From an optimization exercise on the open Yosys and OpenROAD flow, aimed at small area and a short achievable clock period; shortcuts taken in it are not production practice.
At most, simulation tests tie the RTL to the original design; equivalence was not proved.
Some runs may be left out. An edit can pass the tests and still lose a function that they never use.
Function not checked in runs 1, 5 to 8 and 10 to 12: the RTL went through the layout flow alone.

--- flow/design.v: outline only ---
// module fadd_core: 63 lines
// module benc: 17 lines
// module fmul_core: 58 lines
// module mul24: 1432 lines
// module mfa: 3 lines
// module mha: 3 lines
// module mbsel: 3 lines
// module mbseln: 3 lines
// module mxor: 3 lines
// module fpu_addmul: 59 lines
// module lzc32: 29 lines
module fpu_addmul(
  input  wire        clk,
  input  wire        op,      
  input  wire [31:0] s,
  input  wire [31:0] t,
  output wire [31:0] d
);
  // ...
==> flow/run.sh <==
#!/bin/bash
# synth_recipe.tcl (not shown) runs the flow's synth.tcl, then flattens the netlist and writes it again
# the make line also repeats each setting of config.mk as NAME=value (left out here)
make -C /OpenROAD-flow-scripts/flow DESIGN_CONFIG=/design/flow/config.mk WORK_HOME=/design/flow/orfs CLKGATE_MAP_FILE= SYNTH_SCRIPT=/design/flow/synth_recipe.tcl finish
==> flow/config.mk <==
export PLATFORM = sky130hd
export DESIGN_NAME = fpu_addmul
export DESIGN_NICKNAME = fpu_addmul
export VERILOG_FILES = /design/flow/design.v
export SDC_FILE = /design/flow/constraint.sdc
export NUM_CORES = 4
export LEC_CHECK = 0
export CAP_MARGIN = 20
export CORE_MARGIN = 2
export CORE_UTILIZATION = 40
export SETUP_SLACK_MARGIN = 5
export SLEW_MARGIN = 20
export SYNTH_HIERARCHICAL = 1
==> flow/constraint.sdc <==
create_clock -name core_clock -period 13.0 [get_ports {clk}]
set_input_delay 2.6000 -clock core_clock [delete_from_list [all_inputs] [get_ports {clk}]]
set_output_delay 2.6000 -clock core_clock [all_outputs]
set_load 0.01 [all_outputs]
Figure 1. Register map, names as in the netlist (run 1).
Scale: 1.5 px per µm.
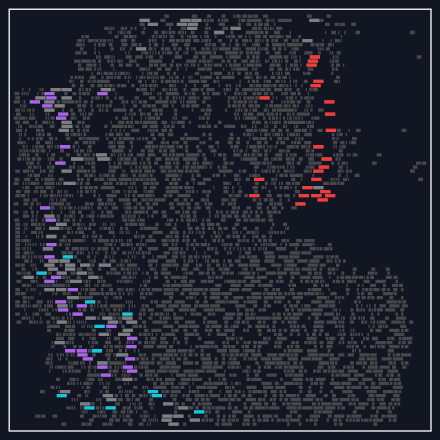
- purple: g1 (sequential cells 32; where a column on the left)
- cyan: ntwo1 (sequential cells 12; where south-west)
- red: man2 (sequential cells 23)
- not colored: 75
final core occ: 46.3%
register area: 0.00288 mm²

Figure 2. Wiring by layer (run 1).
Scale: 1.5 px per µm. Two of the layers only.
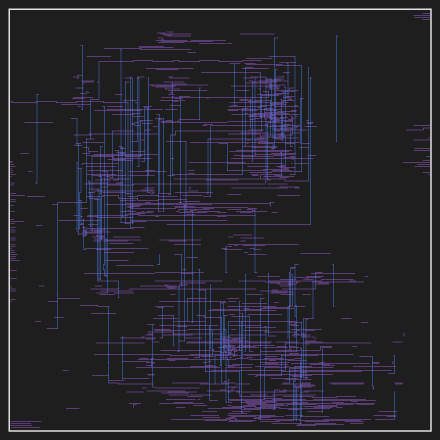
- purple: met3 (wire length 11600 µm)
- blue: met4 (wire length 5590 µm)
DR WL/cell: 24.7 µm
gr usage total: 30.5%
vias post-DR: 30700
WL final: 122000 µm

Figure 3. Nets reached from selected ports (run 1).
Scale: 2 px per µm.
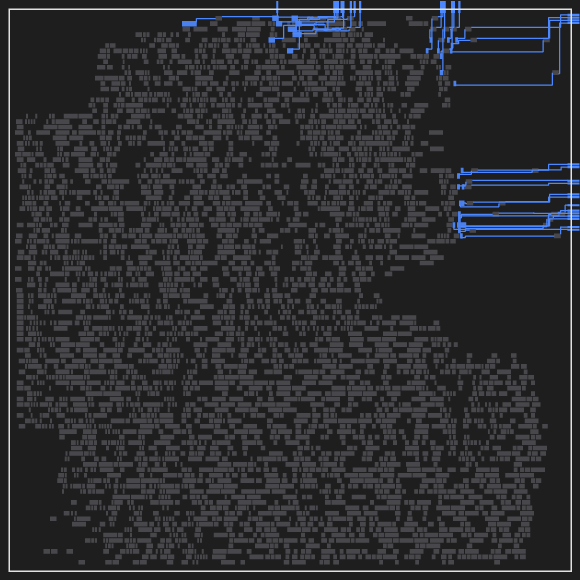
- blue: d (bits 32; direction output; end cells 32; buffers 32; wire 1460 µm)

==> impl_metrics.toml, run 1 <==
[synthesis]
synth-compound-area-share_pct = 22.8
syn-instance-count = 3780
netlist_area_mm2 = 0.0305
synth_top_family_by_area = "adder cells"
yosysMostFrequentCell = "nand2_1"
synth-simple-area-share_pct = 16.8
synth_edf_count = 0
ys_seq_area_share_pct = 9.32
synth_adder_area_share_pct = 25.1
synth.top_cell.area_share_pct = 17.1
yosys.area.top_type = "fa_1"
syn_area_per_cell_um2 = 8.07
synth_cell_types = 107
muxShareOfSynthArea_pct = 5.51
synth_xor_area_share_pct = 13.2
synth_seq_cells = 142

[setup_path]
cp.arrival_ns = 8.49
required_ns = 13.37
cp.depth = 33
reg2reg_slack_ns = 4.88
cpPeakStageDelay_ns = 0.67

[layout]
comb.multi_input.count = 3259
diodes = 1
fill_cells = 7482
final_cells = 4934
drive_gt1_share_pct = 14.2
largest_class = "multi-input gates"
multi_input_area_mm2 = 0.0267
mostFrequentLayoutCells = "357 x nand2_1, 305 x xor2_1, 269 x o22ai_1, 260 x fa_1, 249 x nor2_1"
nClkBuffers = 18
seq_share_pct = 8.21
final_common_cell = "nand2_1"
n_all_inverters = 201

[placed_design]
placed_cells = 4793
dpl_cell_area_mm2 = 0.0325
io_buffers = 97

[grt]
antenna_found_initial = 4
overflow = 0
grt_pass1_wl_um = 184000
first_global_vias = 29600
met3_usage_pct = 6.18
top_usage_layer = "met2"

[detailed_routing]
drt-met1-wl_um = 50900
drtIter0Drc = 3481
top_layer = "met5"
routed_via_density = 6.22
wl_met2_um = 53600
antenna_left = 0

[sta]
post-route-min-period_ns = 8.12
fmax_mhz = 123
layout_setup_ws_ns = 4.88
min_period_over_period_pct = 62.5
tns_ns = 0
slew_headroom_pct = 15.0
worstMarginPinSlew_ns = 1.27
finalHoldViolCount = 0
finalHoldWorstSlack_ns = 0.789
rsz0062_at_grt = "yes"
slew_violations = 0

[clock_tree]
postCtsHoldBufs = 0
cts.sinks = 142
insertion_delay_ns = 0.50
numCtsBuffers = 17
cts_setup_buffers = 55
cts-resized-gates = 125
cts_buffer_depth = 2

[die]
chipWidth_um = 280
die_h_um = 280
rows = 101
ios = 98
nWellTaps = 978
coreArea_mm2 = 0.0757
dieArea_mm2 = 0.0785

[status]
status = "timing/DRC/antenna clean"

[flow_run]
cap_viol_max_count = 0
Figure 4. Clock wiring as the flow saved it (run 1).
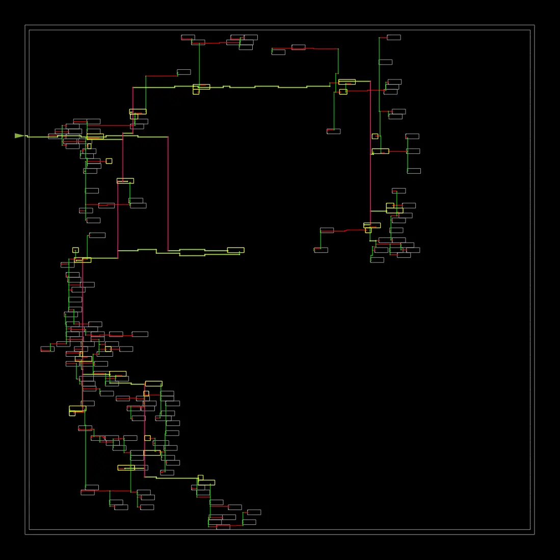

==> run 2: changes to the inputs <==
--- a/flow/design.v
+++ b/flow/design.v
@@ -2,5 +2,10 @@
   input  wire [31:0] g,
-  input  wire [31:0] l,
-  input  wire [4:0]  rs,
+  input  wire        lsign,
+  input  wire [26:0] l27,
+  input  wire        sticky0,
   input  wire        big,
+  input  wire        eqm,      
+  input  wire        lzero,
+  input  wire        lnan,
+  input  wire        linf,
   output wire        sign,
@@ -12,15 +17,5 @@
 );
-wire [7:0]  eg = g[30:23], el = l[30:23];
-wire [22:0] mg = g[22:0],  ml = l[22:0];
-wire        is_add = g[31] == l[31];
-wire [26:0] l27 = {2'b01, ml, 2'b00} >> rs;
-wire [31:0] mlr;
-genvar k;
-generate for (k = 0; k < 23; k = k + 1) begin : rev
-  assign mlr[31-k] = ml[k];
-end endgenerate
-assign mlr[8:0] = 9'h100;
-wire [4:0] tzl;
-lzc32 u_tz(.x(mlr), .n(tzl));
-wire sticky0 = ({1'b0, tzl} + 6'd3) <= {1'b0, rs};
+wire [7:0]  eg = g[30:23];
+wire [22:0] mg = g[22:0];
+wire        is_add = g[31] == lsign;
 wire [26:0] g27 = {2'b01, mg, 2'b00};
@@ -28,7 +23,10 @@
 wire        sr = d27[26];
-wire [4:0] shift;
-lzc32 u_lz(.x({d27[25:0], 6'b100000}), .n(shift));
-wire [7:0] egm1 = eg - 8'd1;
-wire [4:0] sl = ({3'b0, shift} >= eg) ? egm1[4:0] : shift;
-wire [24:0] w = is_add ? (sr ? d27[25:1] : d27[24:0]) : (d27[24:0] << sl);
+wire        eg0 = eg == 8'd0;
+wire [25:0] capbit = (eg <= 8'd26 && !eg0) ? (26'd1 << (8'd26 - eg)) : 26'd0;
+wire [4:0]  sl;
+lzc32 u_lz(.x({d27[25:0] | capbit, 6'b100000}), .n(sl));
+wire [25:0] himask = ~(capbit - 26'd1);
+wire        capped = (eg <= 8'd26) && !eg0 && ((d27[25:0] & himask) == 26'd0);
+wire [24:0] wsub = eg0 ? 25'd0 : (d27[24:0] << sl);
+wire [24:0] w = is_add ? (sr ? d27[25:1] : d27[24:0]) : wsub;
 wire ulp = w[2], guard = w[1], round = w[0];
@@ -36,9 +34,9 @@
 wire nflag = is_add ? guard & (round | st | ulp) : guard & (round | (ulp & ~st));
-wire denorm = ~is_add & (sl < shift);
-wire [7:0] nexp = is_add ? eg + {7'd0, sr} : (denorm ? 8'd0 : eg - {3'd0, sl});
-wire g_max = eg == 8'd255, l_max = el == 8'd255;
-wire g_nan = g_max & (mg != 23'd0), l_nan = l_max & (ml != 23'd0);
-wire g_inf = g_max & (mg == 23'd0), l_inf = l_max & (ml == 23'd0);
-wire l_zero = l[30:0] == 31'd0;
-wire d_zero = ~is_add & (g[30:0] == l[30:0]);
+wire denorm = ~is_add & capped;
+wire [7:0] nexp = is_add ? eg + {7'd0, sr} :
+                  eg0 ? 8'd225 : (capped ? 8'd0 : eg - {3'd0, sl});
+wire g_max = eg == 8'd255;
+wire g_nan = g_max & (mg != 23'd0);
+wire g_inf = g_max & (mg == 23'd0);
+wire d_zero = ~is_add & eqm;
 reg [31:0] sv;
@@ -48,7 +46,7 @@
   sv = g;
-  if (l_nan) sv = l;
+  if (lnan) sv = {lsign, 8'd255, l27[24:2]};
   else if (g_nan) sv = g;
-  else if (g_inf & l_inf) sv = is_add ? {g[31], 8'd255, 23'd0} : 32'h7fc00000;
+  else if (g_inf & linf) sv = is_add ? {g[31], 8'd255, 23'd0} : 32'h7fc00000;
   else if (g_inf) sv = {g[31], 8'd255, 23'd0};
-  else if (l_zero | big) sv = g;
+  else if (lzero | big) sv = g;
   else if (d_zero) sv = 32'd0;
@@ -82,4 +80,14 @@
   input  wire [31:0] g,
-  input  wire [31:0] l,
+  input  wire        lsign,
+  input  wire [22:0] lman,
   input  wire        sgt,
+  input  wire        lzero,
+  input  wire        lnan,
+  input  wire        linf,
+  input  wire        st1,
+  input  wire        st0,
+  input  wire        ovf1,
+  input  wire        ovf0,
+  input  wire        udf,
+  input  wire [7:0]  nexp0,
   input  wire [11:0] none,
@@ -92,4 +100,4 @@
 );
-wire [7:0]  eg = g[30:23], el = l[30:23];
-wire [22:0] mg = g[22:0],  ml = l[22:0];
+wire [7:0]  eg = g[30:23];
+wire [22:0] mg = g[22:0];
 wire [47:0] ra, rb;
@@ -98,39 +106,18 @@
 wire carry = p[47];
-wire [31:0] mgr, mlr;
-genvar k;
-generate for (k = 0; k < 23; k = k + 1) begin : rev
-  assign mgr[31-k] = mg[k];
-  assign mlr[31-k] = ml[k];
-end endgenerate
-assign mgr[8:0] = 9'h100;
-assign mlr[8:0] = 9'h100;
-wire [4:0] tzg, tzl;
-lzc32 u_tzg(.x(mgr), .n(tzg));
-lzc32 u_tzl(.x(mlr), .n(tzl));
-wire [5:0] tzp = {1'b0, tzg} + {1'b0, tzl};
-wire st1 = tzp < 6'd22;    
-wire st0 = tzp < 6'd21;    
 wire flag1 = p[23] & (p[22] | st1 | p[24]);
 wire flag0 = p[22] & (p[21] | st0 | p[23]);
-wire [8:0] esum = {1'b0, eg} + {1'b0, el};
-wire ovf1 = esum >= 9'd381;
-wire ovf0 = esum >= 9'd382;
-wire udf  = esum < 9'd127;
-wire [7:0] nexp1 = esum[7:0] - 8'd126;
-wire [7:0] nexp0 = esum[7:0] - 8'd127;
-wire psign = g[31] ^ l[31];
-wire g_max = eg == 8'd255, l_max = el == 8'd255;
+wire psign = g[31] ^ lsign;
+wire g_max = eg == 8'd255;
 wire g_nan = g_max & (mg != 23'd0);
-wire g_inf = g_max & (mg == 23'd0), l_inf = l_max & (ml == 23'd0);
-wire l_nan = l_max & (ml != 23'd0);
-wire g_zero = g[30:0] == 31'd0, l_zero = l[30:0] == 31'd0;
-wire [31:0] nan_src = (l_nan & ~sgt) ? l : g;
-wire sp_inf  = g_inf | l_inf;
-wire sp_zero = g_zero | l_zero | udf;
+wire g_inf = g_max & (mg == 23'd0);
+wire nan_l = lnan & ~sgt;
+wire [22:0] nan_m = nan_l ? lman : mg;
+wire sp_inf  = g_inf | linf;
+wire sp_zero = lzero | udf;
 wire sp = g_nan | sp_inf | sp_zero;
 wire ovf = carry ? ovf1 : ovf0;
-assign sign = g_nan ? nan_src[31] : psign;
+assign sign = g_nan ? (nan_l ? lsign : g[31]) : psign;
 assign exp  = (g_nan | sp_inf | (~sp_zero & ovf)) ? 8'd255 :
-              sp_zero ? 8'd0 : (carry ? nexp1 : nexp0);
-assign man  = g_nan ? {1'b1, nan_src[21:0]} :
+              sp_zero ? 8'd0 : (carry ? nexp0 + 8'd1 : nexp0);
+assign man  = g_nan ? {1'b1, nan_m[21:0]} :
               (sp | ovf) ? 23'd0 : (carry ? p[46:24] : p[45:23]);
@@ -1592,15 +1579,43 @@
 );
+wire [7:0]  es = s[30:23], et = t[30:23];
+wire [22:0] ms = s[22:0],  mt = t[22:0];
 wire        sgt = s[30:0] > t[30:0];
+wire        eqm = s[30:0] == t[30:0];
 wire [31:0] g_a = sgt ? s : t;
 wire [31:0] l_a = sgt ? t : s;
-wire [7:0]  dst = s[30:23] - t[30:23];
-wire [7:0]  dts = t[30:23] - s[30:23];
-wire [7:0]  rs_a = sgt ? dst : dts;
+wire [8:0]  dst = {1'b0, es} - {1'b0, et};
+wire [7:0]  dts = et - es;
+wire        ege = ~dst[8];                
+wire        eeq = es == et;
+wire [7:0]  rs  = ege ? dst[7:0] : dts;
+wire [22:0] ml_e = ege ? mt : ms;
+wire [26:0] l27_e = {2'b01, ml_e, 2'b00} >> rs[4:0];
+wire [26:0] l27_a = eeq ? {2'b01, l_a[22:0], 2'b00} : l27_e;
+wire [31:0] msr, mtr;
+genvar k;
+generate for (k = 0; k < 23; k = k + 1) begin : rev
+  assign msr[31-k] = ms[k];
+  assign mtr[31-k] = mt[k];
+end endgenerate
+assign msr[8:0] = 9'h100;
+assign mtr[8:0] = 9'h100;
+wire [4:0] tzs, tzt;
+lzc32 u_tzs(.x(msr), .n(tzs));
+lzc32 u_tzt(.x(mtr), .n(tzt));
+wire [4:0] tzle = ege ? tzt : tzs;
+wire       sticky_a = ({3'b0, tzle} + 8'd3) <= rs;
+wire [5:0] tzp = {1'b0, tzs} + {1'b0, tzt};
+wire [8:0] esum = {1'b0, es} + {1'b0, et};
 wire [11:0] none_s, ntwo_s, none_t, ntwo_t;
 wire [10:0] neg_s, neg_t;
-benc u_es(.m(s[22:0]), .none(none_s), .ntwo(ntwo_s), .neg(neg_s));
-benc u_et(.m(t[22:0]), .none(none_t), .ntwo(ntwo_t), .neg(neg_t));
-reg         op1, sgt1, big1;
-reg  [31:0] g1, l1;
-reg  [4:0]  rs1;
+benc u_es(.m(ms), .none(none_s), .ntwo(ntwo_s), .neg(neg_s));
+benc u_et(.m(mt), .none(none_t), .ntwo(ntwo_t), .neg(neg_t));
+wire s_zero = s[30:0] == 31'd0, t_zero = t[30:0] == 31'd0;
+wire s_nan = (es == 8'd255) & (ms != 23'd0), t_nan = (et == 8'd255) & (mt != 23'd0);
+wire s_inf = (es == 8'd255) & (ms == 23'd0), t_inf = (et == 8'd255) & (mt == 23'd0);
+reg         op1, sgt1, big1, lsign1, sticky1, eqm1;
+reg         lzero1, lnan1, linf1, mst1_1, mst0_1, ovf1_1, ovf0_1, udf1;
+reg  [31:0] g1;
+reg  [26:0] l27_1;
+reg  [7:0]  nexp0_1;
 reg  [11:0] none1, ntwo1;
@@ -1608,11 +1623,22 @@
 always @(posedge clk) begin
-  op1   <= op;
-  sgt1  <= sgt;
-  g1    <= g_a;
-  l1    <= l_a;
-  rs1   <= rs_a[4:0];
-  big1  <= rs_a > 8'd24;
-  none1 <= sgt ? none_t : none_s;
-  ntwo1 <= sgt ? ntwo_t : ntwo_s;
-  neg1  <= sgt ? neg_t  : neg_s;
+  op1     <= op;
+  sgt1    <= sgt;
+  eqm1    <= eqm;
+  g1      <= g_a;
+  lsign1  <= l_a[31];
+  l27_1   <= l27_a;
+  sticky1 <= sticky_a;
+  big1    <= rs > 8'd24;
+  lzero1  <= sgt ? t_zero : s_zero;
+  lnan1   <= sgt ? t_nan  : s_nan;
+  linf1   <= sgt ? t_inf  : s_inf;
+  mst1_1  <= tzp < 6'd22;    
+  mst0_1  <= tzp < 6'd21;    
+  ovf1_1  <= esum >= 9'd381;
+  ovf0_1  <= esum >= 9'd382;
+  udf1    <= esum < 9'd127;
+  nexp0_1 <= esum[7:0] - 8'd127;
+  none1   <= sgt ? none_t : none_s;
+  ntwo1   <= sgt ? ntwo_t : ntwo_s;
+  neg1    <= sgt ? neg_t  : neg_s;
 end
@@ -1624,5 +1650,9 @@
 wire [22:0] m_man;
-fadd_core u_add(.g(g1), .l(l1), .rs(rs1), .big(big1),
+fadd_core u_add(.g(g1), .lsign(lsign1), .l27(l27_1), .sticky0(sticky1), .big(big1),
+  .eqm(eqm1), .lzero(lzero1), .lnan(lnan1), .linf(linf1),
   .sign(a_sign), .exp(a_exp), .man(a_man), .flag(a_flag), .inc(a_inc), .infchk(a_infchk));
-fmul_core u_mul(.g(g1), .l(l1), .sgt(sgt1), .none(none1), .ntwo(ntwo1), .neg(neg1),
+fmul_core u_mul(.g(g1), .lsign(lsign1), .lman(l27_1[24:2]), .sgt(sgt1),
+  .lzero(lzero1), .lnan(lnan1), .linf(linf1),
+  .st1(mst1_1), .st0(mst0_1), .ovf1(ovf1_1), .ovf0(ovf0_1), .udf(udf1), .nexp0(nexp0_1),
+  .none(none1), .ntwo(ntwo1), .neg(neg1),
   .sign(m_sign), .exp(m_exp), .man(m_man), .flag(m_flag));
==> flow/flow/run.sh (new file) <==
#!/bin/bash
set -euo pipefail
export SETUP_SLACK_MARGIN=7
bash standard.sh > standard.log 2>&1
==> flow/standard.sh (new file) <==
#!/bin/bash
# synth_recipe.tcl (not shown) runs the flow's synth.tcl, then flattens the netlist and writes it again
# the make line also repeats each setting of config.mk as NAME=value (left out here)
make -C /OpenROAD-flow-scripts/flow DESIGN_CONFIG=/design/flow/config.mk WORK_HOME=/design/flow/orfs CLKGATE_MAP_FILE= SYNTH_SCRIPT=/design/flow/synth_recipe.tcl "${@:-finish}"
--- a/flow/config.mk
+++ b/flow/config.mk
@@ -10,3 +10,2 @@
 export CORE_UTILIZATION = 40
-export SETUP_SLACK_MARGIN = 5
 export SLEW_MARGIN = 20
removed: flow/run.sh
Figure 5. Clock wiring as the flow saved it (run 2).
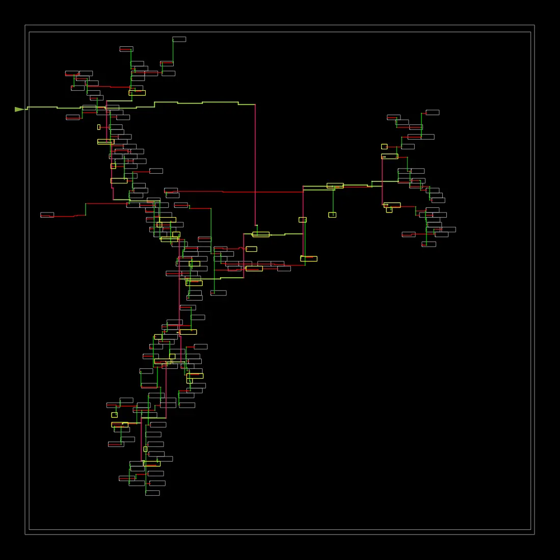
clock buffers: 18
clock skew: 0.0203 ns
sequential cell count: 150
clock sink count: 150

Figure 6. Wire density map (run 2).
Scale: 1.5 px per µm. The die is cut into 28 by 28 equal tiles; dark purple is low, yellow is high, scaled to the fullest tile. Values are wire area over tile area, all layers added.
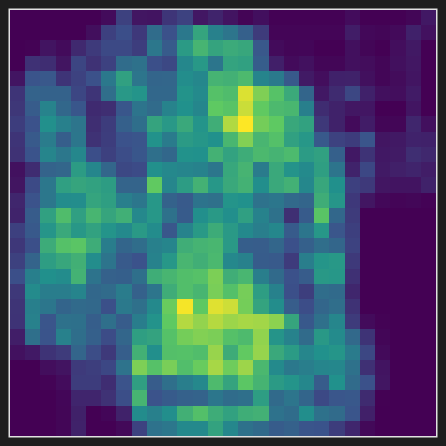
- mean over tiles: 0.28
- nearly empty tiles: 18%
- emptiest ninth of the die: north-east

==> impl_metrics.toml, run 2 <==
[status]
status = "timing/DRC/antenna clean"

[die]
die_h_um = 284
coreArea_mm2 = 0.0776
dieArea_mm2 = 0.0807
rows = 102
ios = 98
nWellTaps = 1040
chipWidth_um = 284
initial_utilization_pct = 40.4

[clock_tree]
cts-resized-gates = 511
postCtsHoldBufs = 0
cts_tree = "built"
numCtsBuffers = 17
cts_setup_buffers = 209
cts_max_level = 4
clkTransAtPathRegs_ns = 0.07
clockRootBuffer = "clkbuf_16"
cts_buffer_depth = 2
insertion_delay_ns = 0.48

[layout]
comb.multi_input.count = 3144
largest_register_ffs = 32
final_util_pct = 50.0
drive_gt1_share_pct = 25.6
fill_cells = 7337
area_share_nonclk_buffers_pct = 10.8
mostFrequentLayoutCells = "312 x xor2_1, 240 x buf_4, 229 x o22ai_1, 221 x nor2_1, 219 x nand2_1"
diodes = 1
stdcell_area_mm2 = 0.0388
layout.nets = 4444
multi_input_area_mm2 = 0.0286
clkCellAreaFrac_pct = 1.47
seq_share_pct = 8.18
final-seq-area_mm2 = 0.00317
largest_class = "multi-input gates"
area_growth_syn_to_layout_pct = 23.6
multi_input_area_share_pct = 73.8
final_cells = 4984
n_all_inverters = 199
final_common_cell = "xor2_1"
signal_buffers = 418

[synthesis]
synth_cell_types = 125
netlist_area_mm2 = 0.0314
synth_xor_area_share_pct = 12.6
synth.top_cell.area_share_pct = 16.7
synth_seq_cells = 150
muxShareOfSynthArea_pct = 9.71
synth_edf_count = 0
ys_seq_area_share_pct = 9.57
synth-simple-area-share_pct = 14.5
synthFlopType = "dfxtp_1"
syn-instance-count = 3683
synth-compound-area-share_pct = 22.2
synth_top_family_by_area = "adder cells"
syn_area_per_cell_um2 = 8.52
synth_common_cells = "326 x xor2_1, 263 x o22ai_1, 261 x fa_1"
async_flop_share_pct = 0
yosys.area.top_type = "fa_1"
yosysMostFrequentCell = "xor2_1"
synth_warnings = 8
ys_top_cells_by_area = "fa_1 17%, dfxtp_1 9.6%, xor2_1 9.1%"
synth_adder_area_share_pct = 24.1

[setup_path]
end_kind = "flop"
cp.depth = 20
cp_top_family = "adder cells"
cpPeakStageDelay_ns = 0.55
crit_slowest_cell = "fa_1"
required_ns = 13.35
path_buf_inv = 2
crit_path_cell_trace = "clkinvlp_4 -> buf_6 -> o22ai_2 -> xor2_1 -> fa_1 -> fa_2 -> fa_1 -> fa_1 -> fa_1 -> ha_4 -> nand2_4 -> or3_4 -> or4b_4 -> o211ai_4 -> a221oi_4 -> o41ai_2 -> xor2_1 -> a222oi_1 -> o21ai_1 -> mux2_4"
cp.arrival_ns = 6.79
ff2ff_path_depth = 20
crit_type = "flop to flop"
start_kind = "flop"
reg2reg_slack_ns = 6.57
path_common_cell = "fa_1"

[detailed_routing]
vias = 31800
routed_via_density = 6.39
antenna_left = 0
drc = 0
wl_met2_um = 54100
drtIter0Drc = 4125
wl_um = 131000
post_drt_wl_per_cell_um = 26.2
top_layer = "met4"
drt-met1-wl_um = 52900
drtPass1Iterations = 9
met3_length_um = 16700

[grt]
grt_use_met2_pct = 46.0
met3_usage_pct = 9.81
grt_usage_pct = 31.5
antenna_found_initial = 1
first_global_vias = 30700
overflow = 0
top_usage_layer = "met2"
grt_pass1_wl_um = 195000
grt_max_degree = 66
grt_util_met1_pct = 42.4

[flow_run]
cap_viol_max_count = 0

[sta]
slew_violations = 0
tns_ns = 0
layout_setup_ws_ns = 6.57
post-route-min-period_ns = 6.43
finalHoldWorstSlack_ns = 0.699
finalHoldViolCount = 0
min_period_over_period_pct = 49.5
slew_headroom_pct = 25.2
worstMarginPinSlew_ns = 1.12
fmax_mhz = 155
rsz0062_at_grt = "yes"

[placed_design]
placed_cells = 4682
dpl.hpwl_um = 86800
post-place-ws_ns = 5.03
io_buffers = 97
dpl_cell_area_mm2 = 0.0334

[min_path]
hold_depth = 3
Figure 7. Nets reached from selected ports (run 2).
Scale: 2 px per µm.
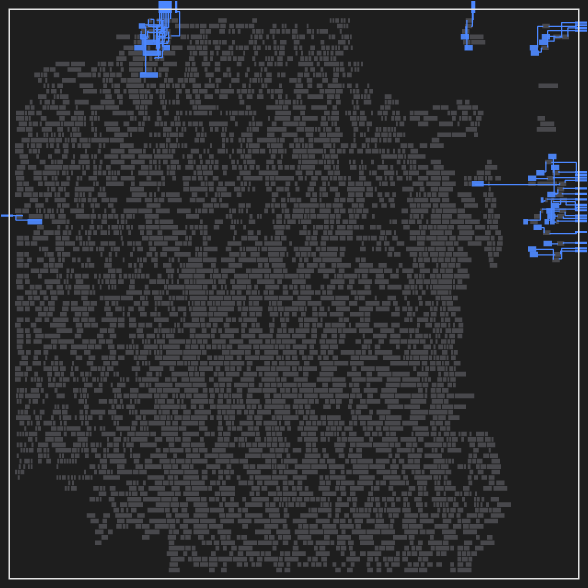

==> run 3: changes to the inputs <==
--- a/flow/config.mk
+++ b/flow/config.mk
@@ -12 +12,2 @@
 export SYNTH_HIERARCHICAL = 1
+export TNS_END_PERCENT = 5
Figure 8. Nets reached from selected ports (run 3).
Scale: 2 px per µm.
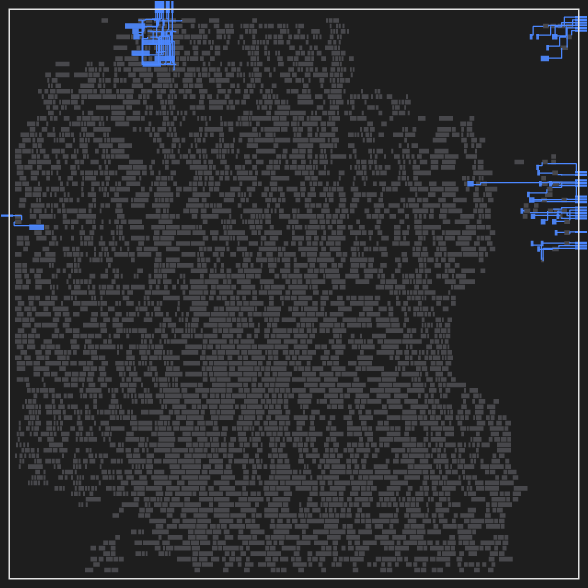
- blue: d (bits 32; direction output; end cells 32; buffers 41; wire 922 µm)
IO Count: 98
I/O Buffers: 97

==> impl_metrics.toml, run 3 <==
[status]
status = "timing/DRC/antenna clean"

[clock_tree]
clkTransAtPathRegs_ns = 0.07
clockRootBuffer = "clkbuf_16"
cts_max_level = 4
numCtsBuffers = 17
cts_buffer_depth = 2
cts_tree = "built"
cts-resized-gates = 272
postCtsHoldBufs = 0
insertion_delay_ns = 0.47
cts_setup_buffers = 167
cts.sinks = 150

[sta]
fmax_mhz = 156
slew_headroom_pct = 24.2
clock_skew_ns = 0.0178
worstMarginPinSlew_ns = 1.13
layout_setup_ws_ns = 6.60
finalHoldWorstSlack_ns = 0.709
finalHoldViolCount = 0
tns_ns = 0
setup_viol = 0
min_period_over_period_pct = 49.2
post-route-min-period_ns = 6.40
slew_violations = 0
rsz0062_at_grt = "yes"

[synthesis]
ys_top_cells_by_area = "fa_1 17%, dfxtp_1 9.6%, xor2_1 9.1%"
synth.top_cell.area_share_pct = 16.7
synth_xor_area_share_pct = 12.6
synth_adder_area_share_pct = 24.1
async_flop_share_pct = 0
synth_edf_count = 0
synth_top_family_by_area = "adder cells"
syn-instance-count = 3683
synth-compound-area-share_pct = 22.2
yosysMostFrequentCell = "xor2_1"
synth-simple-area-share_pct = 14.5
muxShareOfSynthArea_pct = 9.71
synth_common_cells = "326 x xor2_1, 263 x o22ai_1, 261 x fa_1"
synthFlopType = "dfxtp_1"
synth_cell_types = 125
yosys.area.top_type = "fa_1"
synth_warnings = 8
syn_area_per_cell_um2 = 8.52
netlist_area_mm2 = 0.0314
synth_seq_cells = 150
ys_seq_area_share_pct = 9.57

[placed_design]
post-place-ws_ns = 5.08
dpl.hpwl_um = 87900
dpl_cell_area_mm2 = 0.0333
placed_cells = 4680
place.gp.congestion = 0.980

[detailed_routing]
met3_length_um = 16800
drc = 0
drtIter0Drc = 4262
top_layer = "met5"
wl_um = 134000
post_drt_wl_per_cell_um = 26.9
vias = 32000
drtPass1Iterations = 9
drt-met1-wl_um = 54100
wl_met2_um = 56400
antenna_left = 0
routed_via_density = 6.42

[setup_path]
path_buf_inv = 3
cp.arrival_ns = 6.75
required_ns = 13.35
path_common_cell = "fa_1"
crit_type = "flop to flop"
ff2ff_path_depth = 21
crit_slowest_cell = "fa_2"
reg2reg_slack_ns = 6.60
end_kind = "flop"
start_kind = "flop"
cp_max_fo = 4
cp.depth = 21
cp_top_family = "adder cells"
crit_path_cell_trace = "clkinvlp_4 -> buf_12 -> buf_12 -> o22ai_4 -> xor2_2 -> fa_1 -> fa_2 -> fa_2 -> fa_1 -> fa_1 -> ha_4 -> nand2_2 -> or3_4 -> or4b_4 -> o211ai_4 -> a221oi_4 -> o41ai_4 -> xor2_1 -> a222oi_1 -> o21ai_1 -> mux2_4"
cpPeakStageDelay_ns = 0.54

[layout]
drive_gt1_share_pct = 24.2
multi_input_area_share_pct = 74.0
seq_cell_count = 150
final_cells = 4980
mostFrequentLayoutCells = "308 x xor2_1, 255 x buf_4, 237 x nor2_1, 226 x o22ai_1, 220 x nand2_1"
fill_cells = 7429
largest_register_ffs = 32
n_all_inverters = 201
nClkBuffers = 18
clkCellAreaFrac_pct = 1.57
stdcell_area_mm2 = 0.0383
signal_buffers = 413
diodes = 0
area_growth_syn_to_layout_pct = 21.9
largest_class = "multi-input gates"
area_share_nonclk_buffers_pct = 10.3
comb.multi_input.count = 3144
layout.nets = 4441
multi_input_area_mm2 = 0.0283
final_common_cell = "xor2_1"

[die]
coreArea_mm2 = 0.0776
nWellTaps = 1040
chipWidth_um = 284
rows = 102
dieArea_mm2 = 0.0807
initial_utilization_pct = 40.4
die_h_um = 284

[grt]
first_global_vias = 30500
grt_pass1_wl_um = 195000
grt_util_met1_pct = 42.9
grt_usage_pct = 31.6
overflow = 0
grt_use_met2_pct = 46.3
top_usage_layer = "met2"
grt_max_degree = 83
antenna_found_initial = 1
met3_usage_pct = 9.43

[min_path]
hp-class = "flop to flop"
hold_depth = 3

[flow_run]
cap_viol_max_count = 0
Figure 9. Register map, names as in the netlist (run 3).
Scale: 1.5 px per µm.
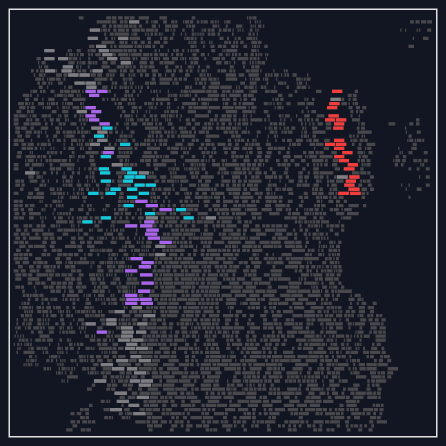
- cyan: l27_1 (sequential cells 26; where west)
- red: man2 (sequential cells 23)
- purple: g1 (sequential cells 32)
- not colored: 69
Seq area share: 8.29%
final core occ: 49.3%
register area: 0.00317 mm²

Figure 10. Clock wiring as the flow saved it (run 3).
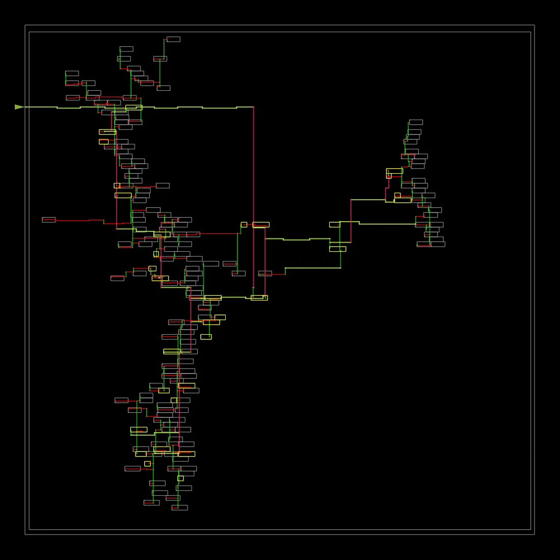

==> run 4: changes to the inputs <==
==> flow/run.sh (new file) <==
#!/bin/bash
# synth_recipe.tcl (not shown) runs the flow's synth.tcl, then flattens the netlist and writes it again
# the make line also repeats each setting of config.mk as NAME=value (left out here)
make -C /OpenROAD-flow-scripts/flow DESIGN_CONFIG=/design/flow/config.mk WORK_HOME=/design/flow/orfs CLKGATE_MAP_FILE= SYNTH_SCRIPT=/design/flow/synth_recipe.tcl finish
--- a/flow/config.mk
+++ b/flow/config.mk
@@ -10,4 +10,4 @@
 export CORE_UTILIZATION = 40
+export SETUP_SLACK_MARGIN = 5
 export SLEW_MARGIN = 20
 export SYNTH_HIERARCHICAL = 1
-export TNS_END_PERCENT = 5
removed: flow/flow/run.sh
removed: flow/standard.sh
Figure 11. Clock wiring as the flow saved it (run 4).
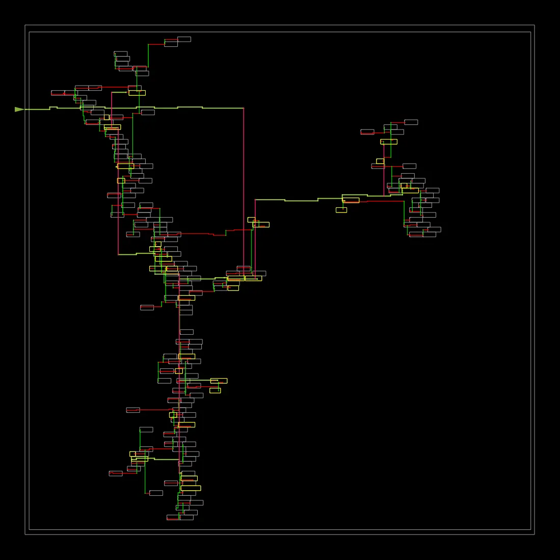
CTS Buf Count: 17
clock skew: 0.0176 ns
clock buffers: 17

==> impl_metrics.toml, run 4 <==
[clock_tree]
cts_tree = "built"
postCtsHoldBufs = 0
clkTransAtPathRegs_ns = 0.08
insertion_delay_ns = 0.47
clockRootBuffer = "clkbuf_16"
cts-resized-gates = 2
cts_max_level = 4
cts.sinks = 150
cts_setup_buffers = 0
cts_buffer_depth = 2

[synthesis]
synth-compound-area-share_pct = 22.2
synth_edf_count = 0
ys_top_cells_by_area = "fa_1 17%, dfxtp_1 9.6%, xor2_1 9.1%"
synth-simple-area-share_pct = 14.5
async_flop_share_pct = 0
synth_common_cells = "326 x xor2_1, 263 x o22ai_1, 261 x fa_1"
syn_area_per_cell_um2 = 8.52
synthFlopType = "dfxtp_1"
synth_seq_cells = 150
muxShareOfSynthArea_pct = 9.71
synth_xor_area_share_pct = 12.6
yosysMostFrequentCell = "xor2_1"
netlist_area_mm2 = 0.0314
ys_seq_area_share_pct = 9.57
synth.top_cell.area_share_pct = 16.7
synth_adder_area_share_pct = 24.1
synth_cell_types = 125
yosys.area.top_type = "fa_1"
synth_warnings = 8
synth_top_family_by_area = "adder cells"
syn-instance-count = 3683

[grt]
grt_max_degree = 70
antenna_found_initial = 1
grt_use_met2_pct = 44.4
grt_util_met1_pct = 41.6
met3_usage_pct = 6.08
first_global_vias = 29500
top_usage_layer = "met2"
grt_pass1_wl_um = 184000
overflow = 0
grt_usage_pct = 29.6

[layout]
drive_gt1_share_pct = 10.2
stdcell_area_mm2 = 0.0338
area_share_nonclk_buffers_pct = 5.43
clkCellAreaFrac_pct = 1.85
seq_share_pct = 8.88
seq_cell_count = 150
signal_buffers = 210
final-seq-area_mm2 = 0.00300
diodes = 0
mostFrequentLayoutCells = "326 x xor2_1, 263 x o22ai_1, 261 x fa_1, 245 x nor2_1, 229 x nand2_1"
multi_input_area_mm2 = 0.0264
largest_register_ffs = 32
largest_class = "multi-input gates"
fill_cells = 7891
final_util_pct = 43.6
area_growth_syn_to_layout_pct = 7.80
comb.multi_input.count = 3141
layout.nets = 4215
final_cells = 4754
final_common_cell = "xor2_1"
multi_input_area_share_pct = 77.9
n_all_inverters = 181

[detailed_routing]
met3_length_um = 14000
routed_via_density = 6.33
wl_um = 123000
drtPass1Iterations = 9
wl_met2_um = 52100
post_drt_wl_per_cell_um = 25.8
top_layer = "met5"
drtIter0Drc = 3729
drt-met1-wl_um = 51800
vias = 30100
antenna_left = 0
drc = 0

[sta]
tns_ns = 0
min_period_over_period_pct = 59.4
slew_headroom_pct = 17.8
finalHoldViolCount = 0
post-route-min-period_ns = 7.72
worstMarginPinSlew_ns = 1.23
fmax_mhz = 130
finalHoldWorstSlack_ns = 0.691
layout_setup_ws_ns = 5.28
rsz0062_at_grt = "no"
slew_violations = 0
setup_viol = 0

[setup_path]
path_buf_inv = 3
end_kind = "flop"
crit_slowest_cell = "or4_1"
start_kind = "flop"
cp_max_fo = 50
cpPeakStageDelay_ns = 0.57
required_ns = 13.40
cp_top_family = "compound AO/OA/AOI/OAI gates"
ff2ff_path_depth = 24
reg2reg_slack_ns = 5.28
crit_path_cell_trace = "ha_2 -> buf_6 -> xor2_1 -> ha_1 -> a21o_1 -> a211o_1 -> nor3_4 -> or3_4 -> a211o_1 -> o21ai_0 -> nor4_4 -> nand2_2 -> or4_1 -> a311oi_2 -> buf_4 -> clkinvlp_4 -> nor2_1 -> a21oi_1 -> mux2i_1 -> mux2i_1 -> a221o_1 -> o32ai_1 -> o31a_1 -> mux2_2"
cp.depth = 24
cp.arrival_ns = 8.12
crit_type = "flop to flop"

[placed_design]
dpl_cell_area_mm2 = 0.0330
dpl.hpwl_um = 88800
post-place-ws_ns = 4.74
place.gp.congestion = 0.982
io_buffers = 97
placed_cells = 4711

[die]
dieArea_mm2 = 0.0807
coreArea_mm2 = 0.0776
rows = 102
ios = 98
nWellTaps = 1040
initial_utilization_pct = 40.4
die_h_um = 284
chipWidth_um = 284

[min_path]
hold_depth = 3
hp-class = "flop to flop"

[flow_run]
cap_viol_max_count = 0

[status]
status = "timing/DRC/antenna clean"
Figure 12. Wiring by layer (run 4).
Scale: 1.5 px per µm. Two of the layers only.
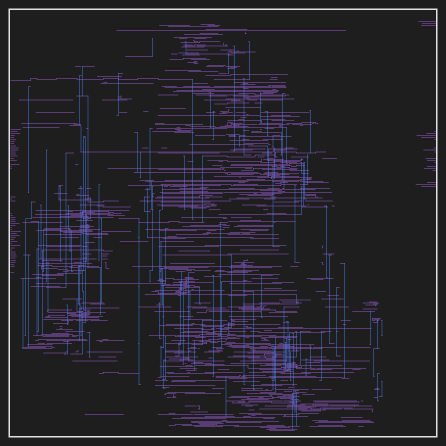
- blue: met4 (wire length 4620 µm)
- purple: met3 (wire length 14000 µm)

Figure 13. Register map, names as in the netlist (run 4).
Scale: 1.5 px per µm.
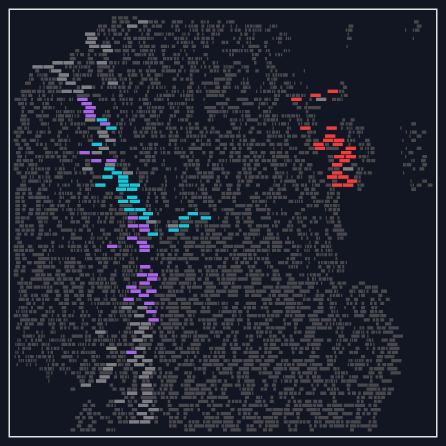

==> run 5: changes to the inputs <==
--- a/flow/design.v
+++ b/flow/design.v
@@ -2,4 +2,5 @@
   input  wire [31:0] g,
+  input  wire        is_add,
   input  wire        lsign,
-  input  wire [26:0] l27,
+  input  wire [26:0] l27x,
   input  wire        sticky0,
@@ -12,4 +13,7 @@
   output wire [7:0]  exp,
+  output wire [4:0]  esub,
   output wire [22:0] man,
-  output wire        flag,
+  output wire        grd,
+  output wire        rnd,
+  output wire        st,
   output wire        inc,
@@ -19,8 +23,9 @@
 wire [22:0] mg = g[22:0];
-wire        is_add = g[31] == lsign;
-wire [26:0] g27 = {2'b01, mg, 2'b00};
-wire [26:0] d27 = g27 + (is_add ? l27 : ~l27) + {26'd0, ~is_add};
+wire [26:0] d27;
+wire        d27_c;
+skladd #(.N(27)) u_add(.a({2'b01, mg, 2'b00}), .b(l27x), .ci(~is_add), .s(d27), .co(d27_c));
 wire        sr = d27[26];
 wire        eg0 = eg == 8'd0;
-wire [25:0] capbit = (eg <= 8'd26 && !eg0) ? (26'd1 << (8'd26 - eg)) : 26'd0;
+wire        egs = eg <= 8'd26;
+wire [25:0] capbit = (egs && !eg0) ? (26'd1 << (8'd26 - eg)) : 26'd0;
 wire [4:0]  sl;
@@ -28,11 +33,5 @@
 wire [25:0] himask = ~(capbit - 26'd1);
-wire        capped = (eg <= 8'd26) && !eg0 && ((d27[25:0] & himask) == 26'd0);
+wire        capped = egs && !eg0 && ((d27[25:0] & himask) == 26'd0);
 wire [24:0] wsub = eg0 ? 25'd0 : (d27[24:0] << sl);
 wire [24:0] w = is_add ? (sr ? d27[25:1] : d27[24:0]) : wsub;
-wire ulp = w[2], guard = w[1], round = w[0];
-wire st = sticky0 | (sr & d27[0]);
-wire nflag = is_add ? guard & (round | st | ulp) : guard & (round | (ulp & ~st));
-wire denorm = ~is_add & capped;
-wire [7:0] nexp = is_add ? eg + {7'd0, sr} :
-                  eg0 ? 8'd225 : (capped ? 8'd0 : eg - {3'd0, sl});
 wire g_max = eg == 8'd255;
@@ -46,3 +45,3 @@
   sv = g;
-  if (lnan) sv = {lsign, 8'd255, l27[24:2]};
+  if (lnan) sv = {lsign, 8'd255, is_add ? l27x[24:2] : ~l27x[24:2]};
   else if (g_nan) sv = g;
@@ -54,7 +53,11 @@
 end
+wire [7:0] nexp = is_add ? eg + {7'd0, sr} : (eg0 ? 8'd225 : (capped ? 8'd0 : eg));
 assign sign   = special ? sv[31]    : g[31];
 assign exp    = special ? sv[30:23] : nexp;
+assign esub   = (special | is_add | eg0 | capped) ? 5'd0 : sl;
 assign man    = special ? sv[22:0]  : w[24:2];
-assign flag   = ~special & nflag;
-assign inc    = ~special & ~denorm;
+assign grd    = ~special & w[1];
+assign rnd    = w[0];
+assign st     = sticky0 | (sr & d27[0]);
+assign inc    = ~special & (is_add | ~capped);
 assign infchk = ~special & sr;
@@ -98,3 +101,5 @@
   output wire [22:0] man,
-  output wire        flag
+  output wire        grd,
+  output wire        rnd,
+  output wire        st
 );
@@ -104,6 +109,6 @@
 mul24 u_m(.x(mg), .none(none), .ntwo(ntwo), .neg(neg), .ra(ra), .rb(rb));
-wire [47:0] p = ra + rb;
+wire [47:0] p;
+wire        p_c;
+skladd #(.N(48)) u_cpa(.a(ra), .b(rb), .ci(1'b0), .s(p), .co(p_c));
 wire carry = p[47];
-wire flag1 = p[23] & (p[22] | st1 | p[24]);
-wire flag0 = p[22] & (p[21] | st0 | p[23]);
 wire psign = g[31] ^ lsign;
@@ -123,3 +128,5 @@
               (sp | ovf) ? 23'd0 : (carry ? p[46:24] : p[45:23]);
-assign flag = ~sp & ~ovf & (carry ? flag1 : flag0);
+assign grd  = ~sp & ~ovf & (carry ? p[23] : p[22]);
+assign rnd  = carry ? p[22] : p[21];
+assign st   = carry ? st1 : st0;
 endmodule
@@ -1581,3 +1588,6 @@
 wire [22:0] ms = s[22:0],  mt = t[22:0];
-wire        sgt = s[30:0] > t[30:0];
+wire [30:0] cmp_s;
+wire        cmp_c;
+skladd #(.N(31)) u_cmp(.a(t[30:0]), .b(~s[30:0]), .ci(1'b1), .s(cmp_s), .co(cmp_c));
+wire        sgt = ~cmp_c;                 
 wire        eqm = s[30:0] == t[30:0];
@@ -1585,7 +1595,10 @@
 wire [31:0] l_a = sgt ? t : s;
-wire [8:0]  dst = {1'b0, es} - {1'b0, et};
-wire [7:0]  dts = et - es;
-wire        ege = ~dst[8];                
+wire        is_add = s[31] == t[31];
+wire [7:0]  dst, dts;
+wire        dst_c, dts_c;
+skladd #(.N(8)) u_dst(.a(es), .b(~et), .ci(1'b1), .s(dst), .co(dst_c));
+skladd #(.N(8)) u_dts(.a(et), .b(~es), .ci(1'b1), .s(dts), .co(dts_c));
+wire        ege = dst_c;                  
 wire        eeq = es == et;
-wire [7:0]  rs  = ege ? dst[7:0] : dts;
+wire [7:0]  rs  = ege ? dst : dts;
 wire [22:0] ml_e = ege ? mt : ms;
@@ -1615,6 +1628,6 @@
 wire s_inf = (es == 8'd255) & (ms == 23'd0), t_inf = (et == 8'd255) & (mt == 23'd0);
-reg         op1, sgt1, big1, lsign1, sticky1, eqm1;
+reg         op1, sgt1, big1, lsign1, sticky1, eqm1, add1;
 reg         lzero1, lnan1, linf1, mst1_1, mst0_1, ovf1_1, ovf0_1, udf1;
 reg  [31:0] g1;
-reg  [26:0] l27_1;
+reg  [26:0] l27x1;
 reg  [7:0]  nexp0_1;
@@ -1626,5 +1639,6 @@
   eqm1    <= eqm;
+  add1    <= is_add;
   g1      <= g_a;
   lsign1  <= l_a[31];
-  l27_1   <= l27_a;
+  l27x1   <= is_add ? l27_a : ~l27_a;
   sticky1 <= sticky_a;
@@ -1644,12 +1658,14 @@
 end
-wire        a_sign, a_flag, a_inc, a_infchk;
+wire        a_sign, a_grd, a_rnd, a_st, a_inc, a_infchk;
 wire [7:0]  a_exp;
+wire [4:0]  a_esub;
 wire [22:0] a_man;
-wire        m_sign, m_flag;
+wire        m_sign, m_grd, m_rnd, m_st;
 wire [7:0]  m_exp;
 wire [22:0] m_man;
-fadd_core u_add(.g(g1), .lsign(lsign1), .l27(l27_1), .sticky0(sticky1), .big(big1),
-  .eqm(eqm1), .lzero(lzero1), .lnan(lnan1), .linf(linf1),
-  .sign(a_sign), .exp(a_exp), .man(a_man), .flag(a_flag), .inc(a_inc), .infchk(a_infchk));
-fmul_core u_mul(.g(g1), .lsign(lsign1), .lman(l27_1[24:2]), .sgt(sgt1),
+fadd_core u_add(.g(g1), .is_add(add1), .lsign(lsign1), .l27x(l27x1), .sticky0(sticky1),
+  .big(big1), .eqm(eqm1), .lzero(lzero1), .lnan(lnan1), .linf(linf1),
+  .sign(a_sign), .exp(a_exp), .esub(a_esub), .man(a_man), .grd(a_grd), .rnd(a_rnd),
+  .st(a_st), .inc(a_inc), .infchk(a_infchk));
+fmul_core u_mul(.g(g1), .lsign(lsign1), .lman(add1 ? l27x1[24:2] : ~l27x1[24:2]), .sgt(sgt1),
   .lzero(lzero1), .lnan(lnan1), .linf(linf1),
@@ -1657,5 +1673,6 @@
   .none(none1), .ntwo(ntwo1), .neg(neg1),
-  .sign(m_sign), .exp(m_exp), .man(m_man), .flag(m_flag));
-reg         sign2, flag2, inc2, infchk2;
+  .sign(m_sign), .exp(m_exp), .man(m_man), .grd(m_grd), .rnd(m_rnd), .st(m_st));
+reg         sign2, grd2, rnd2, st2, sub2, inc2, infchk2;
 reg  [7:0]  exp2;
+reg  [4:0]  esub2;
 reg  [22:0] man2;
@@ -1664,4 +1681,8 @@
   exp2    <= op1 ? m_exp  : a_exp;
+  esub2   <= op1 ? 5'd0   : a_esub;
   man2    <= op1 ? m_man  : a_man;
-  flag2   <= op1 ? m_flag : a_flag;
+  grd2    <= op1 ? m_grd  : a_grd;
+  rnd2    <= op1 ? m_rnd  : a_rnd;
+  st2     <= op1 ? m_st   : a_st;
+  sub2    <= ~op1 & ~add1;
   inc2    <= op1 ? 1'b0   : a_inc;
@@ -1669,4 +1690,5 @@
 end
-wire [23:0] man_r = {1'b0, man2} + {23'd0, flag2};
-wire [7:0]  exp_r = exp2 + {7'd0, inc2 & man_r[23]};
+wire        flag  = grd2 & (rnd2 | (sub2 ? man2[0] & ~st2 : man2[0] | st2));
+wire [23:0] man_r = {1'b0, man2} + {23'd0, flag};
+wire [7:0]  exp_r = exp2 - {3'd0, esub2} + {7'd0, inc2 & man_r[23]};
 wire        inf_r = infchk2 & (exp_r == 8'd255);
@@ -1674,2 +1696,29 @@
 endmodule
+module skladd #(parameter N = 27) (
+  input  wire [N-1:0] a,
+  input  wire [N-1:0] b,
+  input  wire         ci,
+  output wire [N-1:0] s,
+  output wire         co
+);
+localparam L = $clog2(N + 1);
+wire [N:0] g [0:L];
+wire [N:0] p [0:L];
+assign g[0] = {a & b, ci};
+assign p[0] = {a ^ b, 1'b0};
+genvar i, k;
+generate for (k = 0; k < L; k = k + 1) begin : lv
+  for (i = 0; i <= N; i = i + 1) begin : b
+    if ((i >> k) % 2 == 1) begin : m
+      assign g[k+1][i] = g[k][i] | (p[k][i] & g[k][((i >> k) << k) - 1]);
+      assign p[k+1][i] = p[k][i] & p[k][((i >> k) << k) - 1];
+    end else begin : c
+      assign g[k+1][i] = g[k][i];
+      assign p[k+1][i] = p[k][i];
+    end
+  end
+end endgenerate
+assign s  = (a ^ b) ^ g[L][N-1:0];
+assign co = g[L][N];
+endmodule
 module lzc32(
==> flow/flow/run.sh (new file) <==
#!/bin/bash
set -euo pipefail
export SETUP_SLACK_MARGIN=7
bash standard.sh > standard.log 2>&1
==> flow/standard.sh (new file) <==
#!/bin/bash
# synth_recipe.tcl (not shown) runs the flow's synth.tcl, then flattens the netlist and writes it again
# the make line also repeats each setting of config.mk as NAME=value (left out here)
make -C /OpenROAD-flow-scripts/flow DESIGN_CONFIG=/design/flow/config.mk WORK_HOME=/design/flow/orfs CLKGATE_MAP_FILE= SYNTH_SCRIPT=/design/flow/synth_recipe.tcl "${@:-finish}"
--- a/flow/config.mk
+++ b/flow/config.mk
@@ -10,3 +10,2 @@
 export CORE_UTILIZATION = 40
-export SETUP_SLACK_MARGIN = 5
 export SLEW_MARGIN = 20
removed: flow/run.sh
Figure 14. Register map, names as in the netlist (run 5).
Scale: 1 px per µm.
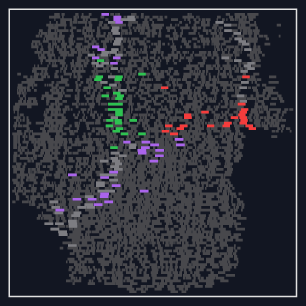
- red: man2 (sequential cells 23; where east)
- green: l27x1 (sequential cells 27)
- purple: g1 (sequential cells 32)
- not colored: 78
register area: 0.00341 mm²
final core occ: 49.7%
Seq area share: 8.71%

Figure 15. Clock wiring as the flow saved it (run 5).
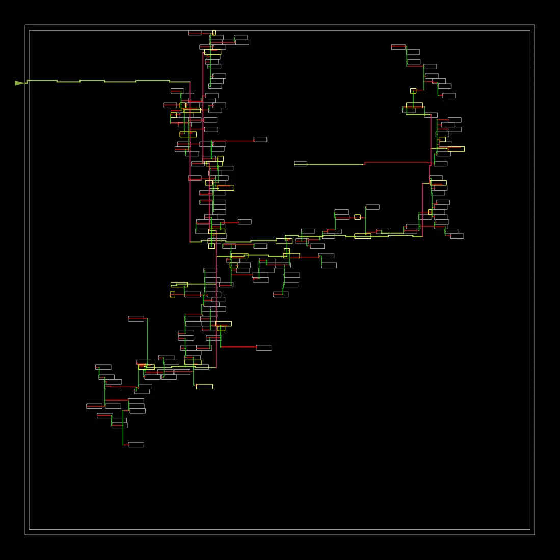
insertion delay to the later sink of the worst-skew pair: 0.47 ns
clock skew: 0.0148 ns
sequential cell count: 160

==> impl_metrics.toml, run 5 <==
[status]
status = "timing/DRC/antenna clean"

[grt]
top_usage_layer = "met2"
grt_usage_pct = 29.8
overflow = 0
met3_usage_pct = 7.36
antenna_found_initial = 0
grt_max_degree = 65
grt_pass1_wl_um = 187000
grt_util_met1_pct = 40.6
grt_use_met2_pct = 44.6
first_global_vias = 29700

[layout]
multi_input_area_share_pct = 73.0
stdcell_area_mm2 = 0.0391
clkCellAreaFrac_pct = 1.46
final_cells = 4921
comb.multi_input.count = 3030
area_share_nonclk_buffers_pct = 10.6
layout.nets = 4395
largest_register_ffs = 32
final_common_cell = "xor2_1"
diodes = 0
mostFrequentLayoutCells = "294 x xor2_1, 224 x buf_4, 204 x fa_1, 202 x o22ai_1, 181 x inv_1"
signal_buffers = 410
largest_class = "multi-input gates"
n_all_inverters = 239
area_growth_syn_to_layout_pct = 23.1
multi_input_area_mm2 = 0.0286
fill_cells = 7339
nClkBuffers = 18
drive_gt1_share_pct = 27.1

[sta]
rsz0062_at_grt = "yes"
slew_headroom_pct = 26.2
worstMarginPinSlew_ns = 1.10
min_period_over_period_pct = 53.2
finalHoldViolCount = 0
slew_violations = 0
setup_viol = 0
fmax_mhz = 144
tns_ns = 0
finalHoldWorstSlack_ns = 0.650
post-route-min-period_ns = 6.92
layout_setup_ws_ns = 6.08

[detailed_routing]
wl_met2_um = 54200
drt-met1-wl_um = 51500
drtPass1Iterations = 6
routed_via_density = 6.21
drtIter0Drc = 3392
drc = 0
post_drt_wl_per_cell_um = 25.7
top_layer = "met4"
vias = 30600
wl_um = 126000
met3_length_um = 14200
antenna_left = 0

[placed_design]
dpl_cell_area_mm2 = 0.0343
dpl.hpwl_um = 81100
placed_cells = 4633
io_buffers = 97
place.gp.congestion = 0.967
post-place-ws_ns = 4.83

[setup_path]
cp_top_family = "adder cells"
cp.arrival_ns = 7.33
crit_slowest_cell = "or4_4"
path_buf_inv = 3
required_ns = 13.41
cp_max_fo = 12
crit_type = "flop to flop"
start_kind = "flop"
cpPeakStageDelay_ns = 0.68
cp.depth = 22
reg2reg_slack_ns = 6.08
path_common_cell = "fa_2"
ff2ff_path_depth = 22
end_kind = "flop"
crit_path_cell_trace = "clkinvlp_4 -> buf_12 -> o22ai_2 -> xor2_1 -> fa_1 -> fa_2 -> fa_2 -> fa_2 -> fa_2 -> ha_2 -> and4_1 -> and3_4 -> and2_1 -> a221oi_4 -> o21ai_2 -> o31a_1 -> xor2_4 -> buf_12 -> mux2_4 -> or4_4 -> o22ai_2 -> mux2_2"

[die]
die_h_um = 286
chipWidth_um = 286
coreArea_mm2 = 0.0787
rows = 103
nWellTaps = 1050
initial_utilization_pct = 40.3
dieArea_mm2 = 0.0817
ios = 98

[synthesis]
syn_area_per_cell_um2 = 8.82
synth_warnings = 12
netlist_area_mm2 = 0.0318
syn-instance-count = 3600

[clock_tree]
numCtsBuffers = 17
cts_tree = "built"
clkTransAtPathRegs_ns = 0.08
cts-resized-gates = 403
cts.sinks = 160
cts_max_level = 4
postCtsHoldBufs = 0
clockRootBuffer = "clkbuf_16"
cts_setup_buffers = 165
cts_buffer_depth = 2

[min_path]
hold_depth = 2
hp-class = "flop to flop"

[flow_run]
cap_viol_max_count = 0
Figure 16. Nets reached from selected ports (run 5).
Scale: 2 px per µm.
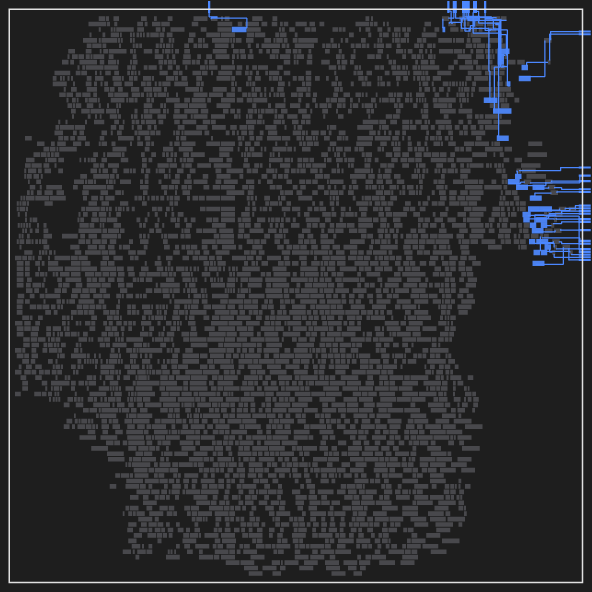

==> run 6: changes to the inputs <==
--- a/flow/design.v
+++ b/flow/design.v
@@ -12,10 +12,11 @@
   output wire        sign,
-  output wire [7:0]  exp,
+  output wire [7:0]  e0,
   output wire [4:0]  esub,
-  output wire [22:0] man,
-  output wire        grd,
-  output wire        rnd,
-  output wire        st,
+  output wire [25:0] v,
+  output wire        rsh,
+  output wire        sta,
+  output wire        stb,
   output wire        inc,
-  output wire        infchk
+  output wire        rinc,
+  output wire        infa
 );
@@ -35,3 +36,2 @@
 wire [24:0] wsub = eg0 ? 25'd0 : (d27[24:0] << sl);
-wire [24:0] w = is_add ? (sr ? d27[25:1] : d27[24:0]) : wsub;
 wire g_max = eg == 8'd255;
@@ -53,12 +53,12 @@
 end
-wire [7:0] nexp = is_add ? eg + {7'd0, sr} : (eg0 ? 8'd225 : (capped ? 8'd0 : eg));
-assign sign   = special ? sv[31]    : g[31];
-assign exp    = special ? sv[30:23] : nexp;
-assign esub   = (special | is_add | eg0 | capped) ? 5'd0 : sl;
-assign man    = special ? sv[22:0]  : w[24:2];
-assign grd    = ~special & w[1];
-assign rnd    = w[0];
-assign st     = sticky0 | (sr & d27[0]);
-assign inc    = ~special & (is_add | ~capped);
-assign infchk = ~special & sr;
+assign sign = special ? sv[31] : g[31];
+assign e0   = special ? sv[30:23] : (is_add ? eg : (eg0 ? 8'd225 : (capped ? 8'd0 : eg)));
+assign esub = (special | is_add | eg0 | capped) ? 5'd0 : sl;
+assign v    = special ? {1'b0, sv[22:0], 2'b00} : (is_add ? d27[25:0] : {1'b0, wsub});
+assign rsh  = ~special & is_add & sr;
+assign sta  = sticky0;
+assign stb  = sticky0 | d27[0];
+assign inc  = ~special & (is_add | ~capped);
+assign rinc = ~special & is_add;
+assign infa = ~special & is_add;
 endmodule
@@ -99,7 +99,8 @@
   output wire        sign,
-  output wire [7:0]  exp,
-  output wire [22:0] man,
-  output wire        grd,
-  output wire        rnd,
-  output wire        st
+  output wire [7:0]  e0,
+  output wire [25:0] v,
+  output wire        rsh,
+  output wire        sta,
+  output wire        stb,
+  output wire        ovfm
 );
@@ -112,3 +113,2 @@
 skladd #(.N(48)) u_cpa(.a(ra), .b(rb), .ci(1'b0), .s(p), .co(p_c));
-wire carry = p[47];
 wire psign = g[31] ^ lsign;
@@ -121,12 +121,10 @@
 wire sp_zero = lzero | udf;
-wire sp = g_nan | sp_inf | sp_zero;
-wire ovf = carry ? ovf1 : ovf0;
+wire sp = g_nan | sp_inf | sp_zero | ovf0;
 assign sign = g_nan ? (nan_l ? lsign : g[31]) : psign;
-assign exp  = (g_nan | sp_inf | (~sp_zero & ovf)) ? 8'd255 :
-              sp_zero ? 8'd0 : (carry ? nexp0 + 8'd1 : nexp0);
-assign man  = g_nan ? {1'b1, nan_m[21:0]} :
-              (sp | ovf) ? 23'd0 : (carry ? p[46:24] : p[45:23]);
-assign grd  = ~sp & ~ovf & (carry ? p[23] : p[22]);
-assign rnd  = carry ? p[22] : p[21];
-assign st   = carry ? st1 : st0;
+assign e0   = (g_nan | sp_inf | (~sp_zero & ovf0)) ? 8'd255 : (sp_zero ? 8'd0 : nexp0);
+assign v    = g_nan ? {2'b01, nan_m[21:0], 2'b00} : (sp ? 26'd0 : p[46:21]);
+assign rsh  = ~sp & p[47];
+assign sta  = st0;
+assign stb  = st1;
+assign ovfm = ~sp & ovf1;
 endmodule
@@ -1621,6 +1619,5 @@
 wire [8:0] esum = {1'b0, es} + {1'b0, et};
-wire [11:0] none_s, ntwo_s, none_t, ntwo_t;
-wire [10:0] neg_s, neg_t;
-benc u_es(.m(ms), .none(none_s), .ntwo(ntwo_s), .neg(neg_s));
-benc u_et(.m(mt), .none(none_t), .ntwo(ntwo_t), .neg(neg_t));
+wire [11:0] none_a, ntwo_a;
+wire [10:0] neg_a;
+benc u_enc(.m(l_a[22:0]), .none(none_a), .ntwo(ntwo_a), .neg(neg_a));
 wire s_zero = s[30:0] == 31'd0, t_zero = t[30:0] == 31'd0;
@@ -1654,17 +1651,17 @@
   nexp0_1 <= esum[7:0] - 8'd127;
-  none1   <= sgt ? none_t : none_s;
-  ntwo1   <= sgt ? ntwo_t : ntwo_s;
-  neg1    <= sgt ? neg_t  : neg_s;
+  none1   <= none_a;
+  ntwo1   <= ntwo_a;
+  neg1    <= neg_a;
 end
-wire        a_sign, a_grd, a_rnd, a_st, a_inc, a_infchk;
-wire [7:0]  a_exp;
+wire        a_sign, a_rsh, a_sta, a_stb, a_inc, a_rinc, a_infa;
+wire [7:0]  a_e0;
 wire [4:0]  a_esub;
-wire [22:0] a_man;
-wire        m_sign, m_grd, m_rnd, m_st;
-wire [7:0]  m_exp;
-wire [22:0] m_man;
+wire [25:0] a_v;
+wire        m_sign, m_rsh, m_sta, m_stb, m_ovf;
+wire [7:0]  m_e0;
+wire [25:0] m_v;
 fadd_core u_add(.g(g1), .is_add(add1), .lsign(lsign1), .l27x(l27x1), .sticky0(sticky1),
   .big(big1), .eqm(eqm1), .lzero(lzero1), .lnan(lnan1), .linf(linf1),
-  .sign(a_sign), .exp(a_exp), .esub(a_esub), .man(a_man), .grd(a_grd), .rnd(a_rnd),
-  .st(a_st), .inc(a_inc), .infchk(a_infchk));
+  .sign(a_sign), .e0(a_e0), .esub(a_esub), .v(a_v), .rsh(a_rsh), .sta(a_sta), .stb(a_stb),
+  .inc(a_inc), .rinc(a_rinc), .infa(a_infa));
 fmul_core u_mul(.g(g1), .lsign(lsign1), .lman(add1 ? l27x1[24:2] : ~l27x1[24:2]), .sgt(sgt1),
@@ -1673,24 +1670,32 @@
   .none(none1), .ntwo(ntwo1), .neg(neg1),
-  .sign(m_sign), .exp(m_exp), .man(m_man), .grd(m_grd), .rnd(m_rnd), .st(m_st));
-reg         sign2, grd2, rnd2, st2, sub2, inc2, infchk2;
-reg  [7:0]  exp2;
+  .sign(m_sign), .e0(m_e0), .v(m_v), .rsh(m_rsh), .sta(m_sta), .stb(m_stb), .ovfm(m_ovf));
+reg         sign2, rsh2, sta2, stb2, sub2, inc2, rinc2, infa2, ovfm2;
+reg  [7:0]  e02;
 reg  [4:0]  esub2;
-reg  [22:0] man2;
+reg  [25:0] v2;
 always @(posedge clk) begin
-  sign2   <= op1 ? m_sign : a_sign;
-  exp2    <= op1 ? m_exp  : a_exp;
-  esub2   <= op1 ? 5'd0   : a_esub;
-  man2    <= op1 ? m_man  : a_man;
-  grd2    <= op1 ? m_grd  : a_grd;
-  rnd2    <= op1 ? m_rnd  : a_rnd;
-  st2     <= op1 ? m_st   : a_st;
-  sub2    <= ~op1 & ~add1;
-  inc2    <= op1 ? 1'b0   : a_inc;
-  infchk2 <= op1 ? 1'b0   : a_infchk;
+  sign2 <= op1 ? m_sign : a_sign;
+  e02   <= op1 ? m_e0   : a_e0;
+  esub2 <= op1 ? 5'd0   : a_esub;
+  v2    <= op1 ? m_v    : a_v;
+  rsh2  <= op1 ? m_rsh  : a_rsh;
+  sta2  <= op1 ? m_sta  : a_sta;
+  stb2  <= op1 ? m_stb  : a_stb;
+  sub2  <= ~op1 & ~add1;
+  inc2  <= ~op1 & a_inc;
+  rinc2 <= op1 | a_rinc;
+  infa2 <= ~op1 & a_infa;
+  ovfm2 <= op1 & m_ovf;
 end
-wire        flag  = grd2 & (rnd2 | (sub2 ? man2[0] & ~st2 : man2[0] | st2));
-wire [23:0] man_r = {1'b0, man2} + {23'd0, flag};
-wire [7:0]  exp_r = exp2 - {3'd0, esub2} + {7'd0, inc2 & man_r[23]};
-wire        inf_r = infchk2 & (exp_r == 8'd255);
-assign d = {sign2, exp_r, inf_r ? 23'd0 : man_r[22:0]};
+wire [24:0] w  = rsh2 ? v2[25:1] : v2[24:0];
+wire        st = rsh2 ? stb2 : sta2;
+wire        flag  = w[1] & (w[0] | (sub2 ? w[2] & ~st : w[2] | st));
+wire [23:0] man_r = {1'b0, w[24:2]} + {23'd0, flag};
+wire        cri   = inc2 & flag & (&w[24:2]);    
+wire [7:0]  exp_b = e02 - {3'd0, esub2} + {7'd0, rsh2 & rinc2};
+wire [7:0]  exp_1 = exp_b + 8'd1;
+wire [7:0]  exp_r = cri ? exp_1 : exp_b;
+wire        is255 = cri ? (exp_b == 8'd254) : (exp_b == 8'd255);
+wire        inf_r = rsh2 & ((infa2 & is255) | ovfm2);
+assign d = {sign2, inf_r ? 8'd255 : exp_r, inf_r ? 23'd0 : man_r[22:0]};
 endmodule
Figure 17. Nets reached from selected ports (run 6).
Scale: 2 px per µm.
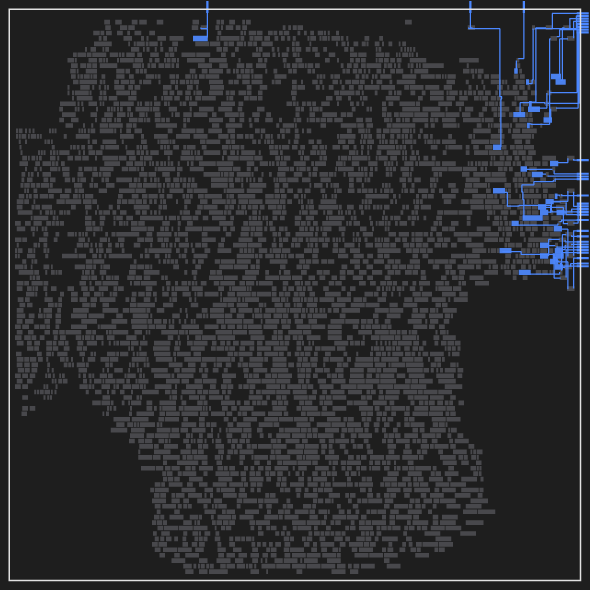

==> impl_metrics.toml, run 6 <==
[status]
status = "timing/DRC/antenna clean"

[setup_path]
cp.arrival_ns = 3.69
cp_top_family = "simple AND/OR/NAND/NOR gates"
path_buf_inv = 4
cp.depth = 14
crit_slowest_cell = "or4_4"
crit_path_cell_trace = "buf_12 -> nand2_4 -> ha_4 -> inv_2 -> ha_4 -> inv_2 -> fa_2 -> o31a_1 -> a22o_1 -> nor4b_4 -> nand2b_4 -> or4_4 -> a32oi_2 -> buf_4"
end_kind = "output port"
crit_type = "flop to output port"
ff2ff_path_depth = 21
cp_max_fo = 4
cpPeakStageDelay_ns = 0.57
required_ns = 10.40
start_kind = "flop"
reg2reg_slack_ns = 6.81

[placed_design]
post-place-ws_ns = 5.17
dpl.hpwl_um = 82000
dpl_cell_area_mm2 = 0.0334
place.gp.congestion = 0.990
placed_cells = 4661
io_buffers = 97

[grt]
grt_use_met2_pct = 45.0
grt_util_met1_pct = 38.6
overflow = 0
grt_max_degree = 49
met3_usage_pct = 5.43
antenna_found_initial = 2
first_global_vias = 29500
top_usage_layer = "met2"
grt_pass1_wl_um = 181000

[layout]
largest_class = "multi-input gates"
stdcell_area_mm2 = 0.0376
fill_cells = 7308
mostFrequentLayoutCells = "294 x xor2_1, 244 x o22ai_1, 233 x fa_1, 220 x nand2_1, 196 x inv_1"
nClkBuffers = 17
clkCellAreaFrac_pct = 1.70
final-seq-area_mm2 = 0.00342
final_common_cell = "xor2_1"
comb.multi_input.count = 3045
area_growth_syn_to_layout_pct = 19.3
seq_share_pct = 9.09
diodes = 0
signal_buffers = 359
drive_gt1_share_pct = 21.2
final_cells = 4866
final_util_pct = 48.4
layout.nets = 4349
n_all_inverters = 226
multi_input_area_mm2 = 0.0277
area_share_nonclk_buffers_pct = 9.68
multi_input_area_share_pct = 73.5
seq_cell_count = 165
largest_register_ffs = 32

[flow_run]
cap_viol_max_count = 0

[detailed_routing]
drt-met1-wl_um = 49900
met3_length_um = 11200
drtIter0Drc = 3440
drc = 0
antenna_left = 0
wl_met2_um = 53600
top_layer = "met5"
wl_um = 120000
routed_via_density = 6.18
drtPass1Iterations = 6

[die]
ios = 98
coreArea_mm2 = 0.0777
chipWidth_um = 285
dieArea_mm2 = 0.0811
die_h_um = 285
rows = 102
initial_utilization_pct = 40.6
nWellTaps = 1040

[sta]
fmax_mhz = 159
min_period_over_period_pct = 48.4
layout_setup_ws_ns = 6.71
rsz0062_at_grt = "yes"
clock_skew_ns = 0.0144
tns_ns = 0
slew_violations = 0
post-route-min-period_ns = 6.29
finalHoldWorstSlack_ns = 0.572
slew_headroom_pct = 29.5
worstMarginPinSlew_ns = 1.05
setup_viol = 0
finalHoldViolCount = 0

[synthesis]
netlist_area_mm2 = 0.0316
syn-instance-count = 3629
synth_warnings = 12
syn_area_per_cell_um2 = 8.69

[clock_tree]
cts.sinks = 165
clockRootBuffer = "clkbuf_16"
insertion_delay_ns = 0.46
clkTransAtPathRegs_ns = 0.07
postCtsHoldBufs = 0
cts_setup_buffers = 107
numCtsBuffers = 17
cts_max_level = 4
cts-resized-gates = 432
cts_buffer_depth = 2
cts_tree = "built"

[min_path]
hp-class = "flop to flop"
hold_depth = 1
Figure 18. Wire density map (run 6).
Scale: 1.5 px per µm. The die is cut into 28 by 28 equal tiles; dark purple is low, yellow is high, scaled to the fullest tile. Values are wire area over tile area, all layers added.
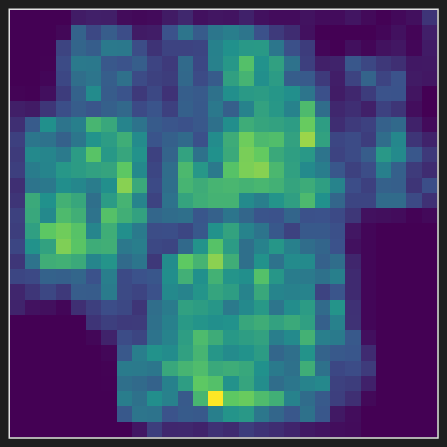
- mean over tiles: 0.25
- tiles over half the peak: 22%
- emptiest ninth of the die: south-west
- fullest tile: 0.85
- nearly empty tiles: 19%
DR WL/cell: 24.7 µm
gr usage total: 28.7%
vias post-DR: 30100

Figure 19. Clock wiring as the flow saved it (run 6).
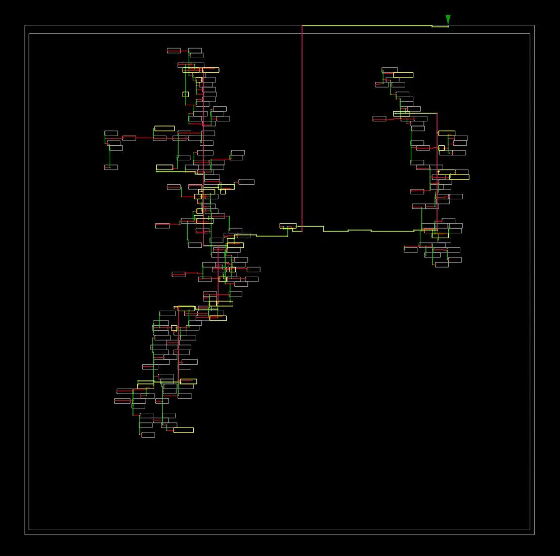

==> run 7: changes to the inputs <==
--- a/flow/design.v
+++ b/flow/design.v
@@ -1601,4 +1601,5 @@
 wire [7:0]  rs  = ege ? dst : dts;
-wire [22:0] ml_e = ege ? mt : ms;
-wire [26:0] l27_e = {2'b01, ml_e, 2'b00} >> rs[4:0];
+wire [26:0] l27_st = {2'b01, mt, 2'b00} >> dst[4:0];    
+wire [26:0] l27_ts = {2'b01, ms, 2'b00} >> dts[4:0];    
+wire [26:0] l27_e = ege ? l27_st : l27_ts;
 wire [26:0] l27_a = eeq ? {2'b01, l_a[22:0], 2'b00} : l27_e;
@@ -1615,4 +1616,3 @@
 lzc32 u_tzt(.x(mtr), .n(tzt));
-wire [4:0] tzle = ege ? tzt : tzs;
-wire       sticky_a = ({3'b0, tzle} + 8'd3) <= rs;
+wire       sticky_a = ege ? ({3'b0, tzt} + 8'd3) <= dst : ({3'b0, tzs} + 8'd3) <= dts;
 wire [5:0] tzp = {1'b0, tzs} + {1'b0, tzt};
@@ -1641,3 +1641,3 @@
   sticky1 <= sticky_a;
-  big1    <= rs > 8'd24;
+  big1    <= ege ? dst > 8'd24 : dts > 8'd24;
   lzero1  <= sgt ? t_zero : s_zero;
@@ -1671,3 +1671,3 @@
   .sign(m_sign), .e0(m_e0), .v(m_v), .rsh(m_rsh), .sta(m_sta), .stb(m_stb), .ovfm(m_ovf));
-reg         sign2, rsh2, sta2, stb2, sub2, inc2, rinc2, infa2, ovfm2;
+reg         sign2, rsh2, sta2, stb2, sub2, inc2, rinc2, infa2, ovfm2, e253_2, e254_2;
 reg  [7:0]  e02;
@@ -1688,2 +1688,4 @@
   ovfm2 <= op1 & m_ovf;
+  e253_2 <= a_e0 == 8'd253;
+  e254_2 <= a_e0 == 8'd254;
 end
@@ -1694,7 +1696,10 @@
 wire        cri   = inc2 & flag & (&w[24:2]);    
-wire [7:0]  exp_b = e02 - {3'd0, esub2} + {7'd0, rsh2 & rinc2};
-wire [7:0]  exp_1 = exp_b + 8'd1;
-wire [7:0]  exp_r = cri ? exp_1 : exp_b;
-wire        is255 = cri ? (exp_b == 8'd254) : (exp_b == 8'd255);
-wire        inf_r = rsh2 & ((infa2 & is255) | ovfm2);
+wire [7:0]  e0p1  = e02 + 8'd1;
+wire [7:0]  e0p2  = e02 + 8'd2;
+wire [7:0]  e0ms  = e02 - {3'd0, esub2};
+wire [7:0]  e0ms1 = e0ms + 8'd1;
+wire        rr    = rsh2 & rinc2;
+wire [7:0]  exp_r = sub2 ? (cri ? e0ms1 : e0ms) :
+                    (rr ? (cri ? e0p2 : e0p1) : (cri ? e0p1 : e02));
+wire        inf_r = rsh2 & ((infa2 & (cri ? e253_2 : e254_2)) | ovfm2);
 assign d = {sign2, inf_r ? 8'd255 : exp_r, inf_r ? 23'd0 : man_r[22:0]};
--- a/flow/config.mk
+++ b/flow/config.mk
@@ -12 +12,2 @@
 export SYNTH_HIERARCHICAL = 1
+export TNS_END_PERCENT = 5
Figure 20. Clock wiring as the flow saved it (run 7).
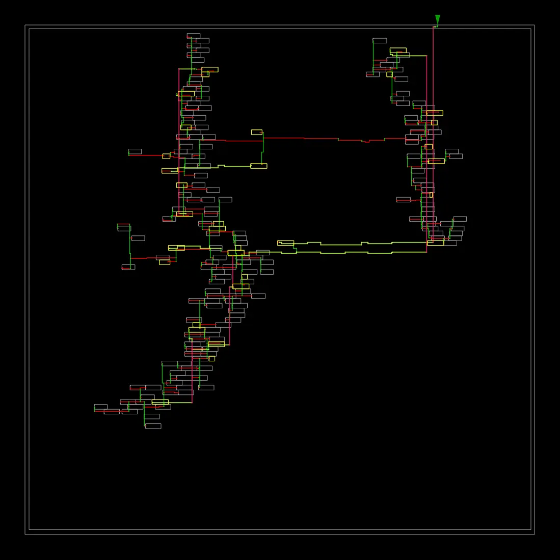
clock sink count: 167

Figure 21. Register map, names as in the netlist (run 7).
Scale: 1 px per µm.
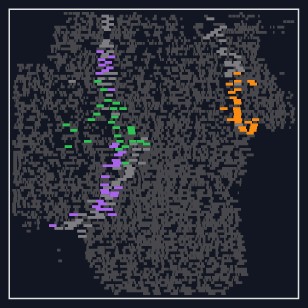
- purple: g1 (sequential cells 32)
- green: l27x1 (sequential cells 27)
- orange: v2 (sequential cells 26)
- not colored: 82

==> impl_metrics.toml, run 7 <==
[die]
die_h_um = 288
chipWidth_um = 288
ios = 98
dieArea_mm2 = 0.0828
nWellTaps = 1060
initial_utilization_pct = 40.2
rows = 104

[detailed_routing]
antenna_left = 0
post_drt_wl_per_cell_um = 24.8
met3_length_um = 12100
routed_via_density = 6.18

[clock_tree]
cts_tree = "built"
clockRootBuffer = "clkbuf_16"
numCtsBuffers = 17
postCtsHoldBufs = 0

[sta]
finalHoldWorstSlack_ns = 0.584
layout_setup_ws_ns = 6.69
fmax_mhz = 159
tns_ns = 0
setup_viol = 0
clock_skew_ns = 0.0245
worstMarginPinSlew_ns = 1.02
finalHoldViolCount = 0
min_period_over_period_pct = 48.5

[setup_path]
cp_max_fo = 12
cp.arrival_ns = 6.67
crit_type = "flop to flop"
start_kind = "flop"
crit_path_cell_trace = "clkinvlp_4 -> buf_12 -> o22ai_2 -> xor2_1 -> fa_1 -> fa_2 -> fa_1 -> fa_1 -> fa_1 -> ha_4 -> and3_4 -> and2_4 -> a221o_1 -> a221o_2 -> nor2_4 -> inv_2 -> fa_2 -> xor2_2 -> o2bb2ai_2 -> mux2_4"
path_buf_inv = 3
required_ns = 13.36

[grt]
first_global_vias = 30000
grt_usage_pct = 29.2
overflow = 0
met3_usage_pct = 5.48
grt_use_met2_pct = 45.2
top_usage_layer = "met2"

[min_path]
hold_depth = 1
hp-class = "flop to flop"

[layout]
stdcell_area_mm2 = 0.0372
nClkBuffers = 17
diodes = 1
seq_cell_count = 167
area_growth_syn_to_layout_pct = 15.7
fill_cells = 7845
final_cells = 4983
final-seq-area_mm2 = 0.00355
n_all_inverters = 247
final_common_cell = "xor2_1"
area_share_nonclk_buffers_pct = 8.38

[synthesis]
synth_warnings = 12
syn-instance-count = 3751
syn_area_per_cell_um2 = 8.58

[placed_design]
placed_cells = 4780
dpl_cell_area_mm2 = 0.0344
post-place-ws_ns = 5.57
io_buffers = 97
place.gp.congestion = 0.963

[status]
status = "timing/DRC/antenna clean"
Figure 22. Nets reached from selected ports (run 7).
Scale: 2 px per µm.
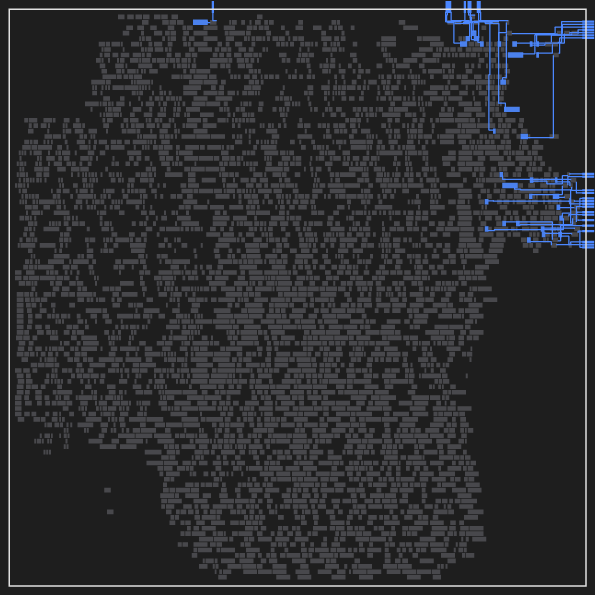

==> run 8: changes to the inputs <==
--- a/flow/design.v
+++ b/flow/design.v
@@ -22,7 +22,52 @@
 );
+function [48:0] skl_carry;
+  input [47:0] a;
+  input [47:0] b;
+  input        ci;
+  reg   [48:0] cg, cp;
+  integer i, k;
+  begin
+    cg = {a & b, ci};
+    cp = {a ^ b, 1'b0};
+    for (k = 0; k < 6; k = k + 1)
+      for (i = 0; i < 49; i = i + 1)
+        if (((i >> k) & 1) == 1) begin
+          cg[i] = cg[i] | (cp[i] & cg[((i >> k) << k) - 1]);
+          cp[i] = cp[i] & cp[((i >> k) << k) - 1];
+        end
+    skl_carry = cg;
+  end
+endfunction
+function [4:0] lzc32;
+  input [31:0] x;
+  reg [15:0] v0, p0;
+  reg [7:0]  v1; reg [15:0] p1;
+  reg [3:0]  v2; reg [11:0] p2;
+  reg [1:0]  v3; reg [7:0]  p3;
+  integer k;
+  begin
+    for (k = 0; k < 16; k = k + 1) begin
+      v0[k] = x[2*k+1] | x[2*k];
+      p0[k] = ~x[2*k+1];
+    end
+    for (k = 0; k < 8; k = k + 1) begin
+      v1[k] = v0[2*k+1] | v0[2*k];
+      p1[2*k+1 -: 2] = v0[2*k+1] ? {1'b0, p0[2*k+1]} : {1'b1, p0[2*k]};
+    end
+    for (k = 0; k < 4; k = k + 1) begin
+      v2[k] = v1[2*k+1] | v1[2*k];
+      p2[3*k+2 -: 3] = v1[2*k+1] ? {1'b0, p1[4*k+3 -: 2]} : {1'b1, p1[4*k+1 -: 2]};
+    end
+    for (k = 0; k < 2; k = k + 1) begin
+      v3[k] = v2[2*k+1] | v2[2*k];
+      p3[4*k+3 -: 4] = v2[2*k+1] ? {1'b0, p2[6*k+5 -: 3]} : {1'b1, p2[6*k+2 -: 3]};
+    end
+    lzc32 = v3[1] ? {1'b0, p3[7:4]} : {1'b1, p3[3:0]};
+  end
+endfunction
 wire [7:0]  eg = g[30:23];
 wire [22:0] mg = g[22:0];
-wire [26:0] d27;
-wire        d27_c;
-skladd #(.N(27)) u_add(.a({2'b01, mg, 2'b00}), .b(l27x), .ci(~is_add), .s(d27), .co(d27_c));
+wire [26:0] g27 = {2'b01, mg, 2'b00};
+wire [48:0] d27_c = skl_carry({21'd0, g27}, {21'd0, l27x}, ~is_add);
+wire [26:0] d27 = g27 ^ l27x ^ d27_c[26:0];
 wire        sr = d27[26];
@@ -31,4 +76,3 @@
 wire [25:0] capbit = (egs && !eg0) ? (26'd1 << (8'd26 - eg)) : 26'd0;
-wire [4:0]  sl;
-lzc32 u_lz(.x({d27[25:0] | capbit, 6'b100000}), .n(sl));
+wire [4:0]  sl = lzc32({d27[25:0] | capbit, 6'b100000});
 wire [25:0] himask = ~(capbit - 26'd1);
@@ -106,2 +150,47 @@
 );
+function [48:0] skl_carry;
+  input [47:0] a;
+  input [47:0] b;
+  input        ci;
+  reg   [48:0] cg, cp;
+  integer i, k;
+  begin
+    cg = {a & b, ci};
+    cp = {a ^ b, 1'b0};
+    for (k = 0; k < 6; k = k + 1)
+      for (i = 0; i < 49; i = i + 1)
+        if (((i >> k) & 1) == 1) begin
+          cg[i] = cg[i] | (cp[i] & cg[((i >> k) << k) - 1]);
+          cp[i] = cp[i] & cp[((i >> k) << k) - 1];
+        end
+    skl_carry = cg;
+  end
+endfunction
+function [4:0] lzc32;
+  input [31:0] x;
+  reg [15:0] v0, p0;
+  reg [7:0]  v1; reg [15:0] p1;
+  reg [3:0]  v2; reg [11:0] p2;
+  reg [1:0]  v3; reg [7:0]  p3;
+  integer k;
+  begin
+    for (k = 0; k < 16; k = k + 1) begin
+      v0[k] = x[2*k+1] | x[2*k];
+      p0[k] = ~x[2*k+1];
+    end
+    for (k = 0; k < 8; k = k + 1) begin
+      v1[k] = v0[2*k+1] | v0[2*k];
+      p1[2*k+1 -: 2] = v0[2*k+1] ? {1'b0, p0[2*k+1]} : {1'b1, p0[2*k]};
+    end
+    for (k = 0; k < 4; k = k + 1) begin
+      v2[k] = v1[2*k+1] | v1[2*k];
+      p2[3*k+2 -: 3] = v1[2*k+1] ? {1'b0, p1[4*k+3 -: 2]} : {1'b1, p1[4*k+1 -: 2]};
+    end
+    for (k = 0; k < 2; k = k + 1) begin
+      v3[k] = v2[2*k+1] | v2[2*k];
+      p3[4*k+3 -: 4] = v2[2*k+1] ? {1'b0, p2[6*k+5 -: 3]} : {1'b1, p2[6*k+2 -: 3]};
+    end
+    lzc32 = v3[1] ? {1'b0, p3[7:4]} : {1'b1, p3[3:0]};
+  end
+endfunction
 wire [7:0]  eg = g[30:23];
@@ -110,5 +199,4 @@
 mul24 u_m(.x(mg), .none(none), .ntwo(ntwo), .neg(neg), .ra(ra), .rb(rb));
-wire [47:0] p;
-wire        p_c;
-skladd #(.N(48)) u_cpa(.a(ra), .b(rb), .ci(1'b0), .s(p), .co(p_c));
+wire [48:0] p_c = skl_carry(ra, rb, 1'b0);
+wire [47:0] p = ra ^ rb ^ p_c[47:0];
 wire psign = g[31] ^ lsign;
@@ -1584,8 +1672,51 @@
 );
+function [48:0] skl_carry;
+  input [47:0] a;
+  input [47:0] b;
+  input        ci;
+  reg   [48:0] cg, cp;
+  integer i, k;
+  begin
+    cg = {a & b, ci};
+    cp = {a ^ b, 1'b0};
+    for (k = 0; k < 6; k = k + 1)
+      for (i = 0; i < 49; i = i + 1)
+        if (((i >> k) & 1) == 1) begin
+          cg[i] = cg[i] | (cp[i] & cg[((i >> k) << k) - 1]);
+          cp[i] = cp[i] & cp[((i >> k) << k) - 1];
+        end
+    skl_carry = cg;
+  end
+endfunction
+function [4:0] lzc32;
+  input [31:0] x;
+  reg [15:0] v0, p0;
+  reg [7:0]  v1; reg [15:0] p1;
+  reg [3:0]  v2; reg [11:0] p2;
+  reg [1:0]  v3; reg [7:0]  p3;
+  integer k;
+  begin
+    for (k = 0; k < 16; k = k + 1) begin
+      v0[k] = x[2*k+1] | x[2*k];
+      p0[k] = ~x[2*k+1];
+    end
+    for (k = 0; k < 8; k = k + 1) begin
+      v1[k] = v0[2*k+1] | v0[2*k];
+      p1[2*k+1 -: 2] = v0[2*k+1] ? {1'b0, p0[2*k+1]} : {1'b1, p0[2*k]};
+    end
+    for (k = 0; k < 4; k = k + 1) begin
+      v2[k] = v1[2*k+1] | v1[2*k];
+      p2[3*k+2 -: 3] = v1[2*k+1] ? {1'b0, p1[4*k+3 -: 2]} : {1'b1, p1[4*k+1 -: 2]};
+    end
+    for (k = 0; k < 2; k = k + 1) begin
+      v3[k] = v2[2*k+1] | v2[2*k];
+      p3[4*k+3 -: 4] = v2[2*k+1] ? {1'b0, p2[6*k+5 -: 3]} : {1'b1, p2[6*k+2 -: 3]};
+    end
+    lzc32 = v3[1] ? {1'b0, p3[7:4]} : {1'b1, p3[3:0]};
+  end
+endfunction
 wire [7:0]  es = s[30:23], et = t[30:23];
 wire [22:0] ms = s[22:0],  mt = t[22:0];
-wire [30:0] cmp_s;
-wire        cmp_c;
-skladd #(.N(31)) u_cmp(.a(t[30:0]), .b(~s[30:0]), .ci(1'b1), .s(cmp_s), .co(cmp_c));
-wire        sgt = ~cmp_c;                 
+wire [48:0] cmp_c = skl_carry({17'd0, t[30:0]}, {17'd0, ~s[30:0]}, 1'b1);
+wire        sgt = ~cmp_c[31];             
 wire        eqm = s[30:0] == t[30:0];
@@ -1594,13 +1725,10 @@
 wire        is_add = s[31] == t[31];
-wire [7:0]  dst, dts;
-wire        dst_c, dts_c;
-skladd #(.N(8)) u_dst(.a(es), .b(~et), .ci(1'b1), .s(dst), .co(dst_c));
-skladd #(.N(8)) u_dts(.a(et), .b(~es), .ci(1'b1), .s(dts), .co(dts_c));
-wire        ege = dst_c;                  
-wire        eeq = es == et;
-wire [7:0]  rs  = ege ? dst : dts;
+wire [48:0] dst_c = skl_carry({40'd0, es}, {40'd0, ~et}, 1'b1);
+wire [48:0] dts_c = skl_carry({40'd0, et}, {40'd0, ~es}, 1'b1);
+wire [7:0]  dst = es ^ ~et ^ dst_c[7:0];
+wire [7:0]  dts = et ^ ~es ^ dts_c[7:0];
+wire        ege = dst_c[8];               
 wire [26:0] l27_st = {2'b01, mt, 2'b00} >> dst[4:0];    
 wire [26:0] l27_ts = {2'b01, ms, 2'b00} >> dts[4:0];    
-wire [26:0] l27_e = ege ? l27_st : l27_ts;
-wire [26:0] l27_a = eeq ? {2'b01, l_a[22:0], 2'b00} : l27_e;
+wire [26:0] l27_a  = sgt ? l27_st : l27_ts;
 wire [31:0] msr, mtr;
@@ -1613,6 +1741,5 @@
 assign mtr[8:0] = 9'h100;
-wire [4:0] tzs, tzt;
-lzc32 u_tzs(.x(msr), .n(tzs));
-lzc32 u_tzt(.x(mtr), .n(tzt));
-wire       sticky_a = ege ? ({3'b0, tzt} + 8'd3) <= dst : ({3'b0, tzs} + 8'd3) <= dts;
+wire [4:0] tzs = lzc32(msr);
+wire [4:0] tzt = lzc32(mtr);
+wire       sticky_a = sgt ? ({3'b0, tzt} + 8'd3) <= dst : ({3'b0, tzs} + 8'd3) <= dts;
 wire [5:0] tzp = {1'b0, tzs} + {1'b0, tzt};
@@ -1706,57 +1833 @@
 endmodule
-module skladd #(parameter N = 27) (
-  input  wire [N-1:0] a,
-  input  wire [N-1:0] b,
-  input  wire         ci,
-  output wire [N-1:0] s,
-  output wire         co
-);
-localparam L = $clog2(N + 1);
-wire [N:0] g [0:L];
-wire [N:0] p [0:L];
-assign g[0] = {a & b, ci};
-assign p[0] = {a ^ b, 1'b0};
-genvar i, k;
-generate for (k = 0; k < L; k = k + 1) begin : lv
-  for (i = 0; i <= N; i = i + 1) begin : b
-    if ((i >> k) % 2 == 1) begin : m
-      assign g[k+1][i] = g[k][i] | (p[k][i] & g[k][((i >> k) << k) - 1]);
-      assign p[k+1][i] = p[k][i] & p[k][((i >> k) << k) - 1];
-    end else begin : c
-      assign g[k+1][i] = g[k][i];
-      assign p[k+1][i] = p[k][i];
-    end
-  end
-end endgenerate
-assign s  = (a ^ b) ^ g[L][N-1:0];
-assign co = g[L][N];
-endmodule
-module lzc32(
-  input  wire [31:0] x,
-  output wire [4:0]  n
-);
-wire [15:0] v0; wire [15:0] p0;
-wire [7:0]  v1; wire [15:0] p1;
-wire [3:0]  v2; wire [11:0] p2;
-wire [1:0]  v3; wire [7:0]  p3;
-genvar k;
-generate
-  for (k = 0; k < 16; k = k + 1) begin : l0
-    assign v0[k] = x[2*k+1] | x[2*k];
-    assign p0[k] = ~x[2*k+1];
-  end
-  for (k = 0; k < 8; k = k + 1) begin : l1
-    assign v1[k] = v0[2*k+1] | v0[2*k];
-    assign p1[2*k+1:2*k] = v0[2*k+1] ? {1'b0, p0[2*k+1]} : {1'b1, p0[2*k]};
-  end
-  for (k = 0; k < 4; k = k + 1) begin : l2
-    assign v2[k] = v1[2*k+1] | v1[2*k];
-    assign p2[3*k+2:3*k] = v1[2*k+1] ? {1'b0, p1[4*k+3:4*k+2]} : {1'b1, p1[4*k+1:4*k]};
-  end
-  for (k = 0; k < 2; k = k + 1) begin : l3
-    assign v3[k] = v2[2*k+1] | v2[2*k];
-    assign p3[4*k+3:4*k] = v2[2*k+1] ? {1'b0, p2[6*k+5:6*k+3]} : {1'b1, p2[6*k+2:6*k]};
-  end
-endgenerate
-assign n = v3[1] ? {1'b0, p3[7:4]} : {1'b1, p3[3:0]};
-endmodule
==> flow/flow/run.sh (replaced) <==
#!/bin/bash
set -euo pipefail
export SETUP_SLACK_MARGIN=7
export BUFFER_PORTS_ARGS="-buffer_cell sky130_fd_sc_hd__buf_2"
bash standard.sh > standard.log 2>&1
--- a/flow/config.mk
+++ b/flow/config.mk
@@ -9,3 +9,4 @@
 export CORE_MARGIN = 2
-export CORE_UTILIZATION = 40
+export CORE_UTILIZATION = 60
+export PLACE_DENSITY = 0.72
 export SLEW_MARGIN = 20
Figure 23. Nets reached from selected ports (run 8).
Scale: 2 px per µm.
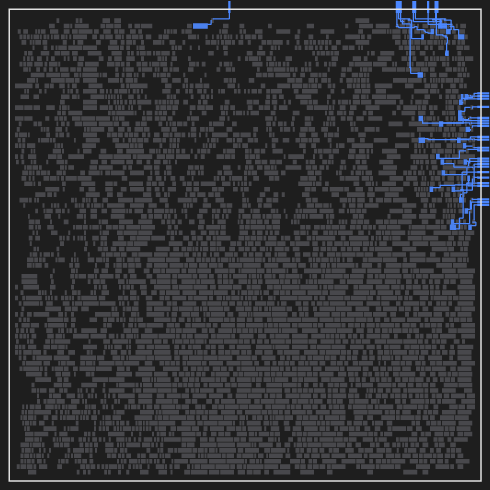
- blue: d (bits 32; direction output; end cells 32; buffers 32; wire 635 µm)

==> impl_metrics.toml, run 8 <==
[sta]
layout_setup_ws_ns = 6.60
min_period_over_period_pct = 49.2
setup_viol = 0
clock_skew_ns = 0.0163
tns_ns = 0
fmax_mhz = 156
worstMarginPinSlew_ns = 1.13
finalHoldWorstSlack_ns = 0.593
finalHoldViolCount = 0

[layout]
area_share_nonclk_buffers_pct = 6.45
final_common_cell = "xor2_1"
n_all_inverters = 203
final-seq-area_mm2 = 0.00347
area_growth_syn_to_layout_pct = 11.3
largest_register_ffs = 32
largest_class = "multi-input gates"
fill_cells = 4146
nClkBuffers = 18
final_cells = 4497
seq_cell_count = 167
diodes = 1
stdcell_area_mm2 = 0.0357

[clock_tree]
insertion_delay_ns = 0.47
cts_setup_buffers = 102
cts_buffer_depth = 2
cts.sinks = 167
numCtsBuffers = 17
postCtsHoldBufs = 0
cts_tree = "built"
clockRootBuffer = "clkbuf_16"

[detailed_routing]
post_drt_wl_per_cell_um = 29.0
antenna_left = 0
routed_via_density = 7.38
drtIter0Drc = 5240
met3_length_um = 19300

[status]
status = "timing/DRC/antenna clean"

[die]
ios = 98
rows = 84
nWellTaps = 688
initial_utilization_pct = 60.9
dieArea_mm2 = 0.0553
chipWidth_um = 235
die_h_um = 235

[setup_path]
crit_type = "flop to flop"
start_kind = "flop"
crit_path_cell_trace = "clkinvlp_4 -> buf_6 -> o22ai_1 -> xor2_1 -> fa_1 -> fa_1 -> fa_1 -> fa_1 -> ha_1 -> and4_1 -> and3_4 -> a221oi_4 -> buf_4 -> a2111oi_4 -> buf_4 -> buf_4 -> o31ai_4 -> nand3b_1 -> xnor2_2 -> o21ai_2 -> mux2_4"
reg2reg_slack_ns = 6.60
cp.arrival_ns = 6.75
path_buf_inv = 5
cp_max_fo = 5
required_ns = 13.35

[synthesis]
syn-instance-count = 3735
netlist_area_mm2 = 0.0321
syn_area_per_cell_um2 = 8.58
synth_warnings = 9

[placed_design]
post-place-ws_ns = 5.55
place.gp.congestion = 1.02
io_buffers = 97
dpl_cell_area_mm2 = 0.0324
placed_cells = 4315

[grt]
grt_max_degree = 90
top_usage_layer = "met2"
grt_use_met2_pct = 66.8
met3_usage_pct = 14.9
overflow = 0
first_global_vias = 32000
grt_usage_pct = 44.6

[min_path]
hold_depth = 1
hp-class = "flop to flop"
Figure 24. Wiring by layer (run 8).
Scale: 2 px per µm. Two of the layers only.
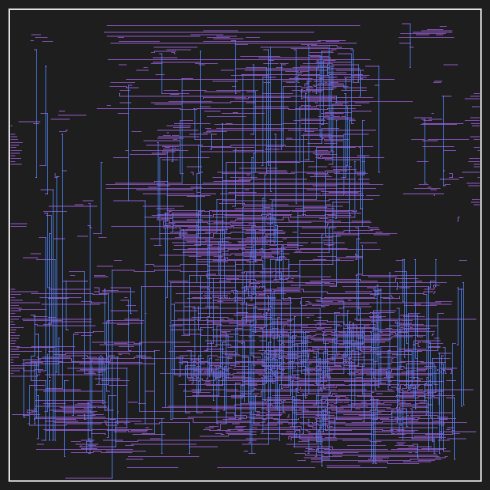
- blue: met4 (wire length 9610 µm)
- purple: met3 (wire length 19300 µm)

Figure 25. Clock wiring as the flow saved it (run 8).
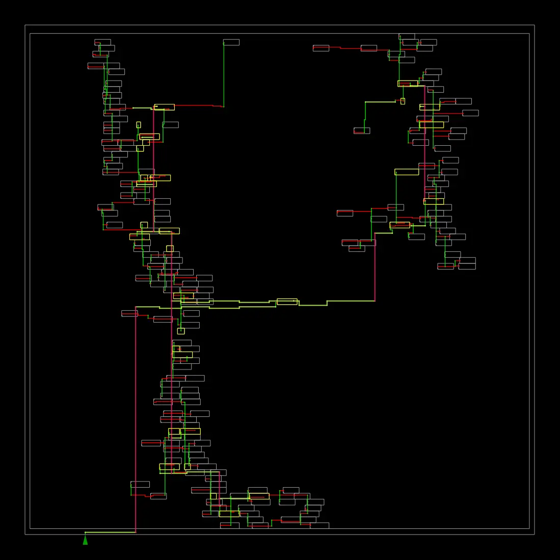

==> run 9: changes to the inputs <==
--- a/flow/design.v
+++ b/flow/design.v
@@ -1730,5 +1730,8 @@
 wire        ege = dst_c[8];               
+wire        eeq = es == et;
+wire [7:0]  rs  = ege ? dst : dts;
 wire [26:0] l27_st = {2'b01, mt, 2'b00} >> dst[4:0];    
 wire [26:0] l27_ts = {2'b01, ms, 2'b00} >> dts[4:0];    
-wire [26:0] l27_a  = sgt ? l27_st : l27_ts;
+wire [26:0] l27_e = ege ? l27_st : l27_ts;
+wire [26:0] l27_a = eeq ? {2'b01, l_a[22:0], 2'b00} : l27_e;
 wire [31:0] msr, mtr;
@@ -1743,3 +1746,3 @@
 wire [4:0] tzt = lzc32(mtr);
-wire       sticky_a = sgt ? ({3'b0, tzt} + 8'd3) <= dst : ({3'b0, tzs} + 8'd3) <= dts;
+wire       sticky_a = ege ? ({3'b0, tzt} + 8'd3) <= dst : ({3'b0, tzs} + 8'd3) <= dts;
 wire [5:0] tzp = {1'b0, tzs} + {1'b0, tzt};
--- a/flow/config.mk
+++ b/flow/config.mk
@@ -9,4 +9,3 @@
 export CORE_MARGIN = 2
-export CORE_UTILIZATION = 60
-export PLACE_DENSITY = 0.72
+export CORE_UTILIZATION = 40
 export SLEW_MARGIN = 20
Figure 26. Clock wiring as the flow saved it (run 9).
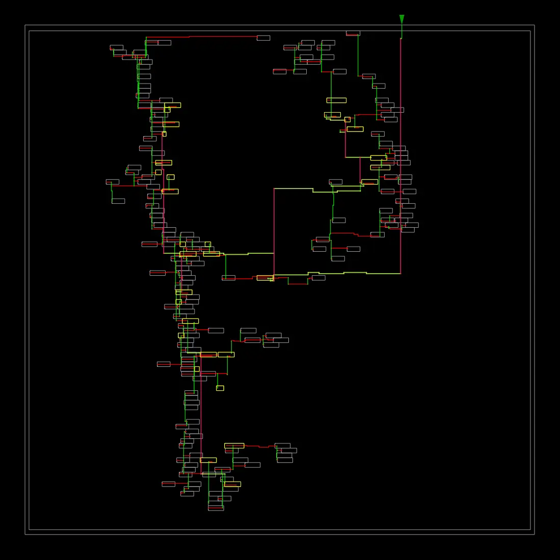
sequential cell count: 167
clock skew: 0.0179 ns

Figure 27. Wiring by layer (run 9).
Scale: 1.5 px per µm. Two of the layers only.
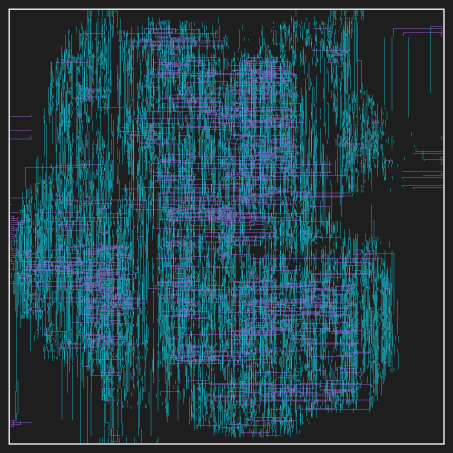
- cyan: met2 (wire length 58.9 mm)
- purple: met3 (wire length 13200 µm)

==> impl_metrics.toml, run 9 <==
[die]
chipWidth_um = 289
rows = 104
ios = 98
initial_utilization_pct = 40.4
dieArea_mm2 = 0.0835
nWellTaps = 1060
die_h_um = 289

[status]
status = "timing/DRC/antenna clean"

[clock_tree]
cts_tree = "built"
cts_setup_buffers = 62
postCtsHoldBufs = 0
clkTransAtPathRegs_ns = 0.08
cts_max_level = 4
insertion_delay_ns = 0.47
numCtsBuffers = 17
clockRootBuffer = "clkbuf_16"
cts_buffer_depth = 2
cts.sinks = 167

[min_path]
hp-class = "flop to flop"
hold_depth = 2

[placed_design]
dpl_cell_area_mm2 = 0.0332
place.gp.congestion = 1.03
io_buffers = 97
placed_cells = 4717
post-place-ws_ns = 5.49

[detailed_routing]
antenna_left = 0
met3_length_um = 13200
post_drt_wl_per_cell_um = 26.8
drtIter0Drc = 3878
top_layer = "met4"
routed_via_density = 6.50

[sta]
fmax_mhz = 159
finalHoldWorstSlack_ns = 0.594
worstMarginPinSlew_ns = 1.22
tns_ns = 0
slew_headroom_pct = 17.5
setup_viol = 0
layout_setup_ws_ns = 6.72
finalHoldViolCount = 0
min_period_over_period_pct = 48.3

[setup_path]
start_kind = "flop"
cp_max_fo = 6
required_ns = 13.36
path_common_cell = "fa_1"
reg2reg_slack_ns = 6.72
path_buf_inv = 2
cp.arrival_ns = 6.64
crit_type = "flop to flop"
crit_path_cell_trace = "clkinvlp_4 -> buf_4 -> o22ai_2 -> xor2_1 -> fa_1 -> fa_1 -> fa_1 -> fa_1 -> fa_1 -> ha_4 -> and4_4 -> nand3_4 -> or3b_4 -> a2111oi_4 -> o31ai_4 -> o31ai_2 -> xnor2_1 -> o21ai_1 -> mux2_4"

[layout]
final_cells = 4884
final_common_cell = "xor2_1"
area_growth_syn_to_layout_pct = 10.8
mostFrequentLayoutCells = "294 x xor2_1, 238 x o22ai_1, 231 x fa_1, 220 x nand2_1, 178 x o21ai_0"
fill_cells = 7887
nClkBuffers = 17
final-seq-area_mm2 = 0.00346
diodes = 1
largest_register_ffs = 32
signal_buffers = 291
stdcell_area_mm2 = 0.0360
clkCellAreaFrac_pct = 1.70
n_all_inverters = 193
area_share_nonclk_buffers_pct = 5.96
largest_class = "multi-input gates"

[grt]
grt_max_degree = 99
first_global_vias = 30700
top_usage_layer = "met2"
grt_usage_pct = 30.6
met3_usage_pct = 5.94
overflow = 0
grt_use_met2_pct = 48.5

[synthesis]
syn-instance-count = 3783
synth_warnings = 9
netlist_area_mm2 = 0.0325
syn_area_per_cell_um2 = 8.58

[flow_run]
cap_viol_max_count = 0
Figure 28. Nets reached from selected ports (run 9).
Scale: 2 px per µm.
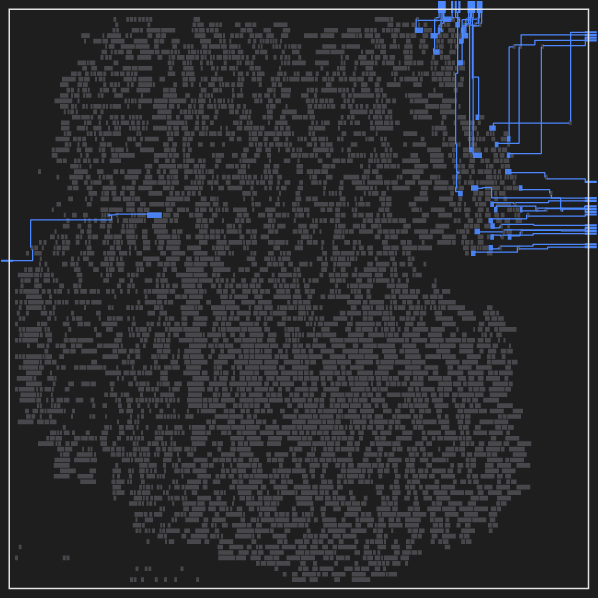

## Run 10: large edit since run 9, in outline
flow/design.v: 1836 -> 1833 lines; modules unchanged: 8
  mul24: edited, 1432 -> 1432 lines
  fpu_addmul: edited, 171 -> 168 lines
Figure 29. Nets reached from selected ports (run 10).
Scale: 2 px per µm.
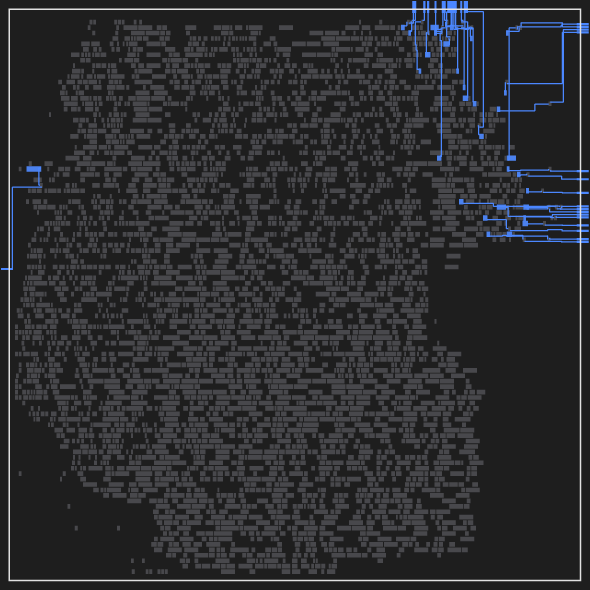

Figure 30. Register map, names as in the netlist (run 10).
Scale: 1.5 px per µm.
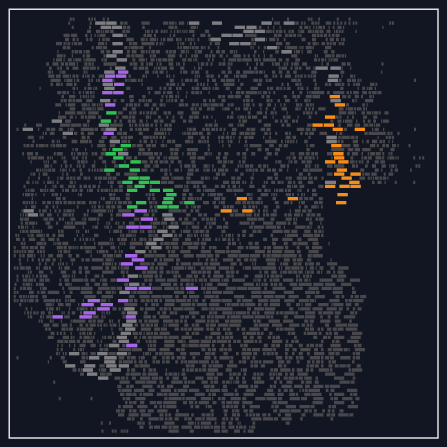
- orange: v2 (sequential cells 26)
- purple: g1 (sequential cells 32)
- green: l27x1 (sequential cells 27)
- not colored: 82
final core occ: 44.6%
Seq area share: 9.90%
register area: 0.00343 mm²

==> impl_metrics.toml, run 10 <==
[layout]
n_all_inverters = 173
largest_register_ffs = 32
multi_input_area_share_pct = 76.8
area_growth_syn_to_layout_pct = 9.85
clkCellAreaFrac_pct = 1.63
comb.multi_input.count = 3087
mostFrequentLayoutCells = "285 x xor2_1, 258 x fa_1, 248 x o22ai_1, 241 x nand2_1, 191 x nor2_1"
multi_input_area_mm2 = 0.0266
seq_cell_count = 167
largest_class = "multi-input gates"
fill_cells = 7629
signal_buffers = 255
stdcell_area_mm2 = 0.0347
nClkBuffers = 18
layout.nets = 4226
drive_gt1_share_pct = 16.5
diodes = 1
final_cells = 4755
area_share_nonclk_buffers_pct = 5.89
final_common_cell = "xor2_1"

[die]
rows = 102
chipWidth_um = 285
ios = 98
coreArea_mm2 = 0.0777
die_h_um = 285
dieArea_mm2 = 0.0812
initial_utilization_pct = 40.6
nWellTaps = 1040

[clock_tree]
cts.sinks = 167
cts_setup_buffers = 61
cts-resized-gates = 190
postCtsHoldBufs = 0
cts_max_level = 4
insertion_delay_ns = 0.49
clockRootBuffer = "clkbuf_16"
cts_buffer_depth = 2
numCtsBuffers = 17
clkTransAtPathRegs_ns = 0.07
cts_tree = "built"

[sta]
worstMarginPinSlew_ns = 1.16
post-route-min-period_ns = 6.14
setup_viol = 0
slew_headroom_pct = 22.1
fmax_mhz = 163
clock_skew_ns = 0.0185
layout_setup_ws_ns = 6.86
finalHoldViolCount = 0
finalHoldWorstSlack_ns = 0.645
rsz0062_at_grt = "yes"
min_period_over_period_pct = 47.3
slew_violations = 0
tns_ns = 0

[grt]
grt_pass1_wl_um = 184000
grt_util_met1_pct = 39.1
overflow = 0
grt_max_degree = 101
antenna_found_initial = 2
met3_usage_pct = 7.45
top_usage_layer = "met2"
first_global_vias = 29400
grt_use_met2_pct = 44.8
grt_usage_pct = 29.4

[detailed_routing]
post_drt_wl_per_cell_um = 25.7
drt-met1-wl_um = 50300
antenna_left = 0
vias = 30400
wl_um = 122000
met3_length_um = 13000
drtIter0Drc = 3854
top_layer = "met5"
routed_via_density = 6.40
wl_met2_um = 53100
drc = 0
drtPass1Iterations = 7

[setup_path]
crit_path_cell_trace = "clkinvlp_4 -> buf_4 -> o22ai_1 -> xor2_1 -> fa_1 -> fa_1 -> fa_2 -> fa_1 -> fa_1 -> ha_2 -> a21oi_4 -> o211ai_1 -> buf_4 -> a22oi_2 -> o21ai_2 -> fa_1 -> a222oi_1 -> inv_1 -> mux2_2"
required_ns = 13.36
start_kind = "flop"
cp_max_fo = 10
cp.arrival_ns = 6.51
path_common_cell = "fa_1"
crit_slowest_cell = "fa_1"
ff2ff_path_depth = 19
cp.depth = 19
cp_top_family = "adder cells"
end_kind = "flop"
reg2reg_slack_ns = 6.86
cpPeakStageDelay_ns = 0.54
crit_type = "flop to flop"
path_buf_inv = 4

[min_path]
hp-class = "flop to flop"
hold_depth = 2

[synthesis]
synth_warnings = 9
netlist_area_mm2 = 0.0316
syn_area_per_cell_um2 = 8.56
syn-instance-count = 3687

[placed_design]
dpl_cell_area_mm2 = 0.0325
placed_cells = 4641
dpl.hpwl_um = 87600
io_buffers = 97
place.gp.congestion = 1.00
post-place-ws_ns = 5.55

[status]
status = "timing/DRC/antenna clean"

[flow_run]
cap_viol_max_count = 0
Figure 31. Wiring by layer (run 10).
Scale: 1.5 px per µm. Two of the layers only.
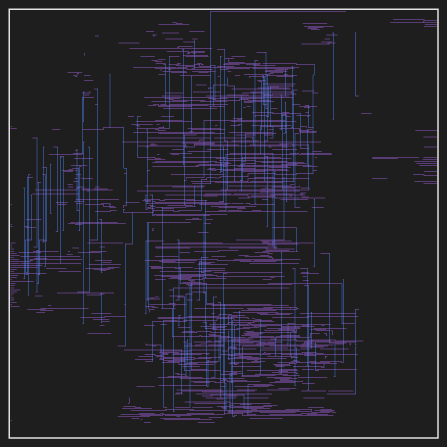

==> run 11: changes to the inputs <==
--- a/flow/design.v
+++ b/flow/design.v
@@ -3,2 +3,3 @@
   input  wire        is_add,
+  input  wire        cin,      
   input  wire        lsign,
@@ -70,3 +71,3 @@
 wire [26:0] g27 = {2'b01, mg, 2'b00};
-wire [48:0] d27_c = skl_carry({21'd0, g27}, {21'd0, l27x}, ~is_add);
+wire [48:0] d27_c = skl_carry({21'd0, g27}, {21'd0, l27x}, cin);
 wire [26:0] d27 = g27 ^ l27x ^ d27_c[26:0];
@@ -89,3 +90,3 @@
   sv = g;
-  if (lnan) sv = {lsign, 8'd255, is_add ? l27x[24:2] : ~l27x[24:2]};
+  if (lnan) sv = {lsign, 8'd255, l27x[24:2]};
   else if (g_nan) sv = g;
@@ -1752,3 +1753,4 @@
 wire s_inf = (es == 8'd255) & (ms == 23'd0), t_inf = (et == 8'd255) & (mt == 23'd0);
-reg         op1, sgt1, big1, lsign1, sticky1, eqm1, add1;
+wire lnan_a = s_nan & t_nan;
+reg         op1, sgt1, big1, lsign1, sticky1, eqm1, add1, cin1;
 reg         lzero1, lnan1, linf1, mst1_1, mst0_1, ovf1_1, ovf0_1, udf1;
@@ -1764,10 +1766,11 @@
   add1    <= is_add;
+  cin1    <= ~is_add;           
   g1      <= g_a;
   lsign1  <= l_a[31];
-  l27x1   <= is_add ? l27_a : ~l27_a;
+  l27x1   <= (is_add | lnan_a) ? l27_a : ~l27_a;    
   sticky1 <= sticky_a;
   big1    <= ege ? dst > 8'd24 : dts > 8'd24;
-  lzero1  <= sgt ? t_zero : s_zero;
-  lnan1   <= sgt ? t_nan  : s_nan;
-  linf1   <= sgt ? t_inf  : s_inf;
+  lzero1  <= s_zero | t_zero;
+  lnan1   <= lnan_a;
+  linf1   <= (s_inf & (t_inf | t_nan)) | (t_inf & (s_inf | s_nan));
   mst1_1  <= tzp < 6'd22;    
@@ -1789,3 +1792,3 @@
 wire [25:0] m_v;
-fadd_core u_add(.g(g1), .is_add(add1), .lsign(lsign1), .l27x(l27x1), .sticky0(sticky1),
+fadd_core u_add(.g(g1), .is_add(add1), .cin(cin1), .lsign(lsign1), .l27x(l27x1), .sticky0(sticky1),
   .big(big1), .eqm(eqm1), .lzero(lzero1), .lnan(lnan1), .linf(linf1),
@@ -1793,3 +1796,3 @@
   .inc(a_inc), .rinc(a_rinc), .infa(a_infa));
-fmul_core u_mul(.g(g1), .lsign(lsign1), .lman(add1 ? l27x1[24:2] : ~l27x1[24:2]), .sgt(sgt1),
+fmul_core u_mul(.g(g1), .lsign(lsign1), .lman(l27x1[24:2]), .sgt(sgt1),
   .lzero(lzero1), .lnan(lnan1), .linf(linf1),
Figure 32. Wiring by layer (run 11).
Scale: 1.5 px per µm. Two of the layers only.
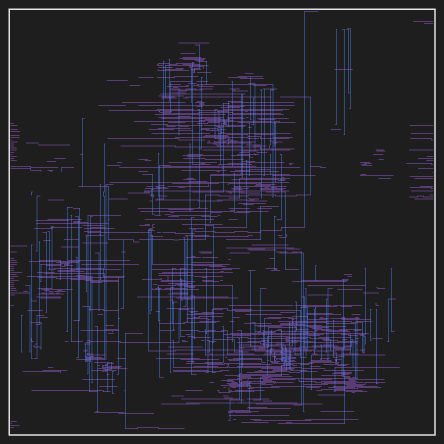
- purple: met3 (wire length 12500 µm)
- blue: met4 (wire length 6620 µm)

==> impl_metrics.toml, run 11 <==
[status]
status = "timing/DRC/antenna clean"

[grt]
overflow = 0
top_usage_layer = "met2"
grt_util_met1_pct = 39.8
grt_usage_pct = 29.4
met3_usage_pct = 6.41
antenna_found_initial = 2
first_global_vias = 28700
grt_use_met2_pct = 44.3

[sta]
layout_setup_ws_ns = 6.94
min_period_over_period_pct = 46.7
post-route-min-period_ns = 6.06
fmax_mhz = 165
rsz0062_at_grt = "yes"
slew_violations = 0
slew_headroom_pct = 23.7
finalHoldWorstSlack_ns = 0.626
worstMarginPinSlew_ns = 1.14
clock_skew_ns = 0.0144

[layout]
nClkBuffers = 18
area_share_nonclk_buffers_pct = 7.37
mostFrequentLayoutCells = "283 x xor2_1, 251 x nand2_1, 248 x fa_1, 243 x o22ai_1, 186 x nor2_1"
n_all_inverters = 198
stdcell_area_mm2 = 0.0351
drive_gt1_share_pct = 19.3
final_common_cell = "xor2_1"
comb.multi_input.count = 3009
fill_cells = 7554
multi_input_area_share_pct = 74.9
seq_cell_count = 168
largest_register_ffs = 32
diodes = 1

[clock_tree]
cts_max_level = 4
insertion_delay_ns = 0.47
numCtsBuffers = 17
cts.sinks = 168
cts_tree = "built"
clkTransAtPathRegs_ns = 0.08
cts-resized-gates = 108
cts_setup_buffers = 68

[detailed_routing]
post_drt_wl_per_cell_um = 25.2
drt-met1-wl_um = 49600
met3_length_um = 12500
wl_um = 120000
drtIter0Drc = 3557
antenna_left = 0

[setup_path]
required_ns = 10.40
cpPeakStageDelay_ns = 0.54
crit_slowest_cell = "dfxtp_1"
reg2reg_slack_ns = 6.96
end_kind = "output port"
cp.depth = 9
crit_path_cell_trace = "nand3_1 -> a2111oi_4 -> and4_4 -> and2_4 -> mux2_2 -> a21o_2 -> and2_1 -> a211o_1 -> buf_2"
cp.arrival_ns = 3.46

[die]
rows = 102
coreArea_mm2 = 0.0772
initial_utilization_pct = 40.3
nWellTaps = 1040
chipWidth_um = 283
dieArea_mm2 = 0.0800

[synthesis]
synth_warnings = 9
netlist_area_mm2 = 0.0311

[placed_design]
post-place-ws_ns = 6.00

[min_path]
hold_depth = 1
hp-class = "flop to flop"
Figure 33. Register map, names as in the netlist (run 11).
Scale: 1.5 px per µm.
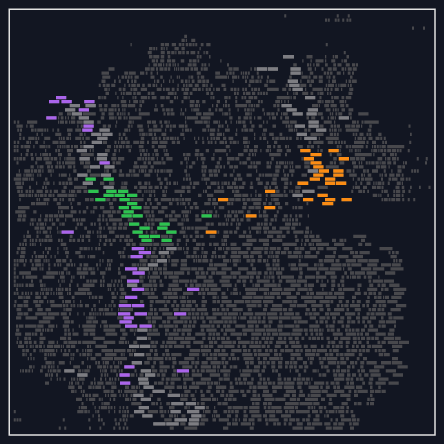
- orange: v2 (sequential cells 26; where east)
- purple: g1 (sequential cells 32; where a column on the left)
- green: l27x1 (sequential cells 27)
register area: 0.00348 mm²
final core occ: 45.4%
Seq area share: 9.92%

Figure 34. Wire density map (run 11).
Scale: 1.5 px per µm. The die is cut into 28 by 28 equal tiles; dark purple is low, yellow is high, scaled to the fullest tile. Values are wire area over tile area, all layers added.
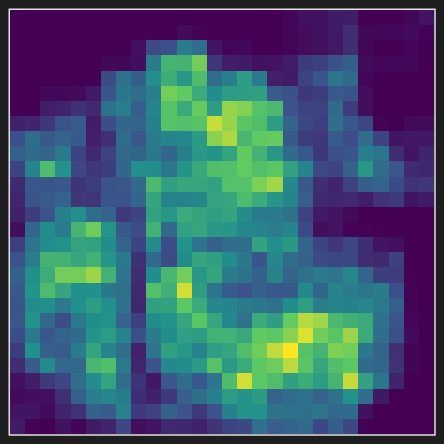

==> run 12: changes to the inputs <==
--- a/flow/design.v
+++ b/flow/design.v
@@ -1734,18 +1734,26 @@
 wire [26:0] l27_a  = sgt ? l27_st : l27_ts;
-wire [31:0] msr, mtr;
-genvar k;
-generate for (k = 0; k < 23; k = k + 1) begin : rev
-  assign msr[31-k] = ms[k];
-  assign mtr[31-k] = mt[k];
-end endgenerate
-assign msr[8:0] = 9'h100;
-assign mtr[8:0] = 9'h100;
-wire [4:0] tzs = lzc32(msr);
-wire [4:0] tzt = lzc32(mtr);
-wire       sticky_a = ege ? ({3'b0, tzt} + 8'd3) <= dst : ({3'b0, tzs} + 8'd3) <= dts;
-wire [5:0] tzp = {1'b0, tzs} + {1'b0, tzt};
+reg [31:0] pos, pot;
+integer j;
+always @* begin
+  pos[0] = ms[0];
+  pot[0] = mt[0];
+  for (j = 1; j < 32; j = j + 1) begin
+    pos[j] = (j >= 23) | pos[j-1] | ms[j < 23 ? j : 0];
+    pot[j] = (j >= 23) | pot[j-1] | mt[j < 23 ? j : 0];
+  end
+end
+wire [31:0] qs = {pos[28:0], 3'b000}, qt = {pot[28:0], 3'b000};
+wire       sticky_a = ege ? qt[dst[4:0]] : qs[dts[4:0]];
+reg mst1_a, mst0_a;
+always @* begin
+  mst1_a = 1'b0;
+  mst0_a = 1'b0;
+  for (j = 0; j <= 21; j = j + 1) mst1_a = mst1_a | (pos[j] & pot[21-j]);
+  for (j = 0; j <= 20; j = j + 1) mst0_a = mst0_a | (pos[j] & pot[20-j]);
+end
 wire [8:0] esum = {1'b0, es} + {1'b0, et};
-wire [11:0] none_a, ntwo_a;
-wire [10:0] neg_a;
-benc u_enc(.m(l_a[22:0]), .none(none_a), .ntwo(ntwo_a), .neg(neg_a));
+wire [11:0] none_s, ntwo_s, none_t, ntwo_t;
+wire [10:0] neg_s, neg_t;
+benc u_es(.m(ms), .none(none_s), .ntwo(ntwo_s), .neg(neg_s));
+benc u_et(.m(mt), .none(none_t), .ntwo(ntwo_t), .neg(neg_t));
 wire s_zero = s[30:0] == 31'd0, t_zero = t[30:0] == 31'd0;
@@ -1775,4 +1783,4 @@
   linf1   <= (s_inf & (t_inf | t_nan)) | (t_inf & (s_inf | s_nan));
-  mst1_1  <= tzp < 6'd22;    
-  mst0_1  <= tzp < 6'd21;    
+  mst1_1  <= mst1_a;
+  mst0_1  <= mst0_a;
   ovf1_1  <= esum >= 9'd381;
@@ -1781,5 +1789,5 @@
   nexp0_1 <= esum[7:0] - 8'd127;
-  none1   <= none_a;
-  ntwo1   <= ntwo_a;
-  neg1    <= neg_a;
+  none1   <= sgt ? none_t : none_s;
+  ntwo1   <= sgt ? ntwo_t : ntwo_s;
+  neg1    <= sgt ? neg_t  : neg_s;
 end
Figure 35. Wire density map (run 12).
Scale: 1.5 px per µm. The die is cut into 28 by 28 equal tiles; dark purple is low, yellow is high, scaled to the fullest tile. Values are wire area over tile area, all layers added.
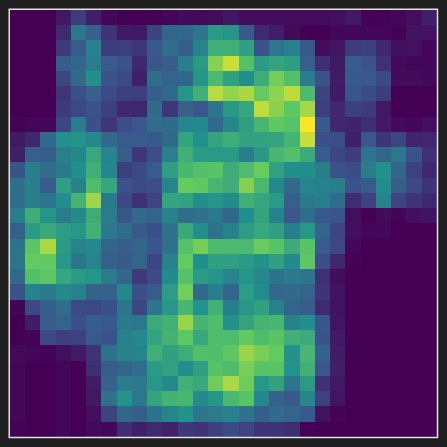
- nearly empty tiles: 21%
- emptiest ninth of the die: south-east
- tiles over half the peak: 25%
- fullest tile: 0.84
WL final: 120000 µm
vias post-DR: 30300
DR WL/cell: 25.3 µm

==> impl_metrics.toml, run 12 <==
[layout]
largest_register_ffs = 32
final_util_pct = 44.8
final_cells = 4762
final_common_cell = "xor2_1"
layout.nets = 4212
clkCellAreaFrac_pct = 1.76
n_all_inverters = 175
comb.multi_input.count = 3068
area_share_nonclk_buffers_pct = 6.26
seq_share_pct = 9.92
final-seq-area_mm2 = 0.00345
area_growth_syn_to_layout_pct = 10.6
signal_buffers = 277
multi_input_area_share_pct = 76.2
stdcell_area_mm2 = 0.0348
largest_class = "multi-input gates"
fill_cells = 7641
seq_cell_count = 168
diodes = 2
drive_gt1_share_pct = 17.6
mostFrequentLayoutCells = "295 x xor2_1, 262 x nand2_1, 256 x fa_1, 249 x o22ai_1, 211 x nor2_1"
multi_input_area_mm2 = 0.0265

[synthesis]
synth_cell_types = 129
muxShareOfSynthArea_pct = 9.04
synth-compound-area-share_pct = 22.6
synth_warnings = 9
async_flop_share_pct = 0
synth.top_cell.area_share_pct = 17.0
synth_common_cells = "299 x xor2_1, 268 x o22ai_1, 267 x fa_1"
ys_top_cells_by_area = "fa_1 17%, dfxtp_1 11%, xor2_1 8.3%"
ys_seq_area_share_pct = 10.7
yosysMostFrequentCell = "xor2_1"
synth_xor_area_share_pct = 11.9
synthFlopType = "dfxtp_1"
synth_seq_cells = 168
yosys.area.top_type = "fa_1"
synth_adder_area_share_pct = 23.9
synth_top_family_by_area = "adder cells"
netlist_area_mm2 = 0.0315
syn-instance-count = 3681
synth_edf_count = 0
synth-simple-area-share_pct = 14.7
syn_area_per_cell_um2 = 8.55

[clock_tree]
clockRootBuffer = "clkbuf_16"
numCtsBuffers = 17
cts.sinks = 168
postCtsHoldBufs = 0
cts_tree = "built"
cts-resized-gates = 82
cts_setup_buffers = 36
clkTransAtPathRegs_ns = 0.07
insertion_delay_ns = 0.47
cts_max_level = 4
cts_buffer_depth = 2

[placed_design]
dpl.hpwl_um = 85300
io_buffers = 97
placed_cells = 4624
dpl_cell_area_mm2 = 0.0323
place.gp.congestion = 0.995
post-place-ws_ns = 6.02

[grt]
first_global_vias = 28800
grt_use_met2_pct = 42.8
grt_util_met1_pct = 39.2
grt_usage_pct = 28.8
met3_usage_pct = 7.35
top_usage_layer = "met2"
overflow = 0
antenna_found_initial = 7
grt_max_degree = 88
grt_pass1_wl_um = 181000

[status]
status = "timing/DRC/antenna clean"

[setup_path]
cpPeakStageDelay_ns = 0.58
crit_type = "input pin to flop"
path_buf_inv = 3
crit_path_cell_trace = "buf_2 -> inv_1 -> ha_1 -> nand4_1 -> nor2_1 -> nand4_1 -> a211oi_1 -> nor2_1 -> nand3_4 -> buf_6 -> mux2_2"
ff2ff_path_depth = 20
reg2reg_slack_ns = 7.04
end_kind = "flop"
crit_slowest_cell = "ha_1"
required_ns = 13.36
cp_max_fo = 87
cp.depth = 11
start_kind = "input pin"
cp.arrival_ns = 6.33
cp_top_family = "simple AND/OR/NAND/NOR gates"

[sta]
setup_viol = 0
slew_violations = 0
post-route-min-period_ns = 5.97
rsz0062_at_grt = "yes"
worstMarginPinSlew_ns = 1.13
slew_headroom_pct = 24.1
fmax_mhz = 167
tns_ns = 0
finalHoldViolCount = 0
min_period_over_period_pct = 46.0
finalHoldWorstSlack_ns = 0.601
layout_setup_ws_ns = 7.03

[detailed_routing]
antenna_left = 0
drc = 0
drtPass1Iterations = 7
top_layer = "met5"
met3_length_um = 13700
wl_met2_um = 50900
routed_via_density = 6.37
drt-met1-wl_um = 50000
drtIter0Drc = 3922

[die]
coreArea_mm2 = 0.0777
nWellTaps = 1040
chipWidth_um = 285
rows = 102
die_h_um = 285
ios = 98
initial_utilization_pct = 40.5
dieArea_mm2 = 0.0810

[min_path]
hold_depth = 2
hp-class = "flop to flop"

[flow_run]
cap_viol_max_count = 0
Figure 36. Clock wiring as the flow saved it (run 12).
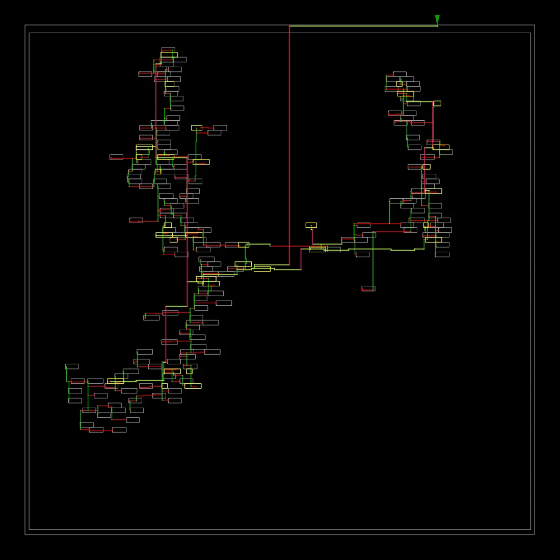
clock buffers: 18
clock skew: 0.0128 ns

-- static timing again, ports no longer ideal --
The results above use ideal ports. As a check the final layouts listed here were re-extracted and re-timed, cells and wires unchanged. Step 1 (the two cells are an assumption about what drives the block):
set clk [get_ports {clk}]
set_driving_cell -lib_cell sky130_fd_sc_hd__clkbuf_16 $clk
set_driving_cell -lib_cell sky130_fd_sc_hd__buf_2 [delete_from_list [all_inputs] $clk]
Step 2 moves the port delays by t, midway between the first and last clock arrival at a register: inputs arrive t later, outputs are due t later. That takes back most of the time a late clock gives input paths. a / b / c = ideal / step 1 / step 2; a / b = the first two.
| run | shift t [ns] | setup slack, ns | worst setup path after step 2 | latest minus earliest clock arrival (ns) | worst register clock-pin slew, ns |
|---|---|---|---|---|---|
| run 1 | 0.545 | 4.881 / 4.881 / 4.881 | register to register | 0.015 / 0.014 | 0.07 / 0.07 |
| run 2 | 0.527 | 6.565 / 6.565 / 6.565 | register to register | 0.022 / 0.022 | 0.09 / 0.09 |
| run 3 | 0.532 | 6.602 / 6.602 / 6.174 | input to register | 0.018 / 0.018 | 0.08 / 0.08 |
| run 4 | 0.526 | 5.281 / 5.281 / 5.259 | input to register | 0.018 / 0.018 | 0.08 / 0.08 |
| run 5 | 0.524 | 6.079 / 6.079 / 6.079 | register to register | 0.017 / 0.017 | 0.08 / 0.08 |
| run 6 | 0.510 | 6.711 / 6.654 / 6.565 | input to register | 0.015 / 0.015 | 0.07 / 0.07 |
| run 7 | 0.544 | 6.692 / 6.691 / 6.225 | input to register | 0.027 / 0.027 | 0.09 / 0.09 |
| run 8 | 0.520 | 6.603 / 6.603 / 6.385 | input to register | 0.017 / 0.017 | 0.07 / 0.07 |
| run 9 | 0.522 | 6.724 / 6.724 / 6.560 | input to register | 0.019 / 0.019 | 0.09 / 0.09 |
| run 10 | 0.534 | 6.856 / 6.856 / 6.545 | input to register | 0.018 / 0.019 | 0.08 / 0.08 |
| run 11 | 0.530 | 6.935 / 6.873 / 6.631 | input to register | 0.014 / 0.015 | 0.08 / 0.08 |
| run 12 | 0.525 | 7.026 / 7.006 / 6.539 | input to register | 0.014 / 0.014 | 0.08 / 0.08 |
After both steps every run listed still meets setup and hold. For run 12, which loses most, drivers alone change the setup slack by -0.020 ns; drivers and shift together by -0.487 ns.
